Context: an optimization exercise on an open-source flow, tuned for small area, a short achievable clock period and few clock cycles per item. The choices shown serve that exercise and are no tape-out recipe.
RTL that was checked went through simulation tests only; none was proved equivalent to the original.
Not every run is shown, and edits may drop behaviour that the tests do not exercise.
Function not checked in runs 2, 3, 5, 7 and 15: the RTL went through the layout flow alone.

<file path="flow/config.mk">
export PLATFORM = sky130hd
export DESIGN_NAME = seq_gcd
export DESIGN_NICKNAME = seq_gcd
export VERILOG_FILES = /design/flow/design.v
export SDC_FILE = /design/flow/constraint.sdc
export NUM_CORES = 4
export LEC_CHECK = 0
export CAP_MARGIN = 20
export CORE_MARGIN = 2
export CORE_UTILIZATION = 40
export SLEW_MARGIN = 20
</file>
<file path="flow/constraint.sdc">
create_clock -name core_clock -period 70.0 [get_ports {clk}]
set_input_delay 14.0000 -clock core_clock [delete_from_list [all_inputs] [get_ports {clk}]]
set_output_delay 14.0000 -clock core_clock [all_outputs]
set_load 0.01 [all_outputs]
</file>
<file path="flow/design.v">
`default_nettype none
module seq_gcd (
        clk,
        rst_n,        
	la_write_a,
	la_write_b,
        a_i,
        b_i,
        gcd_o,
	rdata,        
	ready
);
        input wire clk;
        input wire rst_n;        
	input wire [31:0] la_write_a;
	input wire [31:0] la_write_b;
        input wire [31:0] a_i;
        input wire [31:0] b_i;
        output reg [31:0] gcd_o;
	output reg [31:0] rdata;        
	output reg ready;
        reg [31:0] a_q;
        reg [31:0] b_q;
        wire [31:0] a_muxed;
        wire [31:0] b_muxed;
	wire la_load;
	reg done_o;
        reg CS;
        reg NS;
        reg load_int;		
        always @(posedge clk or negedge rst_n) begin : proc_seq
                if (~rst_n) begin
                        a_q <= 0;
                        b_q <= 0;
			gcd_o <= 0;
			rdata <= 0;
			ready <= 0;
                end
                else begin
                        a_q <= a_muxed;
                        b_q <= b_muxed;
			if (done_o) gcd_o <= a_q;
			if (done_o) ready <= 1'b1;
			else if (load_int) ready <= 1'b0;
                end
        end
	assign la_load = (&la_write_a)&(&la_write_b);
        assign a_muxed = (load_int ? a_i : b_q);
        assign b_muxed = (load_int ? b_i : a_q % b_q);		
        always @(posedge clk or negedge rst_n) begin : proc_update_state
                if (~rst_n)
                        CS <= 1'd0;
                else
                        CS <= NS;				
        end
        always @(*) begin : proc_compute_NS
                load_int = 1'b0;
                done_o = 1'b0;
                case (CS)
                        1'd0: begin
                                done_o = 1'b0;
                                load_int = la_load;
                                if (la_load)
                                        NS = 1'd1;
                                else
                                        NS = 1'd0;
                        end
                        1'd1: begin
                                load_int = 1'b0;
                                done_o = b_q == 0;
                                if (b_q == 0)
                                        NS = 1'd0;
                                else
                                        NS = 1'd1;
                        end
                endcase
        end
endmodule   
`default_nettype wire
</file>
<file path="flow/run.sh">
#!/bin/bash
# synth_recipe.tcl (not shown) runs the flow's synth.tcl, then flattens the netlist and writes it again
# the make line also repeats each setting of config.mk as NAME=value (left out here)
make -C /OpenROAD-flow-scripts/flow DESIGN_CONFIG=/design/flow/config.mk WORK_HOME=/design/flow/orfs CLKGATE_MAP_FILE= SYNTH_SCRIPT=/design/flow/synth_recipe.tcl finish
</file>
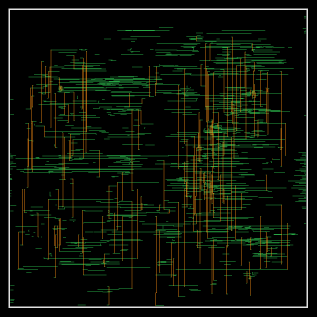
Run 1: routed metal, one color a layer
Scale: 1 px per um. Two of the layers only.
legend:
  green:
    layer: met3
    wire_length: 12900 um
  orange:
    layer: met4
    wire_length: 6030 um
Vias: 39800
WL/cell: 24.5 um

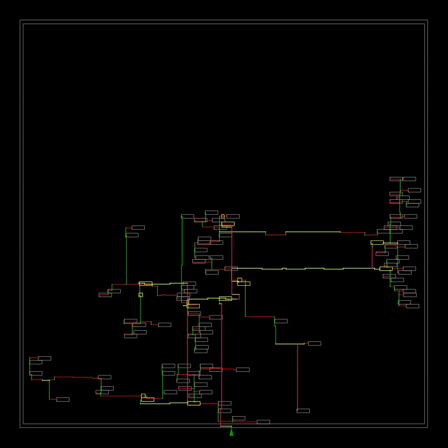
Run 1: clock routing
# clk buffers: 10
Fin Clk Skew: 20.9 ps
CTS Buf Count: 9
Clock Sinks: 98
later-pin clock latency in the skew report: 400 ps

==> run_results.csv, run 1 <==
group,metric,value,unit
run_status,status,"complete, no violations",
grt,grt_pass1_wl,228000,um
die,tap_cells,1144,
placement,dp_worst_setup_slack,-3020,ps
worst_setup_path,path_buf_inv,33,
worst_setup_path,slowest_delay,700,ps
routing,first_pass_iters,5,
worst_setup_path,timing.reg2reg.setup_slack,2840,ps
sta,slew_violations,0,
grt,grt_antenna_before_repair,5,
synth,synth-simple-area-share,22.7,%
synth,synthXorXnorAreaFrac,9.21,%
synth,ys.flop_type,"dfrtp_1",
layout,sh_seq_area,6.08,%
worst_setup_path,r2r_start,"b_q[19]$_DFF_PN0_",
routing,antenna_left,0,
sta,max_slew.worst_pin.slew,915,ps
layout,buf_share,10.1,%
worst_setup_path,critical_path.most_common_cell,"ha_1",
clock_tree,tritoncts,"built",
clock_tree,postCtsSetupRepairBufs,7,
routing,wirelength_met1,67300,um
die,fp.dieH,297,um
placement,gp_congestion,1.04,
layout,clockNetworkAreaShare,0.638,%
layout,nFillCells,8673,
sta,slew_headroom,39.0,%
grt,grt_max_degree,63,
grt,grt.busiest_layer,"met2",
sta,setup_viol,0,
layout,design_area,40400,um^2
worst_setup_path,end_kind,"flop",
layout,drive_above_1_share,13.0,%
clock_tree,htree_levels,3,
synth,synth_edf_count,0,
sta,fin_crit_sh,95.9,%
sta,whs,483,ps
worst_setup_path,reg2reg_to,"b_q[29]$_DFF_PN0_",
worst_setup_path,cp-start-kind,"flop",
layout,dominant_cells,"multi-input gates",
layout,num-multi-input-gates,4382,
worst_setup_path,critical_path_class,"reg2reg",
routing,route.detailed.drc,0,
layout,nets,5832,
synth,synth_compound_area_share,32.7,%
sta,min_period,67160,ps
grt,use_met3,4.27,%
synth,synth_top_family_by_area,"compound AO/OA/AOI/OAI gates",
synth,async_reset_ff_share,100,%
routing,dr.max_layer_used,"met5",
synth,ys_types,96,
synth,avgSynthCellArea,7.05,um^2
layout,nNonClkBuffers,467,
Testbench counts for the RTL of run 1, summed over its fixed seeds: cycles 56,538, items 3,200.
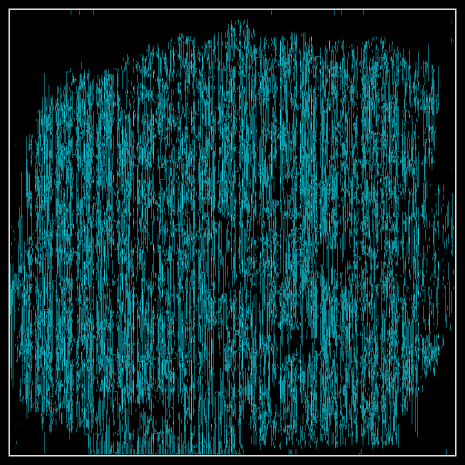
Run 1: met2 routing
Scale: 1.5 px per um.
share of all routed wire: 44%
main direction: vertical
longest straight run: 90.8 um
nets with wire on the layer: 5014
wire length on this layer: 68.8 mm
routing usage on met2: 55.3%
total wire length: 155000 um

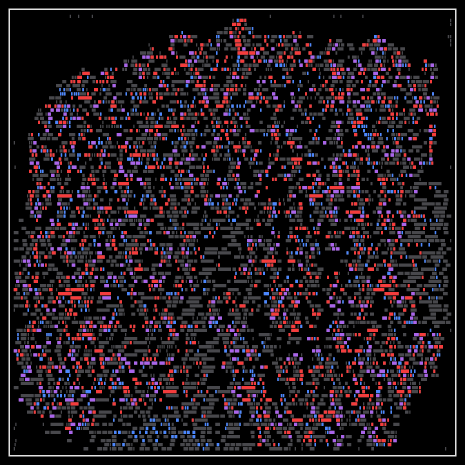
Run 1: gate-type map
Scale: 1.5 px per um.
legend:
  blue:
    family: NAND gates
    cells: 735
    where: spread over the die
  red:
    family: inverting AOI/OAI gates
    cells: 1188
    where: spread over the die
  purple:
    family: AND-OR and OR-AND gates
    cells: 489
    where: spread over the die
multi-input combinational area share: 77.7%
most common cell after layout, fill and taps aside: ha_1
Finished Layout Cells: 6322

Run 1, supply network:
Scale: 1.5 px per um. Pins as bars on the die edge. Tap cells in gray.
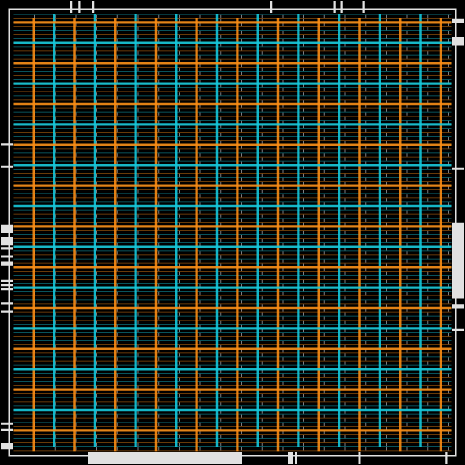

==> run 2: changes to the inputs <==
==> flow/design.v (replaced) <==
`default_nettype none
module seq_gcd (
	clk,
	rst_n,
	la_write_a,
	la_write_b,
	a_i,
	b_i,
	gcd_o,
	rdata,
	ready
);
	input wire clk;
	input wire rst_n;
	input wire [31:0] la_write_a;
	input wire [31:0] la_write_b;
	input wire [31:0] a_i;
	input wire [31:0] b_i;
	output wire [31:0] gcd_o;
	output wire [31:0] rdata;
	output reg ready;
	parameter NSTEP = 4;    
	parameter NSH = 1;      
	reg [31:0] a_q;
	reg [31:0] b_q;
	reg busy;
	wire la_load = (&la_write_a) & (&la_write_b);
	wire load = ~busy & la_load;
	wire [31:0] x = a_q | b_q;
	wire [31:0] m = x & (~x + 32'd1);
	wire [31:0] sa [0:NSTEP];
	wire [31:0] sb [0:NSTEP];
	wire ak0 = |(a_q & m);
	assign sa[0] = ak0 ? a_q : b_q;
	assign sb[0] = ak0 ? b_q : a_q;
	genvar i, j;
	generate
		for (i = 0; i < NSTEP; i = i + 1) begin : step
			wire [31:0] a = sa[i];
			wire [31:0] b = sb[i];
			wire bk = |(b & m);
			wire [32:0] d1 = {1'b0, b} - {1'b0, a};
			wire [31:0] d2 = a - b;
			wire ge = ~d1[32];
			wire [31:0] bs [0:NSH];
			assign bs[0] = ~bk ? {1'b0, b[31:1]} :
			               ge  ? {1'b0, d1[31:1]} : {1'b0, d2[31:1]};
			for (j = 0; j < NSH; j = j + 1) begin : sh
				wire k = |(bs[j] & m);
				assign bs[j+1] = k ? bs[j] : {1'b0, bs[j][31:1]};
			end
			assign sa[i+1] = (bk & ~ge) ? b : a;
			assign sb[i+1] = bs[NSH];
		end
	endgenerate
	always @(posedge clk) begin
		if (load) begin
			a_q <= a_i;
			b_q <= b_i;
		end else if (busy) begin
			a_q <= sa[NSTEP];
			b_q <= sb[NSTEP];
		end
	end
	wire fin = ~|sb[NSTEP];
	always @(posedge clk or negedge rst_n) begin
		if (~rst_n) begin
			busy <= 1'b0;
			ready <= 1'b0;
		end else begin
			if (load) begin
				busy <= 1'b1;
				ready <= 1'b0;
			end else if (busy & fin) begin
				busy <= 1'b0;
				ready <= 1'b1;
			end
		end
	end
	assign gcd_o = a_q;
	assign rdata = 32'd0;
endmodule
`default_nettype wire
--- a/flow/config.mk
+++ b/flow/config.mk
@@ -7,2 +7,3 @@
 export LEC_CHECK = 0
+export ABC_AREA = 1
 export CAP_MARGIN = 20
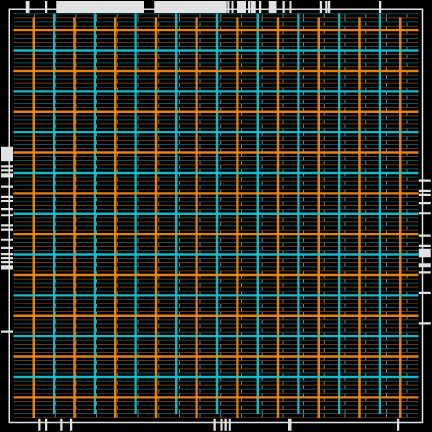
Run 2: supply network
Scale: 1.5 px per um. Pins as bars on the die edge. Tap cells in gray.
legend:
  cyan:
    net: VDD
  orange:
    net: VSS
signal pins: 195
rows: 99
tap cells: 959
met4 straps: 19
met5 straps: 19
Chip Height: 275 um
Core Box Area: 72700 um^2
Die X: 275 um

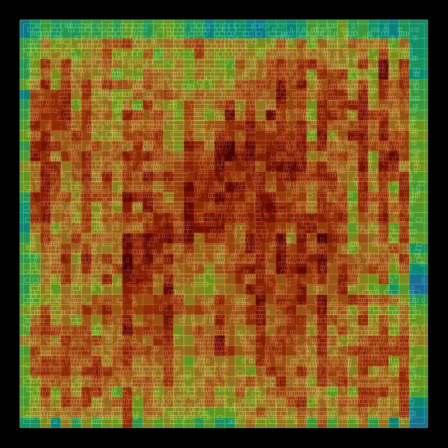
Run 2: track usage over the die
gr usage total: 43.4%
routing usage on met2: 65.1%
Final Core Density: 43.7%

==> run_results.csv, run 2 <==
group,metric,value,unit
sta,min_period,26570,ps
grt,grt_pass1_wl,240000,um
sta,max_slew.worst_pin.slew,1270,ps
routing,wirelength_met1,69900,um
layout,final_common_cell,"nand2_1",
layout,clockNetworkAreaShare,1.04,%
synth,synth_compound_area_share,15.3,%
worst_setup_path,worst-path-stages,116,
sta,slew_violations,0,
synth,synth_edf_count,64,
synth,ys.flop_type,"edfxtp_1",
layout,multi_input_area_share,72.7,%
worst_setup_path,r2r_start,"a_q[8]$_DFFE_PP_",
synth,ys_types,66,
worst_setup_path,reg2reg_to,"busy$_DFFE_PN0P_",
synth,async_reset_ff_share,3.03,%
placement,gp_congestion,1.11,
layout,dominant_cells,"multi-input gates",
routing,first_pass_iters,8,
layout,nNonClkBuffers,229,
synth,synth-simple-area-share,50.6,%
clock_tree,postCtsSetupRepairBufs,0,
routing,wl_per_cell,25.2,um
grt,grt_max_degree,153,
worst_setup_path,crit_required,70230,ps
placement,placed_area,31400,um^2
die,tap_cells,959,
grt,grt_antenna_before_repair,3,
layout,drive_above_1_share,3.71,%
worst_setup_path,critical_path.most_common_cell,"nand2_1",
routing,antenna_left,0,
grt,use_met3,7.53,%
clock_tree,clock_sinks,66,
layout,sh_seq_area,6.21,%
clock_tree,tritoncts,"built",
layout,layout_common_cells,"nand2_1, inv_1, nand3_1",
layout,num-multi-input-gates,4666,
worst_setup_path,end_kind,"flop",
synth,synth_top_family_by_area,"simple AND/OR/NAND/NOR gates",
layout,nFillCells,8375,
sta,slew_headroom,14.9,%
layout,nets,6131,
worst_setup_path,timing.reg2reg.setup_slack,43430,ps
worst_setup_path,slowest_delay,760,ps
worst_setup_path,critical_path_class,"reg2reg",
routing,dr.max_layer_used,"met4",
run_status,status,"complete, no violations",
layout,buf_share,6.69,%
layout,design_area,31800,um^2
sta,setup_viol,0,
min_path,hold_path.class,"reg2reg",
placement,dp_worst_setup_slack,44510,ps
clock_tree,clock_latency,340,ps
grt,grt.busiest_layer,"met2",
routing,route.detailed.drc,0,
synth,avgSynthCellArea,5.13,um^2
sta,clock_skew,6.08,ps
sta,fin_crit_sh,38.0,%
layout,fin_cells,6749,
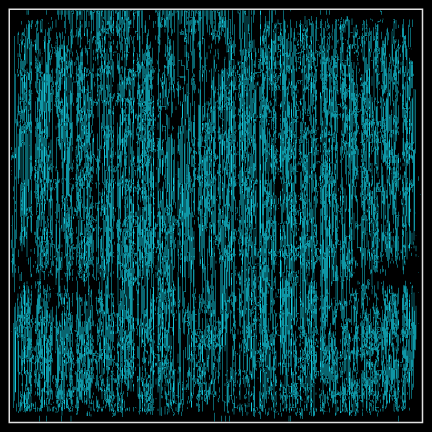
Run 2: met2 routing
Scale: 1.5 px per um.
main direction: vertical
longest straight run: 171 um
nets with wire on the layer: 4895
wire length on this layer: 70.6 mm
total wire length: 170000 um
Vias: 39700

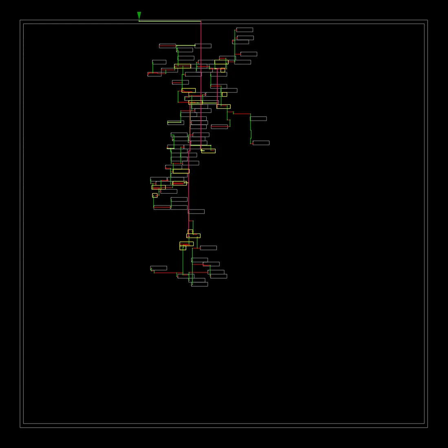
Run 2: clock routing
# clk buffers: 9
seq_cells: 66

Run 2, routed metal, one color a layer:
Scale: 1.5 px per um. Two of the layers only.
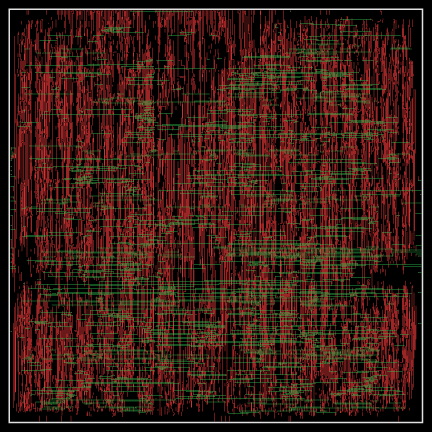

==> run 3: changes to the inputs <==
==> flow/flow/run.sh (new file) <==
#!/bin/bash
# Layout: the standard flow (standard synthesis unchanged), with the
# resizer's setup repair asked to leave MARGIN ns of slack on the design's
# own constraints, so that it sizes and buffers the datapath for speed.
set -euo pipefail
MARGIN=$(cat flow/margin.txt)
bash standard.sh SETUP_SLACK_MARGIN=$MARGIN finish > standard_flow.log 2>&1
==> flow/flow/margin.txt (new file) <==
54
==> flow/standard.sh (new file) <==
#!/bin/bash
# synth_recipe.tcl (not shown) runs the flow's synth.tcl, then flattens the netlist and writes it again
# the make line also repeats each setting of config.mk as NAME=value (left out here)
make -C /OpenROAD-flow-scripts/flow DESIGN_CONFIG=/design/flow/config.mk WORK_HOME=/design/flow/orfs CLKGATE_MAP_FILE= SYNTH_SCRIPT=/design/flow/synth_recipe.tcl "${@:-finish}"
removed: flow/run.sh
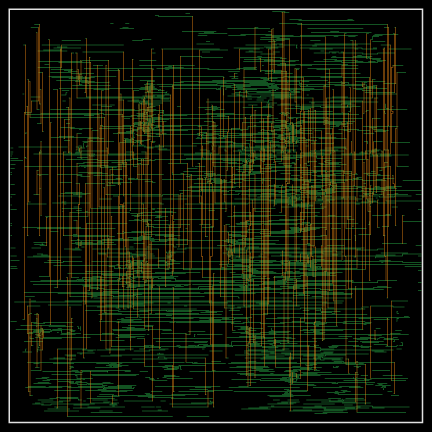
Run 3: routed metal, one color a layer
Scale: 1.5 px per um. Two of the layers only.
legend:
  orange:
    layer: met4
    wire_length: 18400 um
  green:
    layer: met3
    wire_length: 25.5 mm
total wire length: 195000 um
Vias: 44200
gr usage total: 48.9%
WL/cell: 26.9 um

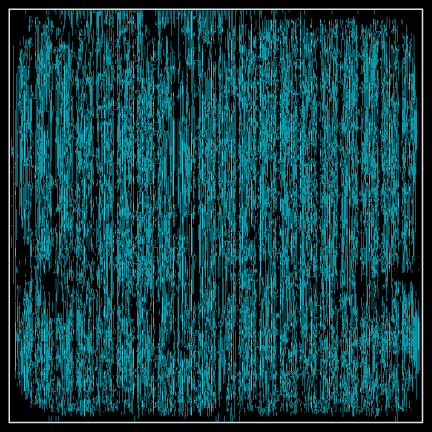
Run 3: met2 routing
Scale: 1.5 px per um.
longest straight run: 159 um
nets with wire on the layer: 5519
share of all routed wire: 40%
routing usage on met2: 71.4%

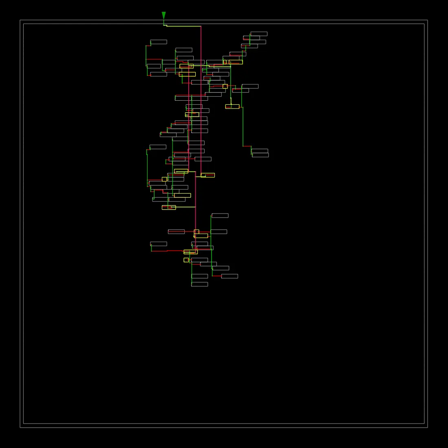
Run 3: clock routing
Clock Sinks: 66
Fin Clk Skew: 8.29 ps
later-pin clock latency in the skew report: 350 ps

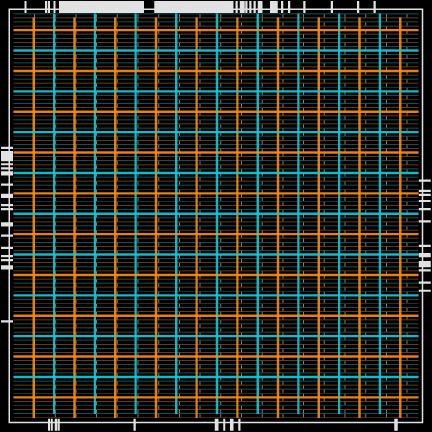
Run 3: supply network
Scale: 1.5 px per um. Pins as bars on the die edge. Tap cells in gray.
legend:
  cyan:
    net: VDD
  orange:
    net: VSS
met4 straps: 19
signal pins: 195

==> run_results.csv, run 3 <==
group,metric,value,unit
sta,whs,497,ps
grt,use_met3,14.0,%
layout,final_common_cell,"nand2_1",
layout,seq_cell_count,66,
clock_tree,cts.path.max_buffers,2,
layout,nets,6615,
routing,wirelength_met1,72500,um
die,tap_cells,959,
routing,route.detailed.drc,0,
clock_tree,htree_levels,3,
grt,grt_antenna_before_repair,1,
layout,clockNetworkAreaShare,0.785,%
worst_setup_path,cp-endpoint,"ready$_DFFE_PN0P_",
die,core-area,72700,um^2
run_status,status,"complete, no violations",
clock_tree,tritoncts,"built",
worst_setup_path,crit_required,70290,ps
die,die_x,275,um
sta,slew_headroom,10.2,%
routing,antenna_left,0,
worst_setup_path,r2r_start,"b_q[3]$_DFFE_PP_",
layout,nNonClkBuffers,668,
job,cap_violations,0,
grt,grt.busiest_layer,"met2",
grt,grt_max_degree,88,
layout,register_area,1970,um^2
routing,first_pass_iters,9,
worst_setup_path,critical-path-top-delay-family,"simple AND/OR/NAND/NOR gates",
layout,reg.largest.list,"a_q: 32 flops, b_q: 32 flops",
worst_setup_path,path_buf_inv,25,
die,fp.dieH,275,um
routing,dr.max_layer_used,"met5",
placement,dp_worst_setup_slack,43860,ps
routing,met3_length,25500,um
sta,min_period,17640,ps
layout,nFillCells,7504,
sta,max_slew.worst_pin.slew,1340,ps
worst_setup_path,critical_path_class,"reg2reg",
worst_setup_path,reg2reg_to,"ready$_DFFE_PN0P_",
synth,ys_warn_count,1,
synth,syn_inst,5710,
grt,grt_pass1_wl,270000,um
clock_tree,cts-root-buf,"clkbuf_16",
layout,layout_common_cells,"nand2_1, inv_1, nand3_1",
min_path,hold_path.class,"reg2reg",
layout,drive_above_1_share,24.1,%
layout,inverters_excl_clock,819,
placement,placed_area,31500,um^2
die,io_pins,195,
worst_setup_path,worst-path-stages,127,
sta,setup_viol,0,
layout,num-multi-input-gates,4703,
synth,synth_top_family_by_area,"simple AND/OR/NAND/NOR gates",
synth,avgSynthCellArea,5.13,um^2
synth,synth_top_area_share,26.7,%
worst_setup_path,critical_path.most_common_cell,"nand2_1",
layout,dominant_cells,"multi-input gates",
sta,slew_violations,0,
synth,synth-simple-area-share,50.6,%
layout,design_area,41500,um^2
layout,fin_cells,7234,
synth,synth_compound_area_share,15.3,%
layout,multi_input_area_share,67.6,%
layout,sh_seq_area,4.76,%
worst_setup_path,slowest_delay,570,ps
layout,buf_share,16.3,%
synth,async_reset_ff_share,3.03,%
sta,fin_crit_sh,25.2,%
synth,synth_edf_count,64,
synth,ys_types,66,
synth,synth_most_common_cell,"nand2_1",
worst_setup_path,cp-start-kind,"flop",
clock_tree,postCtsSetupRepairBufs,312,
synth,ys.flop_type,"edfxtp_1",
placement,gp_congestion,1.11,
sta,grt_setup_unrepaired,"yes",
worst_setup_path,timing.reg2reg.setup_slack,52360,ps
layout,clkbuf_count,9,
layout,syn_to_final_growth,41.6,%
layout,post-route-util,57.0,%
worst_setup_path,end_kind,"flop",
Run 3, gate-type map:
Scale: 1.5 px per um.
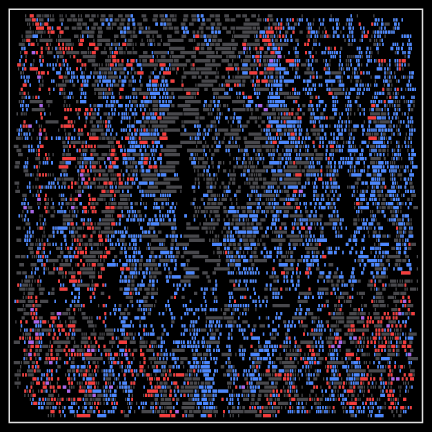

==> run 4: changes to the inputs <==
==> flow/design.v (replaced) <==
`default_nettype none
module seq_gcd (
	clk,
	rst_n,
	la_write_a,
	la_write_b,
	a_i,
	b_i,
	gcd_o,
	rdata,
	ready
);
	input wire clk;
	input wire rst_n;
	input wire [31:0] la_write_a;
	input wire [31:0] la_write_b;
	input wire [31:0] a_i;
	input wire [31:0] b_i;
	output wire [31:0] gcd_o;
	output wire [31:0] rdata;
	output reg ready;
	parameter NSTEP = 4;    
	reg [31:0] a_q;
	reg [31:0] b_q;
	reg [4:0] k_q;
	reg busy;
	wire la_load = (&la_write_a) & (&la_write_b);
	wire load = ~busy & la_load;
	wire [31:0] sa [0:NSTEP];
	wire [31:0] sb [0:NSTEP];
	wire [4:0] sk [0:NSTEP];
	assign sa[0] = a_q;
	assign sb[0] = b_q;
	assign sk[0] = k_q;
	genvar i, l, j;
	generate
		for (i = 0; i < NSTEP; i = i + 1) begin : step
			wire [31:0] a = sa[i];
			wire [31:0] b = sb[i];
			wire [4:0] k = sk[i];
			wire bz = ~|b;
			wire kz = ~|k;
			wire c_put = bz & ~kz;            
			wire c_two = ~bz & ~a[0] & ~b[0];  
			wire c_bev = ~bz & a[0] & ~b[0];   
			wire c_aev = ~a[0] & b[0];         
			wire c_sub = a[0] & b[0];          
			wire [31:0] p0 = ~(a ^ b);
			wire [31:0] G [0:5];
			wire [31:0] P [0:5];
			assign G[0] = b & ~a;
			assign P[0] = p0;
			for (l = 0; l < 5; l = l + 1) begin : lv
				for (j = 0; j < 32; j = j + 1) begin : bt
					if (j & (1 << l)) begin : op
						localparam integer q = ((j >> l) << l) - 1;
						assign G[l+1][j] = G[l][j] | (P[l][j] & G[l][q]);
						assign P[l+1][j] = P[l][j] & P[l][q];
					end else begin : pass
						assign G[l+1][j] = G[l][j];
						assign P[l+1][j] = P[l][j];
					end
				end
			end
			wire [31:0] Gf = G[5];
			wire [31:0] Pf = P[5];
			wire ge = Gf[31] | Pf[31];
			wire [31:0] c1 = {Gf[30:0] | Pf[30:0], 1'b1};
			wire [31:0] c0n = {~Gf[30:0], 1'b1};
			wire [31:0] ad = p0 ^ (ge ? c1 : c0n);
			wire [31:0] xv = c_sub ? ad : c_aev ? a : b;
			wire [3:1] y = c_sub ? (a[3:1] ^ b[3:1]) : c_aev ? a[3:1] : b[3:1];
			wire y1 = y[1] | c_two;
			wire [31:0] s1 = y1 ? xv >> 1 : xv >> 2;
			wire [31:0] s2 = (y1 | y[2]) ? s1 : s1 >> 2;
			assign sb[i+1] = (~y1 & ~y[2] & y[3]) ? xv >> 3 : s2;
			assign sa[i+1] = c_put ? a << 1 :
			                 c_two ? a >> 1 :
			                 (c_aev | (c_sub & ~ge)) ? b : a;
			assign sk[i+1] = c_put ? k - 5'd1 : c_two ? k + 5'd1 : k;
		end
	endgenerate
	always @(posedge clk) begin
		if (load) begin
			a_q <= a_i;
			b_q <= b_i;
			k_q <= 5'd0;
		end else if (busy) begin
			a_q <= sa[NSTEP];
			b_q <= sb[NSTEP];
			k_q <= sk[NSTEP];
		end
	end
	wire fin = ~|sb[NSTEP] & ~|sk[NSTEP];
	always @(posedge clk or negedge rst_n) begin
		if (~rst_n) begin
			busy <= 1'b0;
			ready <= 1'b0;
		end else begin
			if (load) begin
				busy <= 1'b1;
				ready <= 1'b0;
			end else if (busy & fin) begin
				busy <= 1'b0;
				ready <= 1'b1;
			end
		end
	end
	assign gcd_o = a_q;
	assign rdata = 32'd0;
endmodule
`default_nettype wire
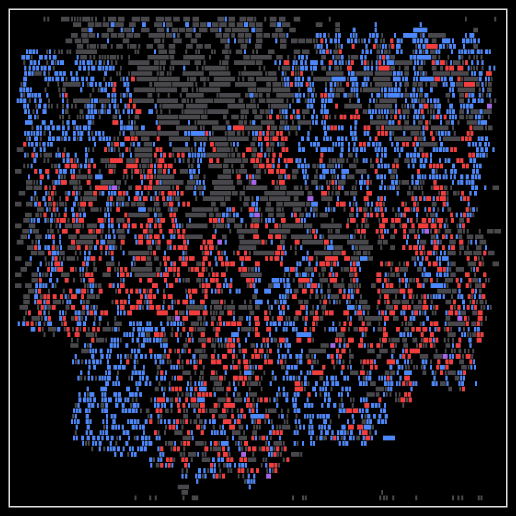
Run 4: gate-type map
Scale: 2 px per um.
legend:
  red:
    family: inverting AOI/OAI gates
    cells: 918
  blue:
    family: NAND gates
    cells: 1968
    where: spread over the die
  purple:
    family: AND-OR and OR-AND gates
    cells: 13
Finished Layout Cells: 5482
multi-input combinational area share: 67.6%
most common cell after layout, fill and taps aside: nand2_1

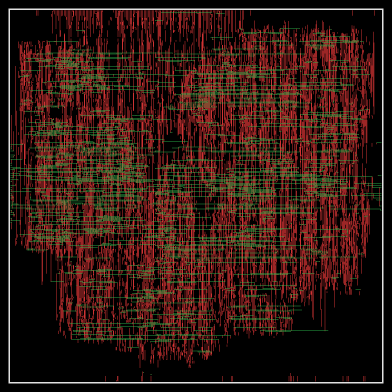
Run 4: routed metal, one color a layer
Scale: 1.5 px per um. Two of the layers only.
legend:
  red:
    layer: met2
    wire_length: 48.4 mm
  green:
    layer: met3
    wire_length: 13800 um
WL/cell: 20.6 um
total wire length: 113000 um
gr usage total: 33.8%

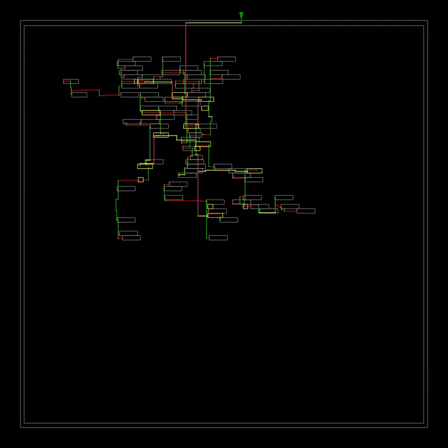
Run 4: clock routing
seq_cells: 71
Fin Clk Skew: 7.82 ps

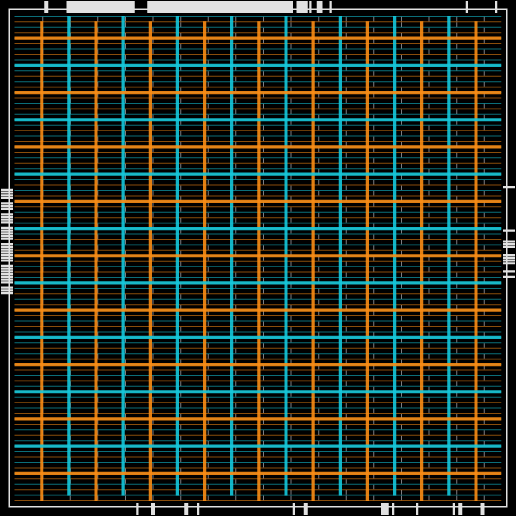
Run 4: supply network
Scale: 2 px per um. Pins as bars on the die edge. Tap cells in gray.
legend:
  cyan:
    net: VDD
  orange:
    net: VSS
signal pins: 195
met4 straps: 17
tap cells: 773
rows: 89
met5 straps: 17
Die X: 248 um
Chip Height: 248 um
Core Box Area: 58900 um^2

==> run_results.csv, run 4 <==
group,metric,value,unit
synth,synth_compound_area_share,22.3,%
layout,nNonClkBuffers,368,
grt,grt_use_met2,51.9,%
placement,dp_worst_setup_slack,50470,ps
sta,slew_headroom,18.5,%
worst_setup_path,crit_required,70160,ps
sta,setup_viol,0,
worst_setup_path,critical-path-top-delay-family,"simple AND/OR/NAND/NOR gates",
sta,grt_setup_unrepaired,"no",
synth,synth_most_common_cell,"nand2_1",
layout,drive_above_1_share,12.3,%
clock_tree,cts-root-buf,"clkbuf_16",
placement,placed_area,25600,um^2
grt,grt.busiest_layer,"met2",
synth,synth_top_family_by_area,"simple AND/OR/NAND/NOR gates",
clock_tree,htree_levels,3,
layout,nFillCells,6314,
layout,syn_to_final_growth,21.5,%
worst_setup_path,cp-endpoint,"a_q[9]$_DFFE_PP_",
placement,gp_congestion,1.03,
job,cap_violations,0,
sta,whs,534,ps
worst_setup_path,path_buf_inv,3,
routing,antenna_left,0,
layout,register_area,2070,um^2
synth,syn_inst,4539,
layout,num-multi-input-gates,3641,
routing,vias,32400,
sta,min_period,16000,ps
routing,first_pass_iters,8,
routing,dr.max_layer_used,"met4",
worst_setup_path,end_kind,"flop",
layout,clockNetworkAreaShare,1.06,%
worst_setup_path,critical_path.most_common_cell,"nand2_1",
synth,avgSynthCellArea,5.25,um^2
run_status,status,"complete, no violations",
min_path,hold_path.class,"reg2reg",
layout,reg.largest.list,"a_q: 32 flops, b_q: 32 flops, k_q: 5 flops",
synth,synth_top_area_share,20.6,%
worst_setup_path,critical_path_class,"in2reg",
layout,buf_share,12.4,%
routing,met3_length,13800,um
die,tap_cells,773,
die,io_pins,195,
worst_setup_path,slowest_delay,450,ps
grt,grt_pass1_wl,162000,um
worst_setup_path,timing.reg2reg.setup_slack,54760,ps
layout,post-route-util,49.1,%
grt,grt_antenna_before_repair,1,
sta,slew_violations,0,
worst_setup_path,reg2reg_to,"busy$_DFFE_PN0P_",
layout,nets,4982,
clock_tree,cts.path.max_buffers,2,
grt,grt_max_degree,69,
layout,layout_common_cells,"nand2_1, inv_1, nand3_1",
layout,clkbuf_count,9,
synth,ys_types,61,
sta,max_slew.worst_pin.slew,1210,ps
worst_setup_path,worst-path-stages,10,
clock_tree,tritoncts,"built",
layout,dominant_cells,"multi-input gates",
routing,route.detailed.drc,0,
Testbench counts for the RTL of run 4, summed over its fixed seeds: cycles 21,638, items 3,200.
Run 4, track usage over the die:
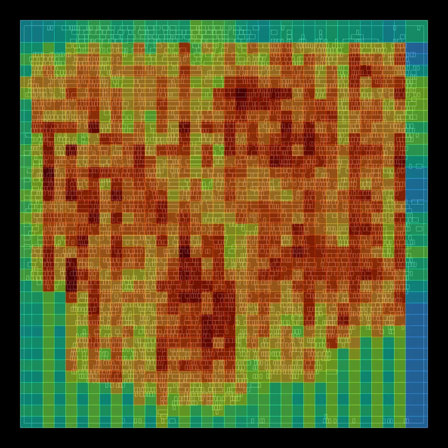

==> run 5: changes to the inputs <==
--- a/flow/design.v
+++ b/flow/design.v
@@ -21,3 +21,3 @@
 	output reg ready;
-	parameter NSTEP = 4;    
+	parameter NSTEP = 3;    
 	reg [31:0] a_q;
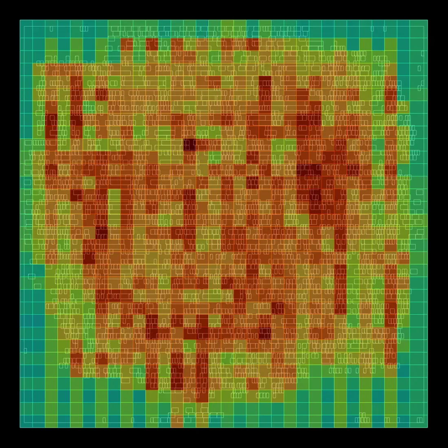
Run 5: track usage over the die
M1 GR Usage: 45.1%
Final Core Density: 44.5%
routing usage on met2: 45.7%
gr usage total: 31.2%

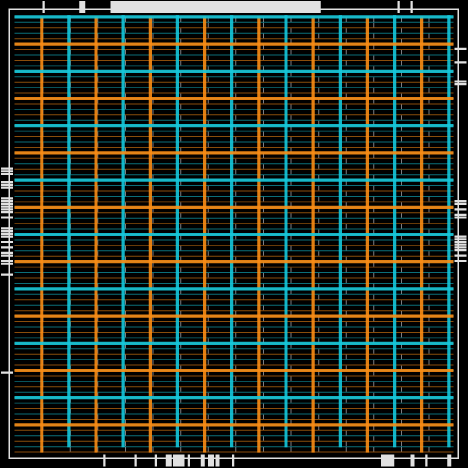
Run 5: supply network
Scale: 2 px per um. Pins as bars on the die edge. Tap cells in gray.
legend:
  orange:
    net: VSS
  cyan:
    net: VDD
met4 straps: 16
met5 straps: 16
rows: 80
Chip Height: 224 um
Die X: 224 um

==> run_results.csv, run 5 <==
group,metric,value,unit
worst_setup_path,path_buf_inv,3,
routing,antenna_left,0,
layout,inverters_excl_clock,461,
worst_setup_path,reg2reg_to,"busy$_DFFE_PN0P_",
layout,buf_share,9.04,%
sta,fin_crit_sh,22.5,%
min_path,hold_path.class,"reg2reg",
worst_setup_path,cp-start-kind,"input port",
clock_tree,path_clk_slew,60,ps
routing,met3_length,8780,um
sta,min_period,15770,ps
clock_tree,htree_levels,3,
worst_setup_path,cp-endpoint,"a_q[18]$_DFFE_PP_",
synth,yosys.area.top_type,"nand2_1",
layout,multi_input_area,14400,um^2
grt,grt_pass1_wl,123000,um
layout,syn_to_final_growth,9.92,%
sta,slew_headroom,24.7,%
run_status,status,"complete, no violations",
worst_setup_path,crit_arrival,15780,ps
synth,ys_types,59,
clock_tree,clock_latency,360,ps
min_path,worstHoldPathCells,2,
synth,synth_top_family_by_area,"simple AND/OR/NAND/NOR gates",
synth,async_reset_ff_share,2.82,%
grt,grt-ovfl-total,0,
clock_tree,clock_sinks,71,
worst_setup_path,worst_path_max_delay_cell,"clkdlybuf4s50_1",
layout,num-multi-input-gates,2885,
clock_tree,ctsResizeCount,5,
synth,synth_compound_area_share,20.7,%
layout,nFillCells,5292,
placement,gp_congestion,0.961,
placement,placed_area,20900,um^2
worst_setup_path,slowest_delay,450,ps
synth,synth_most_common_cell,"nand2_1",
synth,ys_warn_count,1,
sta,clock.fmax,0.0634,GHz
worst_setup_path,startpoint,"la_write_a[21]",
layout,sh_seq_area,9.76,%
synth,synth-seq-area-share,10.7,%
clock_tree,postCtsSetupRepairBufs,0,
placement,dp_worst_setup_slack,53050,ps
die,io_pins,195,
sta,max_slew.worst_pin.slew,1120,ps
layout,design_area,21200,um^2
worst_setup_path,end_kind,"flop",
synth,ys.flop_type,"edfxtp_1",
layout,multi_input_area_share,68.0,%
synth,synth-simple-area-share,44.9,%
layout,nNonClkBuffers,198,
placement,place_inst,4230,
die,die_area,50100,um^2
grt,use_met3,4.75,%
worst_setup_path,critical_path_class,"in2reg",
sta,clock_skew,8.38,ps
placement,port_buffers,162,
routing,dr.first_iter.drc_count,3574,
synth,synthTopCellsByArea,"nand2_1, edfxtp_1, nand3_1",
synth,ys_ff_latch,71,
sta,finalSetupTns,0,ps
sta,whs,496,ps
grt,grt.busiest_layer,"met2",
routing,route.detailed.drc,0,
worst_setup_path,worstPathCellList,"clkdlybuf4s50_1 > nand2_1 > nor4_1 > nand4_1 > nor2_1 > nor2_1 > clkinvlp_4 > buf_12",
sta,report.final.hold_viol_count,0,
layout,clockNetworkAreaShare,1.25,%
sta,grt_setup_unrepaired,"no",
layout,layout_common_cells,"nand2_1, inv_1, nor2_1",
synth,synth-adder-area-share,7.19,%
layout,fin_cells,4246,
grt,grt_pass1_vias,20900,
layout,register_area,2070,um^2
routing,wirelength_met1,35200,um
die,tap_cells,615,
layout,final_common_cell,"nand2_1",
synth,syn_inst,3589,
synth,synth.cell_area,19300,um^2
job,cap_violations,0,
synth,synth_edf_count,64,
worst_setup_path,worst-path-stages,8,
die,core-area,47700,um^2
min_path,min_to,"ready$_DFFE_PN0P_",
clock_tree,cts.path.max_buffers,2,
min_path,hp-start,"ready$_DFFE_PN0P_",
layout,diodes,0,
worst_setup_path,critical_path.most_common_cell,"nor2_1",
worst_setup_path,crit_required,70010,ps
layout,clkbuf_count,10,
layout,seq_cell_count,71,
die,initial_utilization,40.5,%
grt,grt_max_degree,90,
synth,synthMuxAreaShare,0.0518,%
placement,hpwl,63800,um
routing,viasPerCell,5.65,
synth,synth_commonest_cells,"nand2_1, inv_1, nor2_1",
worst_setup_path,r2r_start,"a_q[19]$_DFFE_PP_",
worst_setup_path,reg2reg_depth,66,
clock_tree,cts-root-buf,"clkbuf_16",
worst_setup_path,timing.reg2reg.setup_slack,55130,ps
routing,dr.max_layer_used,"met4",
clock_tree,numCtsBuffers,9,
synth,synthXorXnorAreaFrac,1.13,%
sta,slew_violations,0,
layout,reg.largest.list,"a_q: 32 flops, b_q: 32 flops, k_q: 5 flops",
sta,setup_viol,0,
die,rows,80,
worst_setup_path,crit_fanout,69,
clock_tree,tritoncts,"built",
worst_setup_path,critical-path-top-delay-family,"buffers and inverters",
routing,first_pass_iters,6,
layout,nets,3867,
grt,grt_antenna_before_repair,3,
synth,avgSynthCellArea,5.38,um^2
sta,fin_ws,54230,ps
layout,dominant_cells,"multi-input gates",
routing,wl_met2,33100,um
synth,synth_top_area_share,19.4,%
clock_tree,cts_hold_buf,0,
layout,drive_above_1_share,4.35,%
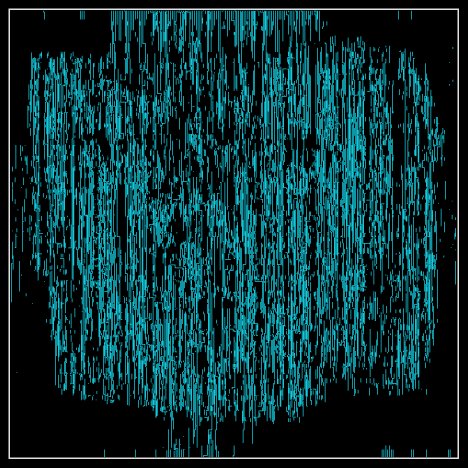
Run 5: met2 routing
Scale: 2 px per um.
wire length on this layer: 33.1 mm
longest straight run: 85.0 um
main direction: vertical
nets with wire on the layer: 2827
share of all routed wire: 41%
Vias: 24000
total wire length: 80700 um

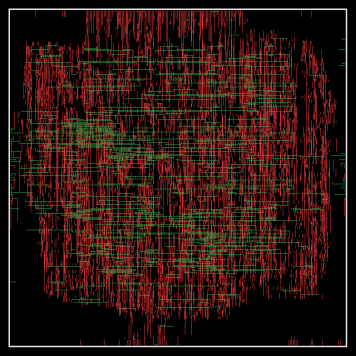
Run 5: routed metal, one color a layer
Scale: 1.5 px per um. Two of the layers only.
legend:
  green:
    layer: met3
    wire_length: 8780 um
  red:
    layer: met2
    wire_length: 33.1 mm
WL/cell: 19.0 um

Run 5, clock routing:
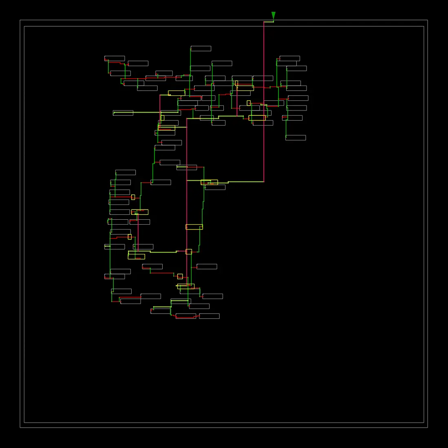

==> run 6: changes to the inputs <==
--- a/flow/design.v
+++ b/flow/design.v
@@ -21,3 +21,3 @@
 	output reg ready;
-	parameter NSTEP = 3;    
+	parameter NSTEP = 4;    
 	reg [31:0] a_q;
==> flow/run.sh (new file) <==
#!/bin/bash
# synth_recipe.tcl (not shown) runs the flow's synth.tcl, then flattens the netlist and writes it again
# the make line also repeats each setting of config.mk as NAME=value (left out here)
make -C /OpenROAD-flow-scripts/flow DESIGN_CONFIG=/design/flow/config.mk WORK_HOME=/design/flow/orfs CLKGATE_MAP_FILE= SYNTH_SCRIPT=/design/flow/synth_recipe.tcl finish
removed: flow/flow/run.sh
removed: flow/flow/margin.txt
removed: flow/standard.sh
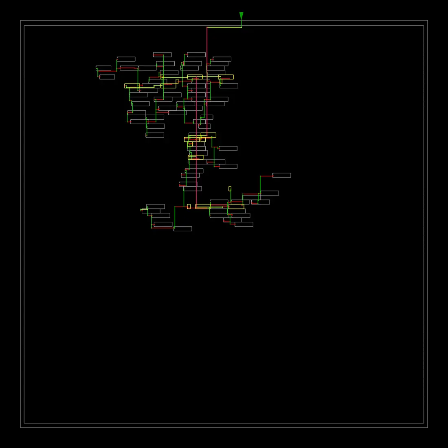
Run 6: clock routing
Fin Clk Skew: 11.0 ps
Clock Sinks: 71
# clk buffers: 12
later-pin clock latency in the skew report: 330 ps

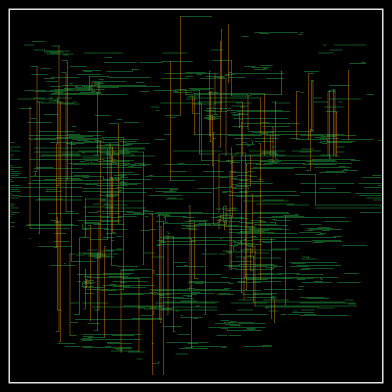
Run 6: routed metal, one color a layer
Scale: 1.5 px per um. Two of the layers only.
legend:
  orange:
    layer: met4
    wire_length: 5050 um
  green:
    layer: met3
    wire_length: 11100 um
total wire length: 109000 um
gr usage total: 33.8%

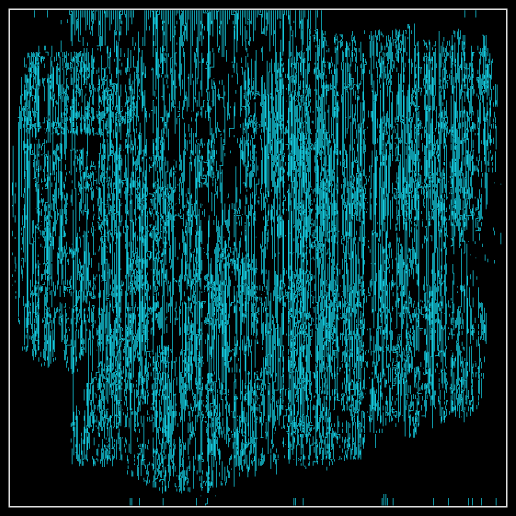
Run 6: met2 routing
Scale: 2 px per um.
share of all routed wire: 43%
wire length on this layer: 46.4 mm
nets with wire on the layer: 3555
Vias: 30700
routing usage on met2: 50.8%

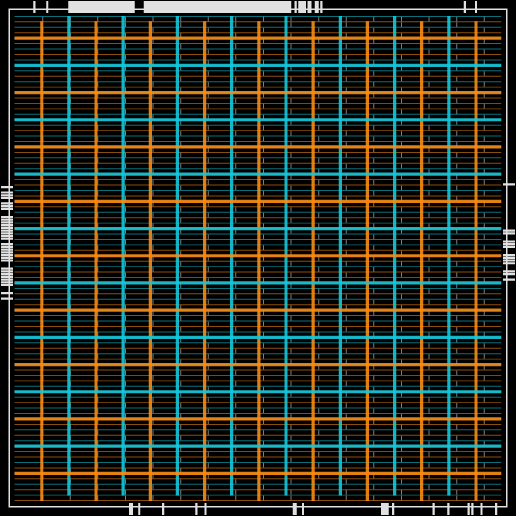
Run 6: supply network
Scale: 2 px per um. Pins as bars on the die edge. Tap cells in gray.
legend:
  orange:
    net: VSS
  cyan:
    net: VDD
signal pins: 195
rows: 89
tap cells: 773
met5 straps: 17
Die X: 248 um
Chip Height: 248 um

==> run_results.csv, run 6 <==
group,metric,value,unit
run_status,status,"complete, no violations",
synth,synth-simple-area-share,44.9,%
placement,hpwl,85900,um
grt,grt-ovfl-total,0,
routing,met3_length,11100,um
routing,first_pass_iters,9,
grt,met1_usage,47.9,%
synth,synthXorXnorAreaFrac,0.956,%
sta,fin_crit_sh,28.7,%
clock_tree,htree_levels,3,
routing,wirelength_met1,46000,um
layout,nNonClkBuffers,225,
synth,synthMuxAreaShare,0.0473,%
worst_setup_path,startpoint,"a_q[0]$_DFFE_PP_",
routing,antenna_left,0,
grt,grt_antenna_before_repair,1,
routing,wl_met2,46400,um
layout,multi_input_area,18200,um^2
layout,num-multi-input-gates,3633,
worst_setup_path,crit_fanout,64,
clock_tree,ctsResizeCount,0,
grt,grt_pass1_wl,160000,um
layout,sh_seq_area,8.00,%
grt,use_met3,4.68,%
sta,slew_headroom,24.8,%
synth,synthTopCellsByArea,"nand2_1, nand3_1, inv_1",
grt,grt_pass1_vias,26100,
synth,synth_compound_area_share,22.3,%
sta,finalSetupTns,0,ps
worst_setup_path,crit_arrival,20130,ps
synth,ys_warn_count,1,
layout,layout_common_cells,"nand2_1, inv_1, nand3_1",
placement,placed_area,25600,um^2
layout,design_area,25900,um^2
synth,synth_most_common_cell,"nand2_1",
layout,register_area,2070,um^2
worst_setup_path,reg2reg_to,"a_q[18]$_DFFE_PP_",
min_path,hp-start,"ready$_DFFE_PN0P_",
synth,synth.cell_area,23800,um^2
layout,fin_cells,5324,
layout,multi_input_area_share,70.4,%
die,rows,89,
placement,dp_worst_setup_slack,50550,ps
worst_setup_path,critical-path-top-delay-family,"compound AO/OA/AOI/OAI gates",
clock_tree,numCtsBuffers,9,
layout,nFillCells,6571,
worst_setup_path,cp-start-kind,"flop",
routing,wl_per_cell,20.4,um
synth,synth-seq-area-share,8.70,%
die,core-area,58900,um^2
synth,async_reset_ff_share,2.82,%
synth,avgSynthCellArea,5.25,um^2
sta,grt_setup_unrepaired,"no",
min_path,min_to,"ready$_DFFE_PN0P_",
worst_setup_path,end_kind,"flop",
sta,fin_ws,49890,ps
die,initial_utilization,40.4,%
synth,ys_types,61,
worst_setup_path,crit_required,70020,ps
Testbench counts for the RTL of run 6, summed over its fixed seeds: cycles 21,638, items 3,200.
Run 6, track usage over the die:
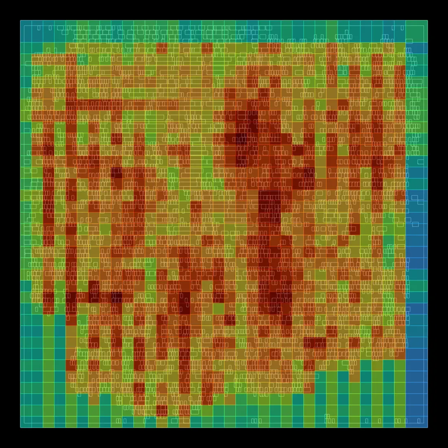

==> run 7: changes to the inputs <==
--- a/flow/design.v
+++ b/flow/design.v
@@ -21,3 +21,3 @@
 	output reg ready;
-	parameter NSTEP = 4;    
+	parameter NSTEP = 3;    
 	reg [31:0] a_q;
@@ -42,5 +42,4 @@
 			wire kz = ~|k;
-			wire c_put = bz & ~kz;            
+			wire c_put = bz & ~kz;             
 			wire c_two = ~bz & ~a[0] & ~b[0];  
-			wire c_bev = ~bz & a[0] & ~b[0];   
 			wire c_aev = ~a[0] & b[0];         
@@ -72,6 +71,11 @@
 			wire [3:1] y = c_sub ? (a[3:1] ^ b[3:1]) : c_aev ? a[3:1] : b[3:1];
-			wire y1 = y[1] | c_two;
-			wire [31:0] s1 = y1 ? xv >> 1 : xv >> 2;
-			wire [31:0] s2 = (y1 | y[2]) ? s1 : s1 >> 2;
-			assign sb[i+1] = (~y1 & ~y[2] & y[3]) ? xv >> 3 : s2;
+			wire [1:0] sh = c_two ? 2'd0 :
+			                y[1] ? 2'd0 :
+			                y[2] ? 2'd1 :
+			                y[3] ? 2'd2 :
+			                2'd3;
+			wire [31:0] s0 = xv >> 1;
+			wire [31:0] s1 = sh[0] ? s0 >> 1 : s0;
+			wire [31:0] s2 = sh[1] ? s1 >> 2 : s1;
+			assign sb[i+1] = s2;
 			assign sa[i+1] = c_put ? a << 1 :
@@ -87,3 +91,3 @@
 			k_q <= 5'd0;
-		end else if (busy) begin
+		end else begin
 			a_q <= sa[NSTEP];
==> flow/flow/run.sh (new file) <==
#!/bin/bash
# Layout: the standard flow (standard synthesis unchanged), with the
# resizer's setup repair asked to leave MARGIN ns of slack on the design's
# own constraints, so that it sizes and buffers the datapath for speed.
set -euo pipefail
MARGIN=$(cat flow/margin.txt)
bash standard.sh SETUP_SLACK_MARGIN=$MARGIN finish > standard_flow.log 2>&1
==> flow/flow/margin.txt (new file) <==
54
==> flow/standard.sh (new file) <==
#!/bin/bash
# synth_recipe.tcl (not shown) runs the flow's synth.tcl, then flattens the netlist and writes it again
# the make line also repeats each setting of config.mk as NAME=value (left out here)
make -C /OpenROAD-flow-scripts/flow DESIGN_CONFIG=/design/flow/config.mk WORK_HOME=/design/flow/orfs CLKGATE_MAP_FILE= SYNTH_SCRIPT=/design/flow/synth_recipe.tcl "${@:-finish}"
removed: flow/run.sh
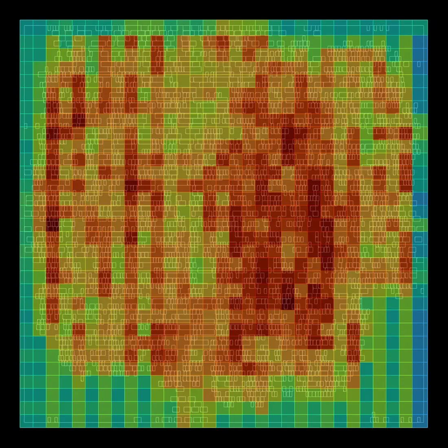
Run 7: track usage over the die
M1 GR Usage: 45.9%
WL/cell: 19.5 um
GRT busiest layer: met2

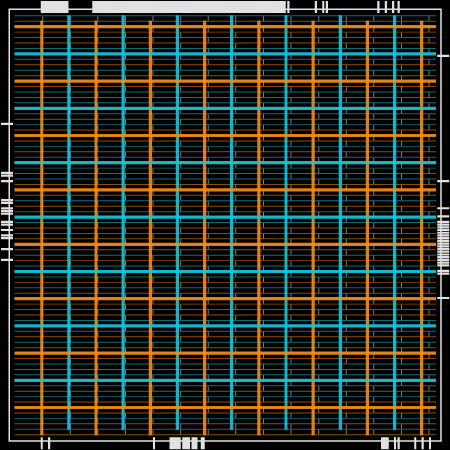
Run 7: supply network
Scale: 2 px per um. Pins as bars on the die edge. Tap cells in gray.
legend:
  cyan:
    net: VDD
  orange:
    net: VSS
met4 straps: 15
met1 rails: 78
tap cells: 592
met5 straps: 15
Die X: 215 um
Core Box Area: 44100 um^2
Chip Height: 215 um

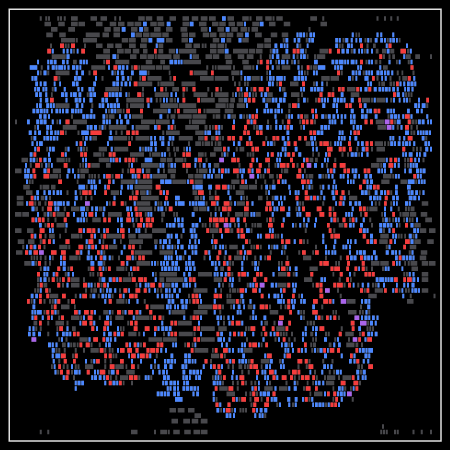
Run 7: gate-type map
Scale: 2 px per um.
legend:
  blue:
    family: NAND gates
    cells: 1604
    where: spread over the die
  purple:
    family: AND-OR and OR-AND gates
    cells: 17
  red:
    family: inverting AOI/OAI gates
    cells: 675
multi-input combinational area share: 68.7%
Finished Layout Cells: 4108

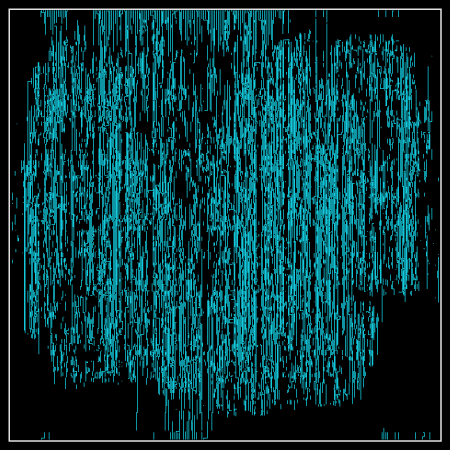
Run 7: met2 routing
Scale: 2 px per um.
nets with wire on the layer: 2820
share of all routed wire: 42%
wire length on this layer: 33.7 mm
Vias: 23400
total wire length: 80200 um
routing usage on met2: 50.5%

==> run_results.csv, run 7 <==
group,metric,value,unit
run_status,status,"complete, no violations",
routing,antenna_left,0,
layout,drive_above_1_share,3.90,%
worst_setup_path,reg2reg_depth,66,
synth,synthTopCellsByArea,"nand2_1, nand3_1, inv_1",
worst_setup_path,end_kind,"flop",
clock_tree,tritoncts,"built",
routing,viasPerCell,5.70,
worst_setup_path,worst_path_max_delay_cell,"or4_1",
synth,synthXorXnorAreaFrac,0.541,%
synth,synth.cell_area,17800,um^2
worst_setup_path,path_buf_inv,3,
placement,gp_congestion,1.02,
clock_tree,cts_hold_buf,0,
synth,ys_ff_latch,71,
worst_setup_path,critical-path-top-delay-family,"simple AND/OR/NAND/NOR gates",
clock_tree,ctsResizeCount,8,
placement,hpwl,63000,um
grt,track_usage,33.4,%
worst_setup_path,crit_fanout,14,
synth,synthMuxAreaShare,0,%
sta,slew_violations,0,
synth,synth-seq-area-share,8.03,%
layout,nFillCells,5050,
grt,grt_max_degree,87,
layout,nets,3752,
min_path,hp-start,"ready$_DFFE_PN0P_",
layout,register_area,1430,um^2
layout,layout_common_cells,"nand2_1, nand3_1, inv_1",
worst_setup_path,slowest_delay,580,ps
worst_setup_path,critical_path_class,"in2reg",
synth,async_reset_ff_share,2.82,%
worst_setup_path,startpoint,"la_write_b[18]",
synth,syn_inst,3462,
die,io_pins,195,
clock_tree,htree_levels,3,
worst_setup_path,cp-endpoint,"b_q[19]$_DFF_P_",
placement,place_inst,4085,
layout,seq_cell_count,71,
sta,clock_skew,12.9,ps
worst_setup_path,worst-path-stages,9,
synth,ys_types,50,
worst_setup_path,cp-start-kind,"input port",
synth,synth-adder-area-share,7.79,%
clock_tree,path_clk_slew,70,ps
synth,avgSynthCellArea,5.15,um^2
routing,dr.first_iter.drc_count,2841,
sta,min_period,15930,ps
sta,report.final.hold_viol_count,0,
synth,synth_top_family_by_area,"simple AND/OR/NAND/NOR gates",
synth,ys_warn_count,1,
worst_setup_path,timing.reg2reg.setup_slack,55070,ps
routing,wl_met2,33700,um
grt,use_met3,5.72,%
layout,post-route-util,45.2,%
clock_tree,clock_latency,340,ps
worst_setup_path,reg2reg_to,"ready$_DFFE_PN0P_",
synth,synth_commonest_cells,"nand2_1, nand3_1, inv_1",
die,tap_cells,592,
clock_tree,cts.path.max_buffers,2,
layout,syn_to_final_growth,11.8,%
grt,grt_antenna_before_repair,0,
min_path,worstHoldPathCells,2,
synth,ys.flop_type,"dfxtp_1",
sta,clock.fmax,0.0628,GHz
routing,wirelength_met1,33400,um
routing,first_pass_iters,8,
layout,reg.largest.list,"a_q: 32 flops, b_q: 32 flops, k_q: 5 flops",
placement,dp_worst_setup_slack,52810,ps
clock_tree,postCtsSetupRepairBufs,4,
worst_setup_path,worstPathCellList,"clkdlybuf4s50_1 > nand4_1 > or4_1 > nor4_4 > buf_4 > buf_4 > nand2_2 > nor2_1 > a21oi_1",
sta,fin_crit_sh,22.8,%
layout,num-multi-input-gates,2741,
grt,grt_pass1_vias,20600,
routing,met3_length,8890,um
die,rows,77,
placement,port_buffers,162,
layout,clkbuf_count,9,
layout,sh_seq_area,7.18,%
clock_tree,clock_sinks,71,
die,initial_utilization,40.4,%
sta,max_slew.worst_pin.slew,1030,ps
clock_tree,cts-root-buf,"clkbuf_16",
routing,route.detailed.drc,0,
layout,clockNetworkAreaShare,1.43,%
sta,fin_ws,54070,ps
sta,whs,492,ps
worst_setup_path,crit_required,70210,ps
layout,buf_share,9.80,%
layout,diodes,0,
min_path,min_to,"ready$_DFFE_PN0P_",
sta,grt_setup_unrepaired,"yes",
synth,synth_compound_area_share,22.1,%
worst_setup_path,crit_arrival,16140,ps
layout,nNonClkBuffers,202,
worst_setup_path,critical_path.most_common_cell,"buf_4",
grt,grt-ovfl-total,0,
routing,dr.max_layer_used,"met4",
sta,finalSetupTns,0,ps
layout,final_common_cell,"nand2_1",
layout,design_area,19900,um^2
job,cap_violations,0,
worst_setup_path,r2r_start,"a_q[7]$_DFF_P_",
sta,setup_viol,0,
placement,placed_area,19500,um^2
layout,inverters_excl_clock,486,
synth,synth-simple-area-share,45.3,%
grt,grt_pass1_wl,122000,um
synth,synth_most_common_cell,"nand2_1",
layout,multi_input_area,13700,um^2
synth,synth_edf_count,0,
clock_tree,numCtsBuffers,9,
synth,yosys.area.top_type,"nand2_1",
sta,slew_headroom,30.4,%
layout,dominant_cells,"multi-input gates",
synth,synth_top_area_share,22.0,%
die,die_area,46300,um^2
Run 7, clock routing:
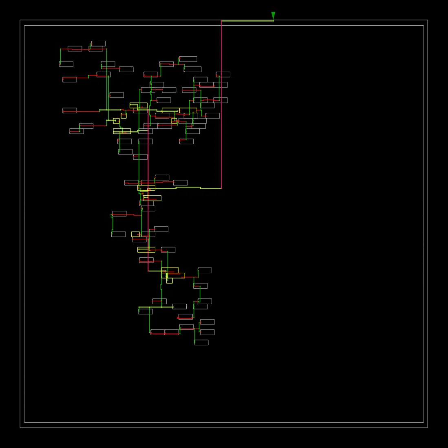

==> run 8: changes to the inputs <==
--- a/flow/design.v
+++ b/flow/design.v
@@ -69,10 +69,10 @@
 			wire [31:0] ad = p0 ^ (ge ? c1 : c0n);
-			wire [31:0] xv = c_sub ? ad : c_aev ? a : b;
-			wire [3:1] y = c_sub ? (a[3:1] ^ b[3:1]) : c_aev ? a[3:1] : b[3:1];
-			wire [1:0] sh = c_two ? 2'd0 :
-			                y[1] ? 2'd0 :
-			                y[2] ? 2'd1 :
-			                y[3] ? 2'd2 :
+			wire [31:0] xv = b[0] ? ad : b;
+			wire [2:0] y = b[0] ? (a[2:0] ^ b[2:0]) : b[2:0];
+			wire [1:0] sh = c_two ? 2'd1 :
+			                y[0] ? 2'd0 :
+			                y[1] ? 2'd1 :
+			                y[2] ? 2'd2 :
 			                2'd3;
-			wire [31:0] s0 = xv >> 1;
+			wire [31:0] s0 = xv;
 			wire [31:0] s1 = sh[0] ? s0 >> 1 : s0;
--- a/flow/config.mk
+++ b/flow/config.mk
@@ -10,3 +10,3 @@
 export CORE_MARGIN = 2
-export CORE_UTILIZATION = 40
+export CORE_UTILIZATION = 65
 export SLEW_MARGIN = 20
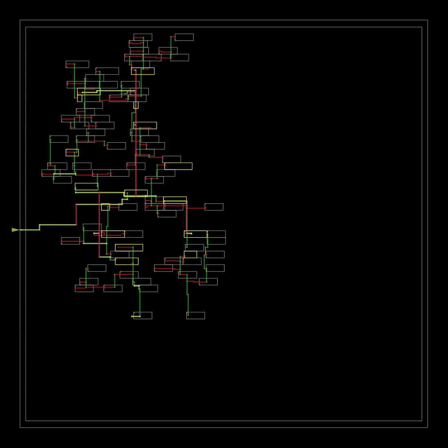
Run 8: clock routing
# clk buffers: 11
later-pin clock latency in the skew report: 340 ps
Fin Clk Skew: 5.41 ps

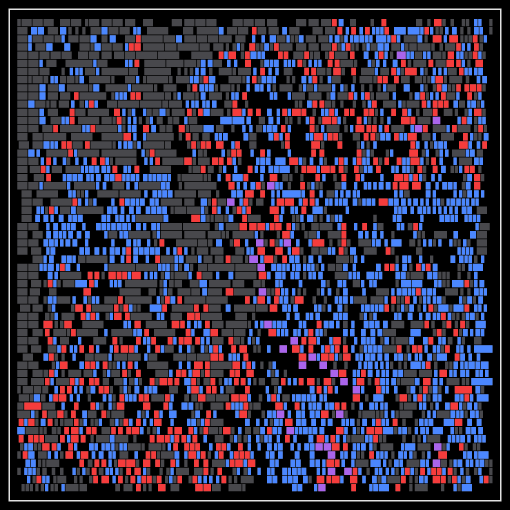
Run 8: gate-type map
Scale: 3 px per um.
legend:
  purple:
    family: AND-OR and OR-AND gates
    cells: 30
  blue:
    family: NAND gates
    cells: 1396
    where: spread over the die
  red:
    family: inverting AOI/OAI gates
    cells: 580
    where: spread over the die
Finished Layout Cells: 3429
multi-input combinational area share: 70.2%

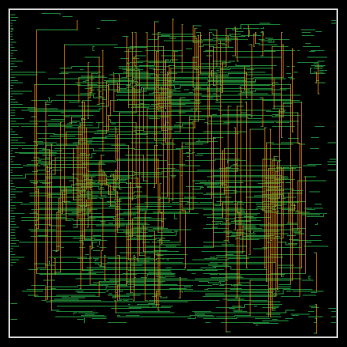
Run 8: routed metal, one color a layer
Scale: 2 px per um. Two of the layers only.
legend:
  orange:
    layer: met4
    wire_length: 6110 um
  green:
    layer: met3
    wire_length: 11100 um
total wire length: 70200 um
WL/cell: 20.5 um
gr usage total: 50.0%

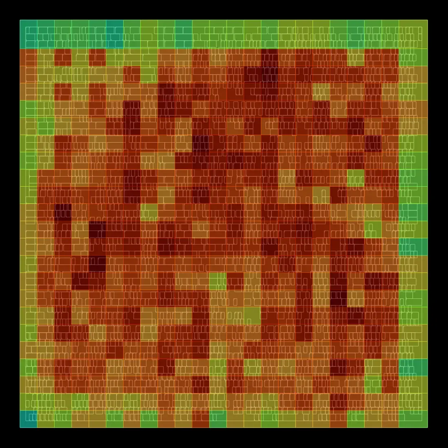
Run 8: track usage over the die
routing usage on met2: 74.3%
Final Core Density: 73.3%
met3 Use GR: 15.7%
M1 GR Usage: 61.6%

==> run_results.csv, run 8 <==
group,metric,value,unit
run_status,status,"complete, no violations",
layout,nNonClkBuffers,193,
synth,async_reset_ff_share,2.82,%
layout,clockNetworkAreaShare,1.81,%
job,cap_violations,0,
routing,wl_met2,28300,um
synth,synth_top_area_share,21.5,%
clock_tree,ctsResizeCount,4,
synth,ys_types,61,
layout,drive_above_1_share,5.45,%
synth,synth-adder-area-share,8.50,%
clock_tree,postCtsSetupRepairBufs,0,
clock_tree,numCtsBuffers,9,
placement,port_buffers,162,
grt,grt_antenna_before_repair,2,
clock_tree,tritoncts,"built",
sta,slew_headroom,22.7,%
sta,report.final.hold_viol_count,0,
sta,max_slew.worst_pin.slew,1150,ps
synth,ys.flop_type,"dfxtp_1",
synth,synth-simple-area-share,42.8,%
routing,met3_length,11100,um
grt,grt.busiest_layer,"met2",
worst_setup_path,timing.reg2reg.setup_slack,55090,ps
layout,buf_share,10.3,%
clock_tree,path_clk_slew,60,ps
die,die_x,163,um
synth,synth-seq-area-share,8.68,%
sta,clock.fmax,0.0629,GHz
sta,setup_viol,0,
sta,slew_violations,0,
synth,syn_inst,3034,
layout,nets,3336,
die,rows,58,
worst_setup_path,worst-path-stages,9,
layout,final_common_cell,"nand2_1",
placement,dp_worst_setup_slack,53340,ps
synth,synthMuxAreaShare,1.67,%
clock_tree,cts.path.max_buffers,2,
routing,route.detailed.drc,0,
worst_setup_path,critical_path_class,"in2reg",
routing,wirelength_met1,24600,um
worst_setup_path,critical-path-top-delay-family,"simple AND/OR/NAND/NOR gates",
worst_setup_path,crit_fanout,33,
die,io_pins,195,
layout,design_area,18400,um^2
worst_setup_path,crit_required,70220,ps
synth,synth_compound_area_share,21.4,%
sta,fin_ws,54110,ps
worst_setup_path,path_buf_inv,3,
layout,diodes,0,
synth,synth_top_family_by_area,"simple AND/OR/NAND/NOR gates",
grt,grt_pass1_vias,19000,
min_path,hold_path.class,"reg2reg",
synth,ys_ff_latch,71,
grt,grt_max_degree,69,
min_path,worstHoldPathCells,2,
layout,syn_to_final_growth,11.3,%
layout,dominant_cells,"multi-input gates",
placement,gp_congestion,1.14,
synth,synth_edf_count,0,
worst_setup_path,worstPathCellList,"clkdlybuf4s50_1 > nand4_1 > nor4_4 > nand2_1 > nor2_1 > nand2_1 > clkinv_4 > buf_12 > mux2_2",
worst_setup_path,critical_path.most_common_cell,"nand2_1",
synth,ys_warn_count,1,
sta,fin_crit_sh,22.7,%
routing,first_pass_iters,11,
placement,placed_area,17900,um^2
layout,register_area,1430,um^2
sta,grt_setup_unrepaired,"no",
layout,nFillCells,2270,
clock_tree,cts_hold_buf,0,
worst_setup_path,startpoint,"la_write_a[26]",
die,fp.dieH,163,um
synth,yosys.area.top_type,"nand2_1",
layout,reg.largest.list,"a_q: 32 flops, b_q: 32 flops, k_q: 5 flops",
clock_tree,cts-root-buf,"clkbuf_16",
worst_setup_path,reg2reg_to,"busy$_DFFE_PN0P_",
die,tap_cells,330,
synth,synth_most_common_cell,"nand2_1",
worst_setup_path,cp-start-kind,"input port",
min_path,hp-start,"ready$_DFFE_PN0P_",
layout,multi_input_area,12900,um^2
layout,layout_common_cells,"nand2_1, nand3_1, inv_1",
sta,finalSetupTns,0,ps
grt,grt-ovfl-total,0,
synth,synth.cell_area,16500,um^2
worst_setup_path,worst_path_max_delay_cell,"clkdlybuf4s50_1",
worst_setup_path,slowest_delay,460,ps
worst_setup_path,crit_arrival,16120,ps
die,initial_utilization,65.9,%
clock_tree,clock_sinks,71,
routing,vias,22100,
synth,avgSynthCellArea,5.44,um^2
die,core-area,25000,um^2
layout,seq_cell_count,71,
die,die_area,26700,um^2
placement,hpwl,54600,um
layout,sh_seq_area,7.80,%
clock_tree,htree_levels,3,
routing,dr.max_layer_used,"met5",
worst_setup_path,r2r_start,"b_q[0]$_DFF_P_",
layout,num-multi-input-gates,2449,
sta,whs,485,ps
worst_setup_path,reg2reg_depth,70,
worst_setup_path,cp-endpoint,"a_q[23]$_DFF_P_",
grt,grt_pass1_wl,104000,um
synth,synthTopCellsByArea,"nand2_1, nand3_1, ha_1",
placement,place_inst,3406,
layout,inverters_excl_clock,370,
synth,synth_commonest_cells,"nand2_1, nand3_1, inv_1",
min_path,min_to,"ready$_DFFE_PN0P_",
routing,dr.first_iter.drc_count,3743,
routing,viasPerCell,6.45,
synth,synthXorXnorAreaFrac,2.71,%
sta,min_period,15890,ps
worst_setup_path,end_kind,"flop",
routing,antenna_left,0,
Testbench counts for the RTL of run 8, summed over its fixed seeds: cycles 28,796, items 3,200.
Run 8, met2 routing:
Scale: 3 px per um.
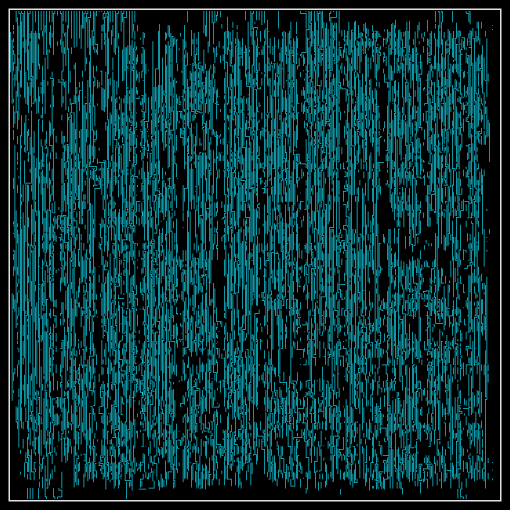

==> run 9: changes to the inputs <==
==> flow/flow/margin.txt (replaced) <==
55
--- a/flow/config.mk
+++ b/flow/config.mk
@@ -10,3 +10,3 @@
 export CORE_MARGIN = 2
-export CORE_UTILIZATION = 65
+export CORE_UTILIZATION = 40
 export SLEW_MARGIN = 20
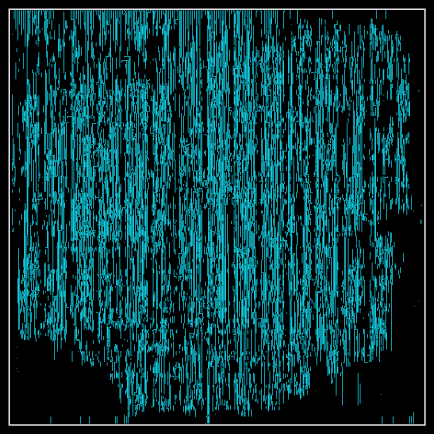
Run 9: met2 routing
Scale: 2 px per um.
longest straight run: 82.3 um
wire length on this layer: 33.7 mm
routing usage on met2: 53.0%
Vias: 21200

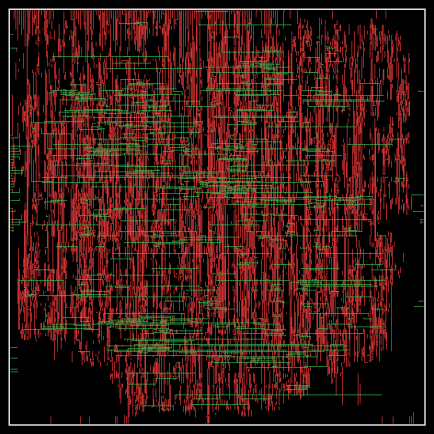
Run 9: routed metal, one color a layer
Scale: 2 px per um. Two of the layers only.
legend:
  red:
    layer: met2
    wire_length: 33.7 mm
  green:
    layer: met3
    wire_length: 7200 um
gr usage total: 33.6%
WL/cell: 21.0 um
total wire length: 77100 um

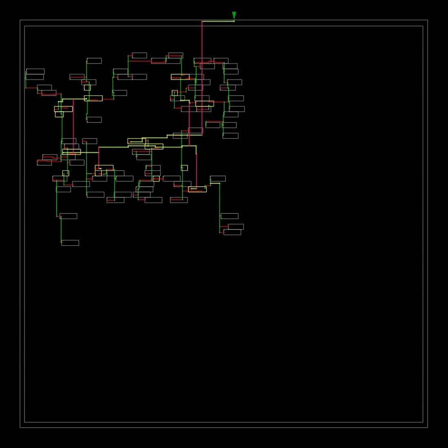
Run 9: clock routing
Fin Clk Skew: 8.05 ps
later-pin clock latency in the skew report: 350 ps
# clk buffers: 9

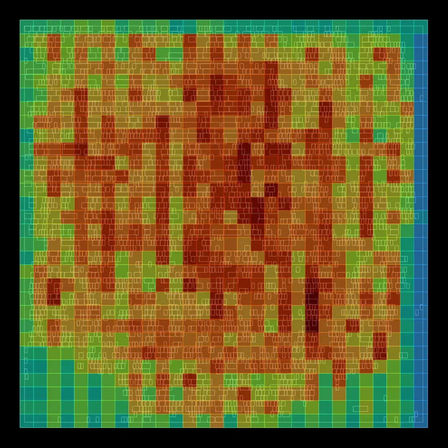
Run 9: track usage over the die
met3 Use GR: 3.99%
Final Core Density: 47.4%
M1 GR Usage: 46.0%

==> run_results.csv, run 9 <==
group,metric,value,unit
synth,synth_compound_area_share,21.4,%
synth,yosys.area.top_type,"nand2_1",
placement,place_inst,3613,
layout,num-multi-input-gates,2451,
layout,sh_seq_area,7.81,%
worst_setup_path,worst_path_max_delay_cell,"mux2_4",
layout,nNonClkBuffers,221,
worst_setup_path,r2r_start,"b_q[0]$_DFF_P_",
worst_setup_path,cp-endpoint,"a_q[27]$_DFF_P_",
sta,whs,485,ps
synth,syn_inst,3034,
layout,nFillCells,4473,
worst_setup_path,slowest_delay,290,ps
grt,grt_max_degree,69,
layout,nets,3367,
worst_setup_path,cp-start-kind,"input port",
worst_setup_path,crit_arrival,15620,ps
worst_setup_path,worst-path-stages,11,
die,die_area,42900,um^2
grt,grt_pass1_wl,113000,um
min_path,hold_path.class,"reg2reg",
worst_setup_path,reg2reg_to,"busy$_DFFE_PN0P_",
routing,wl_met2,33700,um
grt,grt-ovfl-total,0,
layout,inverters_excl_clock,371,
sta,slew_violations,0,
sta,report.final.hold_viol_count,0,
layout,reg.largest.list,"a_q: 32 flops, b_q: 32 flops, k_q: 5 flops",
worst_setup_path,path_buf_inv,5,
synth,synth_top_area_share,21.5,%
clock_tree,tritoncts,"built",
synth,synth-seq-area-share,8.68,%
sta,slew_headroom,32.1,%
placement,gp_congestion,1.04,
layout,design_area,19300,um^2
routing,dr.first_iter.drc_count,2654,
run_status,status,"complete, no violations",
synth,ys_warn_count,1,
worst_setup_path,end_kind,"flop",
layout,clockNetworkAreaShare,1.49,%
synth,synth_edf_count,0,
synth,synth.cell_area,16500,um^2
synth,ys.flop_type,"dfxtp_1",
routing,viasPerCell,5.80,
sta,setup_viol,0,
grt,grt_pass1_vias,18900,
synth,synth_top_family_by_area,"simple AND/OR/NAND/NOR gates",
layout,fin_cells,3662,
sta,finalSetupTns,0,ps
synth,avgSynthCellArea,5.44,um^2
worst_setup_path,crit_fanout,5,
sta,grt_setup_unrepaired,"yes",
clock_tree,cts_hold_buf,0,
worst_setup_path,critical_path_class,"in2reg",
synth,synth_commonest_cells,"nand2_1, nand3_1, inv_1",
clock_tree,htree_levels,3,
synth,async_reset_ff_share,2.82,%
layout,dominant_cells,"multi-input gates",
synth,synth-adder-area-share,8.50,%
synth,synth_most_common_cell,"nand2_1",
clock_tree,postCtsSetupRepairBufs,14,
layout,seq_cell_count,71,
die,tap_cells,532,
min_path,min_to,"ready$_DFFE_PN0P_",
die,fp.dieH,207,um
grt,grt.busiest_layer,"met2",
sta,fin_ws,54610,ps
synth,synthXorXnorAreaFrac,2.71,%
worst_setup_path,critical_path.most_common_cell,"buf_12",
die,rows,74,
worst_setup_path,crit_required,70230,ps
layout,multi_input_area_share,68.1,%
clock_tree,numCtsBuffers,9,
layout,multi_input_area,13200,um^2
routing,route.detailed.drc,0,
synth,ys_ff_latch,71,
clock_tree,ctsResizeCount,324,
placement,dp_worst_setup_slack,53470,ps
layout,syn_to_final_growth,17.2,%
clock_tree,path_clk_slew,60,ps
sta,fin_crit_sh,22.0,%
clock_tree,cts.path.max_buffers,2,
job,cap_violations,0,
layout,diodes,0,
grt,grt_antenna_before_repair,1,
worst_setup_path,reg2reg_depth,78,
die,die_x,207,um
routing,first_pass_iters,10,
min_path,worstHoldPathCells,2,
die,io_pins,195,
synth,synth-simple-area-share,42.8,%
layout,register_area,1510,um^2
routing,wirelength_met1,32400,um
placement,placed_area,18200,um^2
clock_tree,clock_sinks,71,
layout,layout_common_cells,"nand2_1, nand3_1, inv_1",
sta,max_slew.worst_pin.slew,1010,ps
worst_setup_path,startpoint,"la_write_b[29]",
die,initial_utilization,40.5,%
routing,dr.max_layer_used,"met4",
worst_setup_path,timing.reg2reg.setup_slack,55830,ps
placement,port_buffers,162,
sta,clock.fmax,0.0650,GHz
synth,synthTopCellsByArea,"nand2_1, nand3_1, ha_1",
synth,ys_types,61,
layout,final_common_cell,"nand2_1",
die,core-area,40700,um^2
worst_setup_path,critical-path-top-delay-family,"simple AND/OR/NAND/NOR gates",
routing,met3_length,7200,um
worst_setup_path,worstPathCellList,"clkdlybuf4s15_1 > nand4_1 > nor4_1 > nand2_1 > nor2_1 > nand2_2 > clkinv_4 > buf_12 > buf_12 > buf_16 > mux2_4",
min_path,hp-start,"ready$_DFFE_PN0P_",
layout,drive_above_1_share,10.1,%
sta,min_period,15390,ps
routing,antenna_left,0,
placement,hpwl,60700,um
synth,synthMuxAreaShare,1.67,%
clock_tree,cts-root-buf,"clkbuf_16",
layout,buf_share,11.7,%
Run 9, gate-type map:
Scale: 2 px per um.
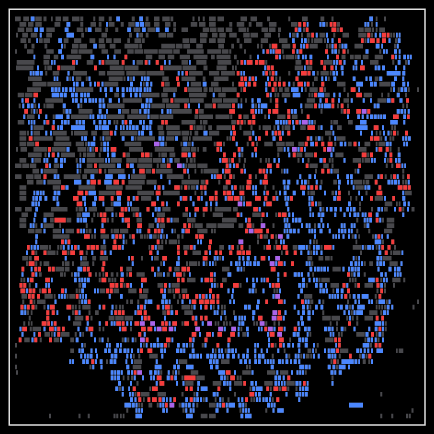

==> run 10: changes to the inputs <==
==> flow/flow/margin.txt (replaced) <==
54
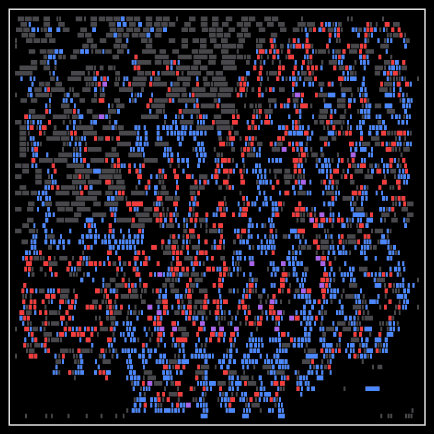
Run 10: gate-type map
Scale: 2 px per um.
legend:
  blue:
    family: NAND gates
    cells: 1396
    where: spread over the die
  red:
    family: inverting AOI/OAI gates
    cells: 581
    where: spread over the die
  purple:
    family: AND-OR and OR-AND gates
    cells: 30
Finished Layout Cells: 3632
multi-input combinational area share: 69.3%

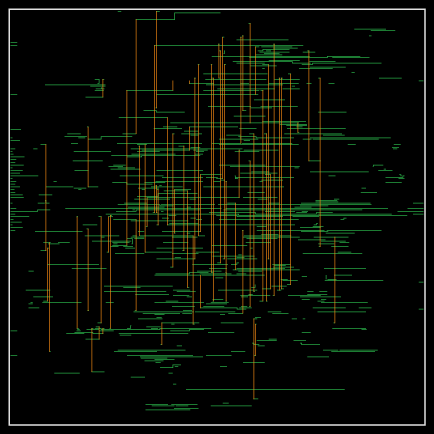
Run 10: routed metal, one color a layer
Scale: 2 px per um. Two of the layers only.
legend:
  green:
    layer: met3
    wire_length: 6160 um
  orange:
    layer: met4
    wire_length: 3430 um
Vias: 20900
total wire length: 73900 um
gr usage total: 32.5%
WL/cell: 20.3 um

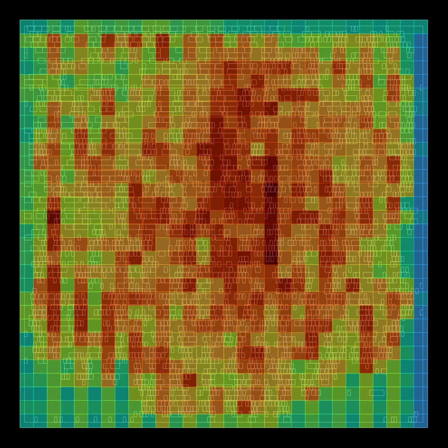
Run 10: track usage over the die
met3 Use GR: 4.15%
M1 GR Usage: 43.6%
Final Core Density: 45.6%
routing usage on met2: 52.3%

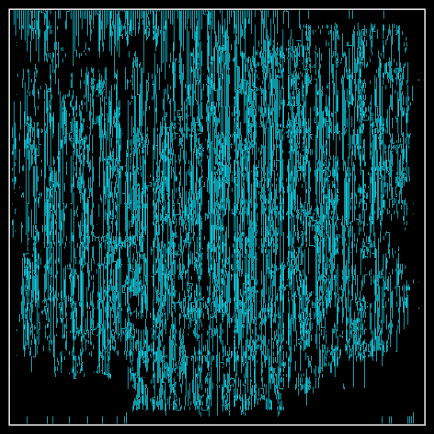
Run 10: met2 routing
Scale: 2 px per um.
wire length on this layer: 32.6 mm
share of all routed wire: 44%
nets with wire on the layer: 2662

==> run_results.csv, run 10 <==
group,metric,value,unit
run_status,status,"complete, no violations",
sta,grt_setup_unrepaired,"yes",
sta,max_slew.worst_pin.slew,1170,ps
synth,yosys.area.top_type,"nand2_1",
worst_setup_path,crit_required,70210,ps
die,io_pins,195,
layout,layout_common_cells,"nand2_1, nand3_1, inv_1",
worst_setup_path,worstPathCellList,"clkdlybuf4s50_1 > nand4_1 > nor4_1 > nand2_1 > nor2_1 > nand2_1 > clkinv_4 > buf_12 > mux2_2",
clock_tree,cts-root-buf,"clkbuf_16",
grt,grt_antenna_before_repair,1,
layout,dominant_cells,"multi-input gates",
synth,ys.flop_type,"dfxtp_1",
synth,async_reset_ff_share,2.82,%
worst_setup_path,reg2reg_depth,77,
synth,synthTopCellsByArea,"nand2_1, nand3_1, ha_1",
min_path,min_to,"ready$_DFFE_PN0P_",
clock_tree,clock_sinks,71,
sta,clock.fmax,0.0632,GHz
worst_setup_path,cp-start-kind,"input port",
synth,synth_commonest_cells,"nand2_1, nand3_1, inv_1",
worst_setup_path,slowest_delay,460,ps
clock_tree,ctsResizeCount,5,
sta,finalSetupTns,0,ps
layout,sh_seq_area,7.72,%
sta,slew_violations,0,
min_path,hp-start,"ready$_DFFE_PN0P_",
clock_tree,cts.path.max_buffers,2,
grt,grt_pass1_wl,110000,um
placement,port_buffers,162,
clock_tree,tritoncts,"built",
layout,clockNetworkAreaShare,1.70,%
worst_setup_path,critical_path.most_common_cell,"nand2_1",
layout,diodes,0,
die,rows,74,
layout,nNonClkBuffers,192,
worst_setup_path,critical_path_class,"in2reg",
layout,nets,3337,
worst_setup_path,r2r_start,"b_q[0]$_DFF_P_",
synth,synth.cell_area,16500,um^2
placement,place_inst,3611,
die,die_x,207,um
routing,first_pass_iters,6,
layout,num-multi-input-gates,2450,
layout,buf_share,10.1,%
sta,fin_crit_sh,22.6,%
clock_tree,htree_levels,3,
layout,clkbuf_count,11,
layout,multi_input_area,12900,um^2
min_path,worstHoldPathCells,2,
layout,final_common_cell,"nand2_1",
synth,ys_ff_latch,71,
synth,synthXorXnorAreaFrac,2.71,%
grt,grt_max_degree,69,
synth,avgSynthCellArea,5.44,um^2
clock_tree,numCtsBuffers,9,
synth,synth_edf_count,0,
grt,grt.busiest_layer,"met2",
routing,dr.first_iter.drc_count,2456,
worst_setup_path,startpoint,"la_write_a[20]",
sta,slew_headroom,21.0,%
placement,gp_congestion,1.03,
layout,register_area,1430,um^2
routing,met3_length,6160,um
die,tap_cells,532,
synth,ys_warn_count,1,
synth,synth-seq-area-share,8.68,%
layout,inverters_excl_clock,371,
min_path,hold_path.class,"reg2reg",
routing,route.detailed.drc,0,
worst_setup_path,worst-path-stages,9,
sta,min_period,15820,ps
placement,dp_worst_setup_slack,53350,ps
synth,ys_types,61,
placement,placed_area,18200,um^2
worst_setup_path,path_buf_inv,3,
synth,synth_top_area_share,21.5,%
sta,whs,495,ps
synth,synth_compound_area_share,21.4,%
layout,design_area,18600,um^2
worst_setup_path,crit_fanout,52,
layout,drive_above_1_share,5.45,%
worst_setup_path,end_kind,"flop",
clock_tree,path_clk_slew,60,ps
synth,synth-adder-area-share,8.50,%
grt,grt-ovfl-total,0,
layout,syn_to_final_growth,12.6,%
clock_tree,postCtsSetupRepairBufs,0,
worst_setup_path,crit_arrival,16040,ps
Run 10, supply network:
Scale: 2 px per um. Pins as bars on the die edge. Tap cells in gray.
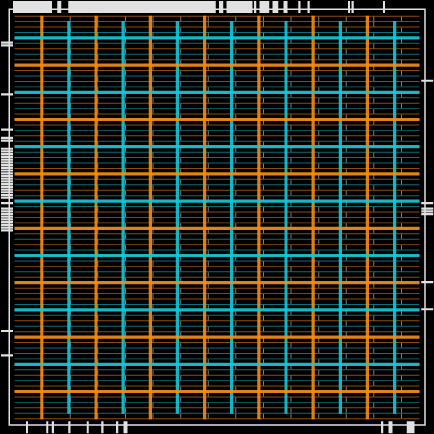

## Run 11: files that changed since run 10, shown whole
==> flow/design.v <==
`default_nettype none
module seq_gcd (
	clk,
	rst_n,
	la_write_a,
	la_write_b,
	a_i,
	b_i,
	gcd_o,
	rdata,
	ready
);
	input wire clk;
	input wire rst_n;
	input wire [31:0] la_write_a;
	input wire [31:0] la_write_b;
	input wire [31:0] a_i;
	input wire [31:0] b_i;
	output wire [31:0] gcd_o;
	output wire [31:0] rdata;
	output reg ready;
	parameter NSTEP = 3;    
	reg [31:0] a_q;
	reg [31:0] b_q;
	reg [4:0] k_q;
	reg busy;
	wire la_load = (&la_write_a) & (&la_write_b);
	wire load = ~busy & la_load;
	wire [31:0] sa [0:NSTEP];
	wire [31:0] sb [0:NSTEP];
	wire [4:0] sk [0:NSTEP];
	assign sa[0] = a_q;
	assign sb[0] = b_q;
	assign sk[0] = k_q;
	genvar i, l, j;
	generate
		for (i = 0; i < NSTEP; i = i + 1) begin : step
			wire [31:0] a = sa[i];
			wire [31:0] b = sb[i];
			wire [4:0] k = sk[i];
			wire bz = ~|b;
			wire kz = ~|k;
			wire c_put = bz & ~kz;             
			wire c_two = ~bz & ~a[0] & ~b[0];  
			wire c_aev = ~a[0] & b[0];         
			wire c_sub = a[0] & b[0];          
			wire [31:0] p0 = ~(a ^ b);
			wire [31:0] g0 = b & ~a;
			wire gn0 = g0[1] | (p0[1] & g0[0]);
			wire pn0 = p0[1] & p0[0];
			wire gn1 = g0[3] | (p0[3] & g0[2]);
			wire pn1 = p0[3] & p0[2];
			wire gn2 = g0[5] | (p0[5] & g0[4]);
			wire pn2 = p0[5] & p0[4];
			wire gn3 = g0[7] | (p0[7] & g0[6]);
			wire pn3 = p0[7] & p0[6];
			wire gn4 = g0[9] | (p0[9] & g0[8]);
			wire pn4 = p0[9] & p0[8];
			wire gn5 = g0[11] | (p0[11] & g0[10]);
			wire pn5 = p0[11] & p0[10];
			wire gn6 = g0[13] | (p0[13] & g0[12]);
			wire pn6 = p0[13] & p0[12];
			wire gn7 = g0[15] | (p0[15] & g0[14]);
			wire pn7 = p0[15] & p0[14];
			wire gn8 = g0[17] | (p0[17] & g0[16]);
			wire pn8 = p0[17] & p0[16];
			wire gn9 = g0[19] | (p0[19] & g0[18]);
			wire pn9 = p0[19] & p0[18];
			wire gn10 = g0[21] | (p0[21] & g0[20]);
			wire pn10 = p0[21] & p0[20];
			wire gn11 = g0[23] | (p0[23] & g0[22]);
			wire pn11 = p0[23] & p0[22];
			wire gn12 = g0[25] | (p0[25] & g0[24]);
			wire pn12 = p0[25] & p0[24];
			wire gn13 = g0[27] | (p0[27] & g0[26]);
			wire pn13 = p0[27] & p0[26];
			wire gn14 = g0[29] | (p0[29] & g0[28]);
			wire pn14 = p0[29] & p0[28];
			wire gn15 = g0[31] | (p0[31] & g0[30]);
			wire pn15 = p0[31] & p0[30];
			wire gn16 = gn1 | (pn1 & gn0);
			wire pn16 = pn1 & pn0;
			wire gn17 = gn3 | (pn3 & gn2);
			wire pn17 = pn3 & pn2;
			wire gn18 = gn5 | (pn5 & gn4);
			wire pn18 = pn5 & pn4;
			wire gn19 = gn7 | (pn7 & gn6);
			wire pn19 = pn7 & pn6;
			wire gn20 = gn9 | (pn9 & gn8);
			wire pn20 = pn9 & pn8;
			wire gn21 = gn11 | (pn11 & gn10);
			wire pn21 = pn11 & pn10;
			wire gn22 = gn13 | (pn13 & gn12);
			wire pn22 = pn13 & pn12;
			wire gn23 = gn15 | (pn15 & gn14);
			wire pn23 = pn15 & pn14;
			wire gn24 = gn17 | (pn17 & gn16);
			wire pn24 = pn17 & pn16;
			wire gn25 = gn19 | (pn19 & gn18);
			wire pn25 = pn19 & pn18;
			wire gn26 = gn21 | (pn21 & gn20);
			wire pn26 = pn21 & pn20;
			wire gn27 = gn23 | (pn23 & gn22);
			wire pn27 = pn23 & pn22;
			wire gn28 = gn25 | (pn25 & gn24);
			wire pn28 = pn25 & pn24;
			wire gn29 = gn27 | (pn27 & gn26);
			wire pn29 = pn27 & pn26;
			wire gn30 = gn29 | (pn29 & gn28);
			wire pn30 = pn29 & pn28;
			wire gn31 = gn26 | (pn26 & gn28);
			wire pn31 = pn26 & pn28;
			wire gn32 = gn18 | (pn18 & gn24);
			wire pn32 = pn18 & pn24;
			wire gn33 = gn20 | (pn20 & gn28);
			wire pn33 = pn20 & pn28;
			wire gn34 = gn22 | (pn22 & gn31);
			wire pn34 = pn22 & pn31;
			wire gn35 = gn2 | (pn2 & gn16);
			wire pn35 = pn2 & pn16;
			wire gn36 = gn4 | (pn4 & gn24);
			wire pn36 = pn4 & pn24;
			wire gn37 = gn6 | (pn6 & gn32);
			wire pn37 = pn6 & pn32;
			wire gn38 = gn8 | (pn8 & gn28);
			wire pn38 = pn8 & pn28;
			wire gn39 = gn10 | (pn10 & gn33);
			wire pn39 = pn10 & pn33;
			wire gn40 = gn12 | (pn12 & gn31);
			wire pn40 = pn12 & pn31;
			wire gn41 = gn14 | (pn14 & gn34);
			wire pn41 = pn14 & pn34;
			wire gn42 = g0[2] | (p0[2] & gn0);
			wire pn42 = p0[2] & pn0;
			wire gn43 = g0[4] | (p0[4] & gn16);
			wire pn43 = p0[4] & pn16;
			wire gn44 = g0[6] | (p0[6] & gn35);
			wire pn44 = p0[6] & pn35;
			wire gn45 = g0[8] | (p0[8] & gn24);
			wire pn45 = p0[8] & pn24;
			wire gn46 = g0[10] | (p0[10] & gn36);
			wire pn46 = p0[10] & pn36;
			wire gn47 = g0[12] | (p0[12] & gn32);
			wire pn47 = p0[12] & pn32;
			wire gn48 = g0[14] | (p0[14] & gn37);
			wire pn48 = p0[14] & pn37;
			wire gn49 = g0[16] | (p0[16] & gn28);
			wire pn49 = p0[16] & pn28;
			wire gn50 = g0[18] | (p0[18] & gn38);
			wire pn50 = p0[18] & pn38;
			wire gn51 = g0[20] | (p0[20] & gn33);
			wire pn51 = p0[20] & pn33;
			wire gn52 = g0[22] | (p0[22] & gn39);
			wire pn52 = p0[22] & pn39;
			wire gn53 = g0[24] | (p0[24] & gn31);
			wire pn53 = p0[24] & pn31;
			wire gn54 = g0[26] | (p0[26] & gn40);
			wire pn54 = p0[26] & pn40;
			wire gn55 = g0[28] | (p0[28] & gn34);
			wire pn55 = p0[28] & pn34;
			wire gn56 = g0[30] | (p0[30] & gn41);
			wire pn56 = p0[30] & pn41;
			wire [31:0] Gf = {gn30, gn56, gn41, gn55, gn34, gn54, gn40, gn53, gn31, gn52, gn39, gn51, gn33, gn50, gn38, gn49, gn28, gn48, gn37, gn47, gn32, gn46, gn36, gn45, gn24, gn44, gn35, gn43, gn16, gn42, gn0, g0[0]};
			wire [31:0] Pf = {pn30, pn56, pn41, pn55, pn34, pn54, pn40, pn53, pn31, pn52, pn39, pn51, pn33, pn50, pn38, pn49, pn28, pn48, pn37, pn47, pn32, pn46, pn36, pn45, pn24, pn44, pn35, pn43, pn16, pn42, pn0, p0[0]};
			wire ge = Gf[31] | Pf[31];
			wire [31:0] c1 = {Gf[30:0] | Pf[30:0], 1'b1};
			wire [31:0] c0n = {~Gf[30:0], 1'b1};
			wire [31:0] ad = p0 ^ (ge ? c1 : c0n);
			wire [31:0] xv = b[0] ? ad : b;
			wire [2:0] y = b[0] ? (a[2:0] ^ b[2:0]) : b[2:0];
			wire [1:0] sh = c_two ? 2'd1 :
			                y[0] ? 2'd0 :
			                y[1] ? 2'd1 :
			                y[2] ? 2'd2 :
			                2'd3;
			wire [31:0] s0 = xv;
			wire [31:0] s1 = sh[0] ? s0 >> 1 : s0;
			wire [31:0] s2 = sh[1] ? s1 >> 2 : s1;
			assign sb[i+1] = s2;
			assign sa[i+1] = c_put ? a << 1 :
			                 c_two ? a >> 1 :
			                 (c_aev | (c_sub & ~ge)) ? b : a;
			assign sk[i+1] = c_put ? k - 5'd1 : c_two ? k + 5'd1 : k;
		end
	endgenerate
	always @(posedge clk) begin
		if (load) begin
			a_q <= a_i;
			b_q <= b_i;
			k_q <= 5'd0;
		end else begin
			a_q <= sa[NSTEP];
			b_q <= sb[NSTEP];
			k_q <= sk[NSTEP];
		end
	end
	wire fin = ~|sb[NSTEP] & ~|sk[NSTEP];
	always @(posedge clk or negedge rst_n) begin
		if (~rst_n) begin
			busy <= 1'b0;
			ready <= 1'b0;
		end else begin
			if (load) begin
				busy <= 1'b1;
				ready <= 1'b0;
			end else if (busy & fin) begin
				busy <= 1'b0;
				ready <= 1'b1;
			end
		end
	end
	assign gcd_o = a_q;
	assign rdata = 32'd0;
endmodule
`default_nettype wire
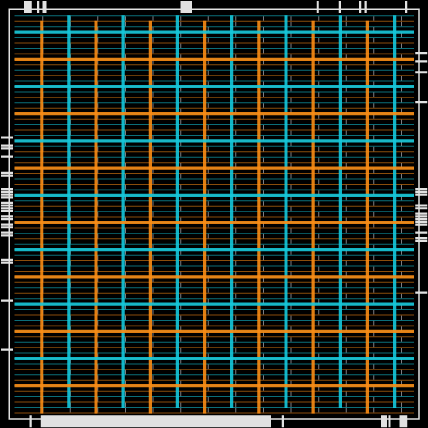
Run 11: supply network
Scale: 2 px per um. Pins as bars on the die edge. Tap cells in gray.
legend:
  orange:
    net: VSS
  cyan:
    net: VDD
met4 straps: 14
met5 straps: 14
Core Box Area: 39600 um^2
Die X: 204 um
Chip Height: 204 um

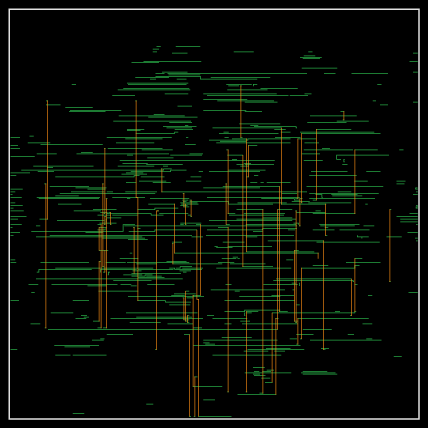
Run 11: routed metal, one color a layer
Scale: 2 px per um. Two of the layers only.
legend:
  orange:
    layer: met4
    wire_length: 2010 um
  green:
    layer: met3
    wire_length: 6410 um
Vias: 20100
WL/cell: 19.9 um
total wire length: 70300 um

==> run_results.csv, run 11 <==
group,metric,value,unit
layout,multi_input_area,12300,um^2
layout,inverters_excl_clock,393,
synth,synth_compound_area_share,23.9,%
sta,max_slew.worst_pin.slew,1150,ps
worst_setup_path,r2r_start,"b_q[0]$_DFF_P_",
synth,synthXorXnorAreaFrac,4.10,%
synth,synth_commonest_cells,"nand2_1, inv_1, o21ai_0",
synth,ys_warn_count,1,
placement,dp_worst_setup_slack,53200,ps
layout,final_common_cell,"nand2_1",
sta,whs,490,ps
synth,synth.cell_area,16000,um^2
synth,synth_top_area_share,19.4,%
min_path,hold_path.class,"reg2reg",
layout,fin_cells,3537,
grt,grt-ovfl-total,0,
worst_setup_path,reg2reg_depth,60,
clock_tree,path_clk_slew,80,ps
worst_setup_path,startpoint,"la_write_b[30]",
grt,grt_antenna_before_repair,2,
clock_tree,htree_levels,3,
layout,clkbuf_count,9,
worst_setup_path,end_kind,"flop",
worst_setup_path,crit_required,70260,ps
layout,num-multi-input-gates,2341,
synth,async_reset_ff_share,2.82,%
sta,fin_crit_sh,22.7,%
synth,yosys.area.top_type,"nand2_1",
placement,gp_congestion,0.971,
layout,sh_seq_area,7.93,%
grt,use_met3,4.59,%
layout,register_area,1430,um^2
synth,ys_ff_latch,71,
worst_setup_path,crit_fanout,47,
die,rows,73,
clock_tree,cts-root-buf,"clkbuf_16",
synth,synth_edf_count,0,
synth,ys.flop_type,"dfxtp_1",
min_path,hp-start,"ready$_DFFE_PN0P_",
layout,multi_input_area_share,68.2,%
sta,slew_violations,0,
routing,met3_length,6410,um
placement,port_buffers,162,
layout,buf_share,10.4,%
run_status,status,"complete, no violations",
grt,track_usage,33.0,%
clock_tree,cts.path.max_buffers,2,
worst_setup_path,timing.reg2reg.setup_slack,55460,ps
routing,first_pass_iters,6,
grt,grt.busiest_layer,"met2",
layout,nets,3249,
worst_setup_path,critical_path_class,"in2reg",
layout,syn_to_final_growth,12.6,%
worst_setup_path,slowest_delay,460,ps
sta,grt_setup_unrepaired,"no",
routing,dr.first_iter.drc_count,2108,
min_path,worstHoldPathCells,2,
grt,met1_usage,46.4,%
clock_tree,numCtsBuffers,9,
sta,min_period,15860,ps
clock_tree,clock_sinks,71,
layout,dominant_cells,"multi-input gates",
layout,diodes,1,
die,io_pins,195,
routing,viasPerCell,5.69,
synth,ys_types,61,
placement,place_inst,3518,
layout,post-route-util,45.5,%
routing,route.detailed.drc,0,
placement,placed_area,17700,um^2
synth,synthTopCellsByArea,"nand2_1, o21ai_0, nand3_1",
layout,design_area,18100,um^2
synth,avgSynthCellArea,5.43,um^2
worst_setup_path,worst-path-stages,10,
layout,layout_common_cells,"nand2_1, inv_1, o21ai_0",
grt,grt_pass1_wl,106000,um
die,tap_cells,525,
worst_setup_path,path_buf_inv,4,
clock_tree,tritoncts,"built",
layout,nNonClkBuffers,190,
clock_tree,postCtsSetupRepairBufs,0,
layout,clockNetworkAreaShare,1.59,%
worst_setup_path,critical_path.most_common_cell,"buf_12",
sta,clock.fmax,0.0630,GHz
sta,finalSetupTns,0,ps
layout,drive_above_1_share,4.35,%
worst_setup_path,crit_arrival,16120,ps
clock_tree,ctsResizeCount,6,
Testbench counts for the RTL of run 11, summed over its fixed seeds: cycles 28,796, items 3,200.
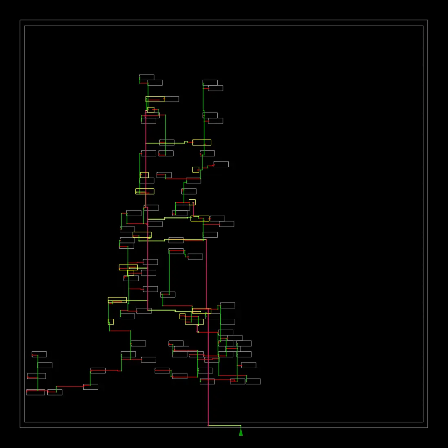
Run 11: clock routing
later-pin clock latency in the skew report: 360 ps
Fin Clk Skew: 19.7 ps

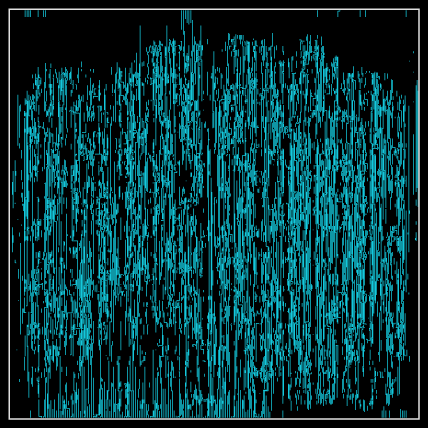
Run 11: met2 routing
Scale: 2 px per um.
main direction: vertical
nets with wire on the layer: 2568
wire length on this layer: 30.9 mm
share of all routed wire: 44%
longest straight run: 88.7 um
routing usage on met2: 52.1%

Run 11, track usage over the die:
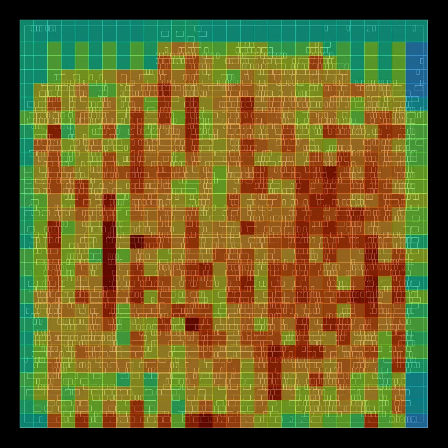

==> run 12: changes to the inputs <==
==> flow/flow/run.sh (replaced) <==
#!/bin/bash
set -euo pipefail
MARGIN=$(cat flow/margin.txt)
bash standard.sh SETUP_SLACK_MARGIN=$MARGIN \
  "BUFFER_PORTS_ARGS=-buffer_cell sky130_fd_sc_hd__buf_1" finish > standard_flow.log 2>&1
==> flow/flow/margin.txt (replaced) <==
54.6
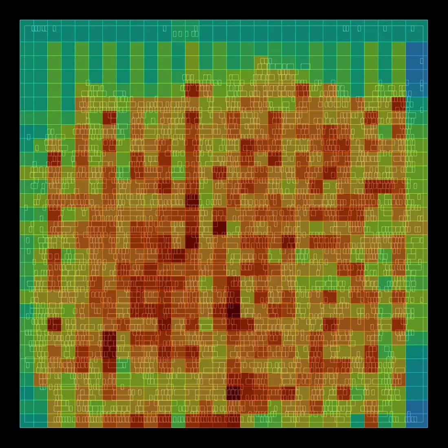
Run 12: track usage over the die
gr usage total: 31.5%
WL/cell: 19.3 um

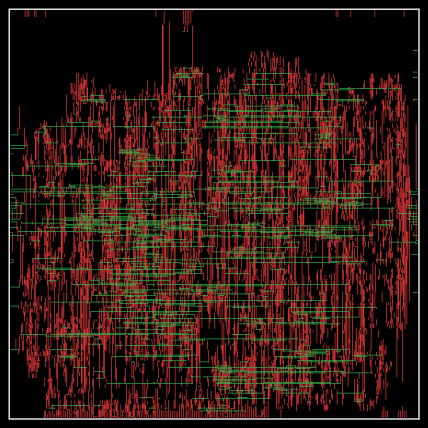
Run 12: routed metal, one color a layer
Scale: 2 px per um. Two of the layers only.
legend:
  green:
    layer: met3
    wire_length: 7570 um
  red:
    layer: met2
    wire_length: 28.0 mm
total wire length: 68200 um
Vias: 20400

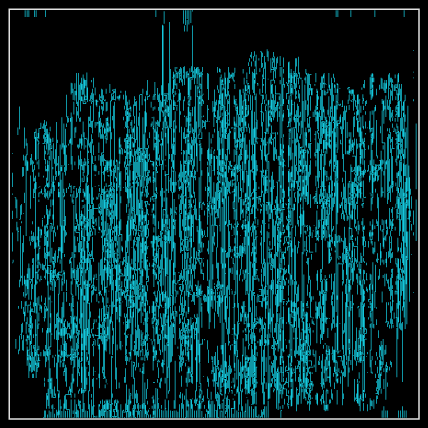
Run 12: met2 routing
Scale: 2 px per um.
main direction: vertical
wire length on this layer: 28.0 mm
nets with wire on the layer: 2609
routing usage on met2: 47.1%

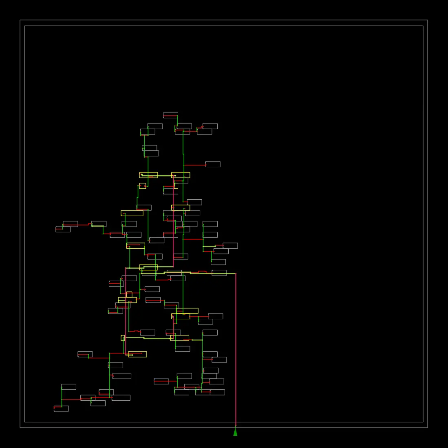
Run 12: clock routing
later-pin clock latency in the skew report: 340 ps
Fin Clk Skew: 5.27 ps

==> run_results.csv, run 12 <==
group,metric,value,unit
routing,wl_met2,28000,um
routing,wirelength_met1,30300,um
layout,seq_cell_count,71,
layout,nNonClkBuffers,196,
layout,num-multi-input-gates,2342,
worst_setup_path,critical-path-top-delay-family,"simple AND/OR/NAND/NOR gates",
synth,synth-seq-area-share,8.93,%
clock_tree,cts.path.max_buffers,2,
min_path,worstHoldPathCells,2,
worst_setup_path,reg2reg_to,"ready$_DFFE_PN0P_",
layout,clkbuf_count,9,
synth,synth_commonest_cells,"nand2_1, inv_1, o21ai_0",
sta,slew_headroom,25.0,%
layout,nets,3256,
worst_setup_path,worstPathCellList,"clkbuf_2 > nand4_1 > nor4_2 > nand2_1 > nor4_2 > nand2_2 > clkbuf_16 > clkinv_8 > clkbuf_16 > nand2_1 > o21ai_1",
worst_setup_path,timing.reg2reg.setup_slack,56110,ps
sta,slew_violations,0,
layout,multi_input_area_share,71.5,%
synth,synth_edf_count,0,
layout,design_area,17300,um^2
grt,use_met3,4.82,%
sta,finalSetupTns,0,ps
min_path,hold_path.class,"reg2reg",
clock_tree,numCtsBuffers,9,
synth,ys_types,61,
synth,synth_most_common_cell,"nand2_1",
clock_tree,cts_hold_buf,0,
routing,viasPerCell,5.77,
layout,post-route-util,43.7,%
layout,diodes,0,
worst_setup_path,crit_arrival,15660,ps
worst_setup_path,r2r_start,"a_q[17]$_DFF_P_",
layout,multi_input_area,12400,um^2
synth,synth_compound_area_share,23.9,%
synth,synthMuxAreaShare,0.336,%
sta,fin_ws,54600,ps
synth,yosys.area.top_type,"nand2_1",
synth,synth.cell_area,16000,um^2
sta,max_slew.worst_pin.slew,1110,ps
die,tap_cells,525,
placement,place_inst,3516,
layout,layout_common_cells,"nand2_1, inv_1, nand3_1",
die,die_area,41700,um^2
job,cap_violations,0,
worst_setup_path,path_buf_inv,4,
layout,dominant_cells,"multi-input gates",
sta,min_period,15400,ps
min_path,min_to,"ready$_DFFE_PN0P_",
min_path,hp-start,"ready$_DFFE_PN0P_",
layout,reg.largest.list,"a_q: 32 flops, b_q: 32 flops, k_q: 5 flops",
layout,sh_seq_area,8.26,%
grt,grt-ovfl-total,0,
die,rows,73,
routing,route.detailed.drc,0,
die,core-area,39600,um^2
clock_tree,ctsResizeCount,14,
grt,grt_max_degree,68,
placement,hpwl,53800,um
sta,setup_viol,0,
grt,met1_usage,45.8,%
synth,ys_warn_count,1,
synth,ys_ff_latch,71,
run_status,status,"complete, no violations",
worst_setup_path,critical_path_class,"in2reg",
layout,buf_share,6.02,%
die,die_x,204,um
grt,grt_pass1_wl,103000,um
clock_tree,path_clk_slew,60,ps
grt,grt.busiest_layer,"met2",
routing,dr.max_layer_used,"met4",
grt,grt_antenna_before_repair,0,
grt,grt_pass1_vias,18100,
synth,synth_top_area_share,19.4,%
worst_setup_path,crit_required,70260,ps
clock_tree,tritoncts,"built",
placement,dp_worst_setup_slack,53690,ps
die,io_pins,195,
synth,ys.flop_type,"dfxtp_1",
placement,port_buffers,162,
synth,synth-simple-area-share,38.7,%
clock_tree,cts-root-buf,"clkbuf_16",
sta,report.final.hold_viol_count,0,
routing,antenna_left,0,
synth,synthTopCellsByArea,"nand2_1, o21ai_0, nand3_1",
worst_setup_path,worst-path-stages,11,
worst_setup_path,reg2reg_depth,66,
layout,nFillCells,4447,
placement,placed_area,16600,um^2
die,initial_utilization,40.4,%
sta,grt_setup_unrepaired,"yes",
worst_setup_path,cp-endpoint,"a_q[9]$_DFF_P_",
synth,synth_top_family_by_area,"simple AND/OR/NAND/NOR gates",
layout,syn_to_final_growth,8.17,%
synth,syn_inst,2951,
placement,gp_congestion,0.986,
synth,avgSynthCellArea,5.43,um^2
layout,fin_cells,3542,
sta,fin_crit_sh,22.0,%
layout,drive_above_1_share,5.37,%
synth,synth-adder-area-share,8.82,%
worst_setup_path,startpoint,"la_write_b[21]",
layout,inverters_excl_clock,393,
synth,synthXorXnorAreaFrac,4.10,%
clock_tree,htree_levels,3,
layout,register_area,1430,um^2
worst_setup_path,crit_fanout,9,
clock_tree,clock_sinks,71,
synth,async_reset_ff_share,2.82,%
clock_tree,postCtsSetupRepairBufs,1,
worst_setup_path,cp-start-kind,"input port",
sta,clock.fmax,0.0649,GHz
worst_setup_path,end_kind,"flop",
sta,whs,483,ps
layout,final_common_cell,"nand2_1",
worst_setup_path,slowest_delay,320,ps
routing,first_pass_iters,9,
routing,met3_length,7570,um
layout,clockNetworkAreaShare,1.80,%
routing,dr.first_iter.drc_count,2474,
die,fp.dieH,204,um
worst_setup_path,worst_path_max_delay_cell,"nor4_2",
Run 12, gate-type map:
Scale: 2 px per um.
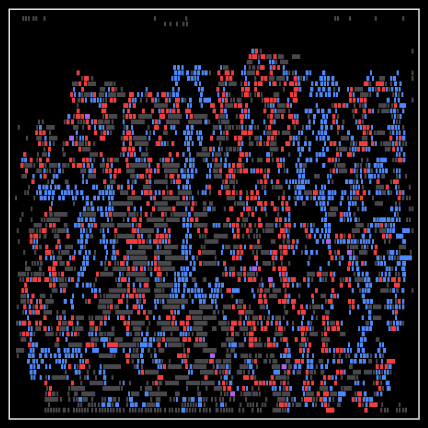

==> run 13: changes to the inputs <==
==> flow/flow/margin.txt (replaced) <==
54
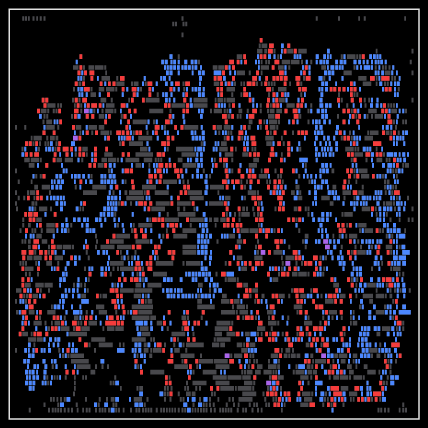
Run 13: gate-type map
Scale: 2 px per um.
legend:
  blue:
    family: NAND gates
    cells: 1249
    where: spread over the die
  red:
    family: inverting AOI/OAI gates
    cells: 674
    where: spread over the die
  purple:
    family: AND-OR and OR-AND gates
    cells: 9
multi-input combinational area share: 72.4%
Finished Layout Cells: 3539

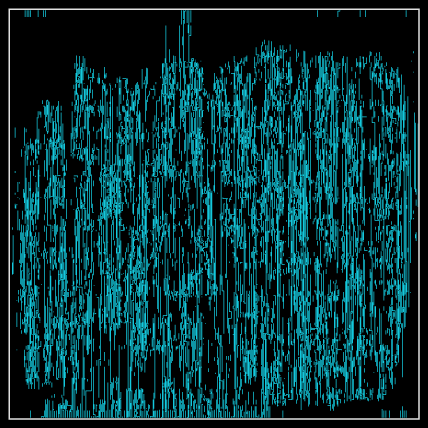
Run 13: met2 routing
Scale: 2 px per um.
main direction: vertical
share of all routed wire: 41%
wire length on this layer: 28.3 mm
routing usage on met2: 47.7%
Vias: 20100
total wire length: 68300 um

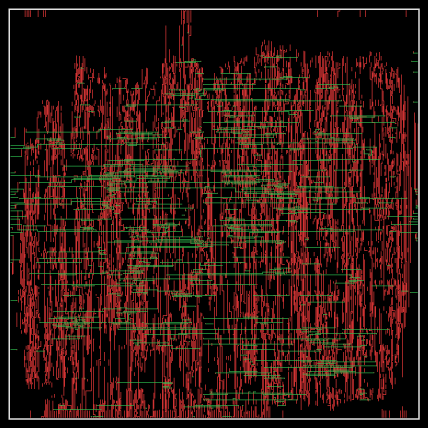
Run 13: routed metal, one color a layer
Scale: 2 px per um. Two of the layers only.
legend:
  red:
    layer: met2
    wire_length: 28.3 mm
  green:
    layer: met3
    wire_length: 6630 um
gr usage total: 31.6%
WL/cell: 19.3 um

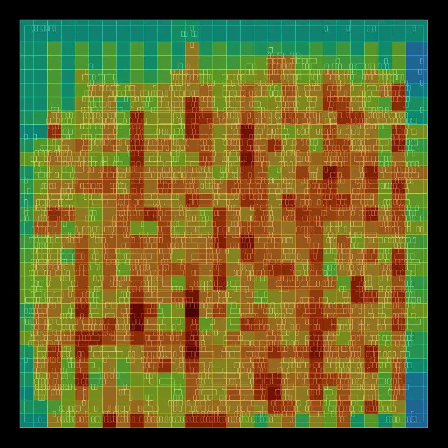
Run 13: track usage over the die
M1 GR Usage: 45.9%
met3 Use GR: 4.34%
Final Core Density: 42.9%

==> run_results.csv, run 13 <==
group,metric,value,unit
run_status,status,"complete, no violations",
layout,design_area,17000,um^2
routing,antenna_left,0,
sta,fin_crit_sh,22.6,%
routing,wirelength_met1,31000,um
placement,hpwl,55600,um
sta,finalSetupTns,0,ps
placement,placed_area,16600,um^2
routing,first_pass_iters,8,
placement,place_inst,3513,
layout,buf_share,4.73,%
worst_setup_path,critical-path-top-delay-family,"simple AND/OR/NAND/NOR gates",
synth,synth-adder-area-share,8.82,%
sta,report.final.hold_viol_count,0,
clock_tree,numCtsBuffers,9,
min_path,hp-start,"ready$_DFFE_PN0P_",
layout,inverters_excl_clock,394,
synth,yosys.area.top_type,"nand2_1",
synth,synthMuxAreaShare,0.336,%
job,cap_violations,0,
die,initial_utilization,40.4,%
layout,register_area,1430,um^2
grt,grt.busiest_layer,"met2",
worst_setup_path,crit_arrival,16060,ps
synth,synth_top_area_share,19.4,%
sta,min_period,15810,ps
grt,grt_antenna_before_repair,5,
sta,setup_viol,0,
placement,gp_congestion,0.970,
worst_setup_path,critical_path_class,"in2reg",
placement,port_buffers,162,
layout,sh_seq_area,8.42,%
synth,ys_ff_latch,71,
clock_tree,htree_levels,3,
synth,syn_inst,2951,
clock_tree,clock_latency,350,ps
placement,dp_worst_setup_slack,53820,ps
worst_setup_path,timing.reg2reg.setup_slack,55670,ps
synth,synth_edf_count,0,
layout,nFillCells,4513,
die,core-area,39600,um^2
layout,layout_common_cells,"nand2_1, inv_1, o21ai_0",
clock_tree,tritoncts,"built",
routing,wl_met2,28300,um
synth,synthTopCellsByArea,"nand2_1, o21ai_0, nand3_1",
worst_setup_path,reg2reg_depth,61,
worst_setup_path,reg2reg_to,"ready$_DFFE_PN0P_",
clock_tree,postCtsSetupRepairBufs,0,
layout,drive_above_1_share,4.28,%
synth,synth_commonest_cells,"nand2_1, inv_1, o21ai_0",
worst_setup_path,end_kind,"flop",
layout,dominant_cells,"multi-input gates",
synth,synth-simple-area-share,38.7,%
layout,diodes,3,
layout,syn_to_final_growth,6.06,%
layout,nNonClkBuffers,187,
sta,slew_violations,0,
routing,viasPerCell,5.68,
grt,grt_max_degree,70,
clock_tree,cts-root-buf,"clkbuf_16",
synth,avgSynthCellArea,5.43,um^2
grt,grt_pass1_wl,102000,um
sta,clock.fmax,0.0633,GHz
worst_setup_path,r2r_start,"b_q[0]$_DFF_P_",
worst_setup_path,path_buf_inv,3,
min_path,min_to,"ready$_DFFE_PN0P_",
clock_tree,cts.path.max_buffers,2,
worst_setup_path,cp-start-kind,"input port",
die,tap_cells,525,
worst_setup_path,cp-endpoint,"a_q[30]$_DFF_P_",
layout,num-multi-input-gates,2343,
routing,dr.first_iter.drc_count,2368,
clock_tree,clock_sinks,71,
worst_setup_path,slowest_delay,390,ps
worst_setup_path,crit_required,70260,ps
worst_setup_path,crit_fanout,36,
layout,seq_cell_count,71,
layout,multi_input_area,12300,um^2
layout,final_common_cell,"nand2_1",
synth,synth.cell_area,16000,um^2
layout,clkbuf_count,9,
synth,synth_most_common_cell,"nand2_1",
synth,ys_types,61,
worst_setup_path,worst-path-stages,10,
synth,synth-seq-area-share,8.93,%
sta,whs,504,ps
layout,nets,3249,
==> run 14: changes to the inputs <==
==> flow/flow/margin.txt (replaced) <==
54.6
--- a/flow/config.mk
+++ b/flow/config.mk
@@ -8,5 +8,5 @@
 export ABC_AREA = 1
-export CAP_MARGIN = 20
+export CAP_MARGIN = 0
 export CORE_MARGIN = 2
 export CORE_UTILIZATION = 40
-export SLEW_MARGIN = 20
+export SLEW_MARGIN = 0
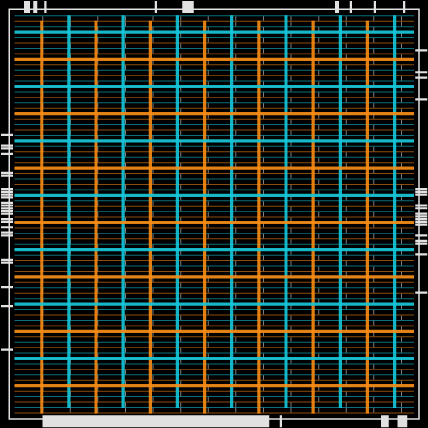
Run 14: supply network
Scale: 2 px per um. Pins as bars on the die edge. Tap cells in gray.
legend:
  orange:
    net: VSS
  cyan:
    net: VDD
met1 rails: 74
tap cells: 525
met4 straps: 14
rows: 73
met5 straps: 14

==> run_results.csv, run 14 <==
group,metric,value,unit
run_status,status,"complete, no violations",
worst_setup_path,timing.reg2reg.setup_slack,56110,ps
routing,wl_per_cell,19.3,um
worst_setup_path,crit_arrival,15660,ps
routing,vias,20400,
synth,yosys.area.top_type,"nand2_1",
synth,synth-adder-area-share,8.82,%
job,cap_violations,0,
synth,synthTopCellsByArea,"nand2_1, o21ai_0, nand3_1",
grt,use_met3,4.82,%
synth,synthMuxAreaShare,0.336,%
synth,synth-seq-area-share,8.93,%
die,initial_utilization,40.4,%
routing,antenna_left,0,
routing,wl_met2,28000,um
routing,wl,68200,um
grt,grt_use_met2,47.1,%
worst_setup_path,end_kind,"flop",
layout,buf_share,6.02,%
layout,multi_input_area,12400,um^2
routing,wirelength_met1,30300,um
worst_setup_path,crit_fanout,9,
min_path,min_to,"ready$_DFFE_PN0P_",
routing,first_pass_iters,9,
layout,num-multi-input-gates,2342,
clock_tree,numCtsBuffers,9,
worst_setup_path,path_buf_inv,4,
routing,dr.first_iter.drc_count,2474,
sta,whs,483,ps
layout,dominant_cells,"multi-input gates",
worst_setup_path,slowest_delay,320,ps
min_path,hp-start,"ready$_DFFE_PN0P_",
layout,final_common_cell,"nand2_1",
clock_tree,postCtsSetupRepairBufs,1,
clock_tree,htree_levels,3,
layout,nNonClkBuffers,196,
layout,drive_above_1_share,5.37,%
sta,slew_violations,0,
grt,grt_pass1_wl,103000,um
die,core-area,39600,um^2
layout,clkbuf_count,9,
layout,nFillCells,4447,
layout,seq_cell_count,71,
synth,ys_types,61,
worst_setup_path,crit_required,70260,ps
clock_tree,cts-root-buf,"clkbuf_16",
clock_tree,clock_sinks,71,
clock_tree,tritoncts,"built",
layout,nets,3256,
synth,syn_inst,2951,
sta,clock.fmax,0.0649,GHz
synth,synth_edf_count,0,
placement,dp_worst_setup_slack,53690,ps
layout,register_area,1430,um^2
placement,placed_area,16600,um^2
die,tap_cells,525,
synth,synth_commonest_cells,"nand2_1, inv_1, o21ai_0",
==> run 15: changes to the inputs <==
--- a/flow/design.v
+++ b/flow/design.v
@@ -21,3 +21,3 @@
 	output reg ready;
-	parameter NSTEP = 3;    
+	parameter NSTEP = 4;    
 	reg [31:0] a_q;
--- a/flow/config.mk
+++ b/flow/config.mk
@@ -8,5 +8,7 @@
 export ABC_AREA = 1
-export CAP_MARGIN = 0
+export CAP_MARGIN = 20
 export CORE_MARGIN = 2
 export CORE_UTILIZATION = 40
-export SLEW_MARGIN = 0
+export CTS_BUF_LIST = sky130_fd_sc_hd__clkbuf_4 sky130_fd_sc_hd__clkbuf_8
+export PLACE_DENSITY = 0.8
+export SLEW_MARGIN = 20
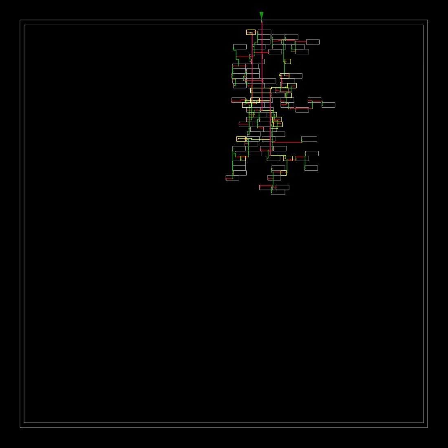
Run 15: clock routing
later-pin clock latency in the skew report: 350 ps

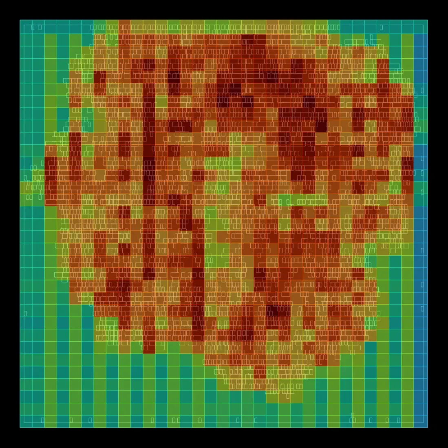
Run 15: track usage over the die
WL/cell: 20.3 um
met3 Use GR: 5.60%

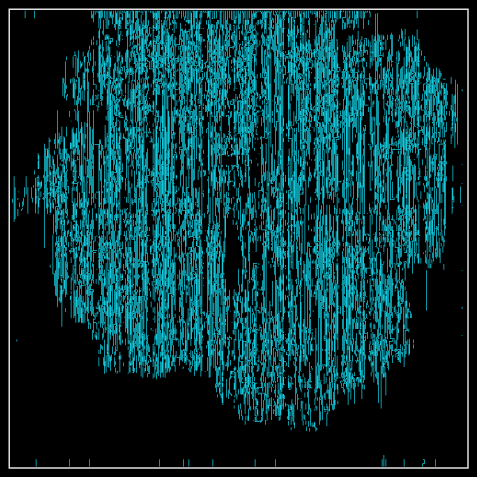
Run 15: met2 routing
Scale: 2 px per um.
longest straight run: 93.3 um
main direction: vertical
wire length on this layer: 37.4 mm
share of all routed wire: 41%
nets with wire on the layer: 3321
routing usage on met2: 46.2%
Vias: 27000
total wire length: 92000 um

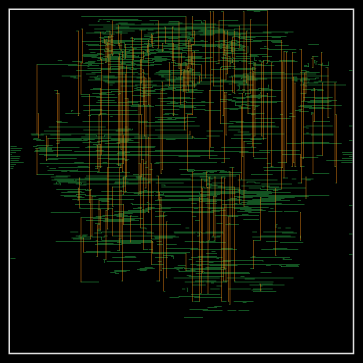
Run 15: routed metal, one color a layer
Scale: 1.5 px per um. Two of the layers only.
legend:
  orange:
    layer: met4
    wire_length: 6700 um
  green:
    layer: met3
    wire_length: 11700 um
gr usage total: 31.6%

==> run_results.csv, run 15 <==
group,metric,value,unit
worst_setup_path,path_buf_inv,4,
layout,fin_cells,4528,
sta,clock.fmax,0.0642,GHz
worst_setup_path,cp-endpoint,"b_q[3]$_DFF_P_",
worst_setup_path,worstPathCellList,"buf_1 > nand4_1 > nor4_2 > nand4_1 > nor4_4 > nand2_2 > buf_12 > buf_16 > buf_4 > nor2_4 > a21oi_4",
synth,synth_compound_area_share,24.7,%
layout,nNonClkBuffers,229,
routing,antenna_left,0,
worst_setup_path,critical_path.most_common_cell,"nand4_1",
placement,hpwl,70200,um
synth,ys_warn_count,1,
routing,met3_length,11700,um
synth,synth_edf_count,0,
worst_setup_path,cp-start-kind,"input port",
layout,register_area,1440,um^2
clock_tree,postCtsSetupRepairBufs,9,
clock_tree,numCtsBuffers,9,
layout,num-multi-input-gates,3073,
clock_tree,htree_levels,3,
job,cap_violations,0,
synth,synthTopCellsByArea,"nand2_1, nand3_1, o21ai_0",
die,die_area,52200,um^2
routing,wl_met2,37400,um
sta,slew_headroom,8.61,%
layout,drive_above_1_share,9.57,%
synth,synth_commonest_cells,"nand2_1, inv_1, nand3_1",
routing,first_pass_iters,10,
die,initial_utilization,40.4,%
layout,clkbuf_count,9,
die,die_x,229,um
layout,syn_to_final_growth,13.7,%
min_path,min_to,"ready$_DFFE_PN0P_",
worst_setup_path,crit_required,70240,ps
synth,synth-adder-area-share,9.30,%
worst_setup_path,crit_arrival,15820,ps
placement,placed_area,20900,um^2
worst_setup_path,timing.reg2reg.setup_slack,55040,ps
clock_tree,cts_hold_buf,0,
synth,yosys.area.top_type,"nand2_1",
worst_setup_path,crit_fanout,7,
grt,grt_antenna_before_repair,2,
worst_setup_path,r2r_start,"a_q[14]$_DFF_P_",
die,core-area,50000,um^2
layout,buf_share,6.10,%
grt,grt-ovfl-total,0,
grt,grt_pass1_wl,130000,um
worst_setup_path,slowest_delay,300,ps
layout,seq_cell_count,71,
worst_setup_path,end_kind,"flop",
worst_setup_path,critical_path_class,"in2reg",
clock_tree,cts-root-buf,"clkbuf_8",
synth,synth-seq-area-share,7.10,%
clock_tree,tritoncts,"built",
layout,dominant_cells,"multi-input gates",
layout,layout_common_cells,"nand2_1, inv_1, nand3_1",
worst_setup_path,reg2reg_depth,94,
grt,met1_usage,43.3,%
min_path,hold_path.class,"reg2reg",
routing,wirelength_met1,36200,um
die,tap_cells,672,
grt,grt_max_degree,96,
synth,ys_types,61,
clock_tree,clock_sinks,71,
layout,multi_input_area,17200,um^2
die,fp.dieH,229,um
run_status,status,"complete, no violations",
synth,syn_inst,3787,
sta,fin_ws,54420,ps
die,io_pins,195,
layout,reg.largest.list,"a_q: 32 flops, b_q: 32 flops, k_q: 5 flops",
sta,slew_violations,0,
placement,dp_worst_setup_slack,50260,ps
layout,diodes,0,
die,rows,82,
routing,dr.first_iter.drc_count,4103,
layout,nets,4131,
synth,synthMuxAreaShare,0.261,%
layout,final_common_cell,"nand2_1",
layout,nFillCells,5330,
min_path,hp-start,"ready$_DFFE_PN0P_",
sta,whs,614,ps

afterwards: timing with drivers on the ports:
Ports are ideal in the flow. The routed layouts listed here were re-timed in OpenROAD.
Step 1 assumes that a clkbuf_16 drives the clock port and a buf_2 every other input.
Step 2 times the ports against the registers' clock, not the clock port: input delays grow and output delays shrink by t, the midpoint of the rising clock arrivals with the driver on.
Slacks: ideal ports / drivers / drivers and shift; pairs: ideal ports / drivers.
run	shift t [ns]	setup slack, ns	worst hold slack (ns)	worst data-port slew with drivers (ns)
run 1	0.430	2.836 / 2.836 / 2.836	0.483 / 0.483 / 0.483	0.07
run 2	0.386	43.427 / 43.427 / 43.427	0.510 / 0.510 / 0.510	0.09
run 3	0.394	52.363 / 52.363 / 52.363	0.497 / 0.497 / 0.497	0.07
run 4	0.381	54.000 / 53.995 / 53.614	0.534 / 0.534 / 0.534	0.06
run 5	0.402	54.229 / 54.233 / 53.831	0.496 / 0.496 / 0.496	0.06
run 6	0.365	49.890 / 49.890 / 49.890	0.512 / 0.512 / 0.512	0.06
run 7	0.388	54.072 / 54.094 / 53.706	0.492 / 0.492 / 0.492	0.06
run 8	0.369	54.107 / 54.117 / 53.748	0.485 / 0.485 / 0.485	0.07
run 9	0.388	54.614 / 54.625 / 54.237	0.485 / 0.485 / 0.485	0.07
run 10	0.367	54.176 / 54.189 / 53.822	0.495 / 0.495 / 0.495	0.06
run 11	0.402	54.136 / 54.158 / 53.756	0.490 / 0.490 / 0.490	0.06
run 12	0.385	54.599 / 54.621 / 54.237	0.483 / 0.483 / 0.483	0.05
run 13	0.384	54.193 / 54.211 / 53.828	0.504 / 0.504 / 0.504	0.11
run 14	0.385	54.599 / 54.621 / 54.237	0.483 / 0.483 / 0.483	0.05
run 15	0.378	54.422 / 54.423 / 54.045	0.614 / 0.614 / 0.614	0.08
After both steps setup and hold are still met in every run listed. The setup slack of run 5, which loses most, moves by +0.004 ns with the drivers and by -0.398 ns with both steps.
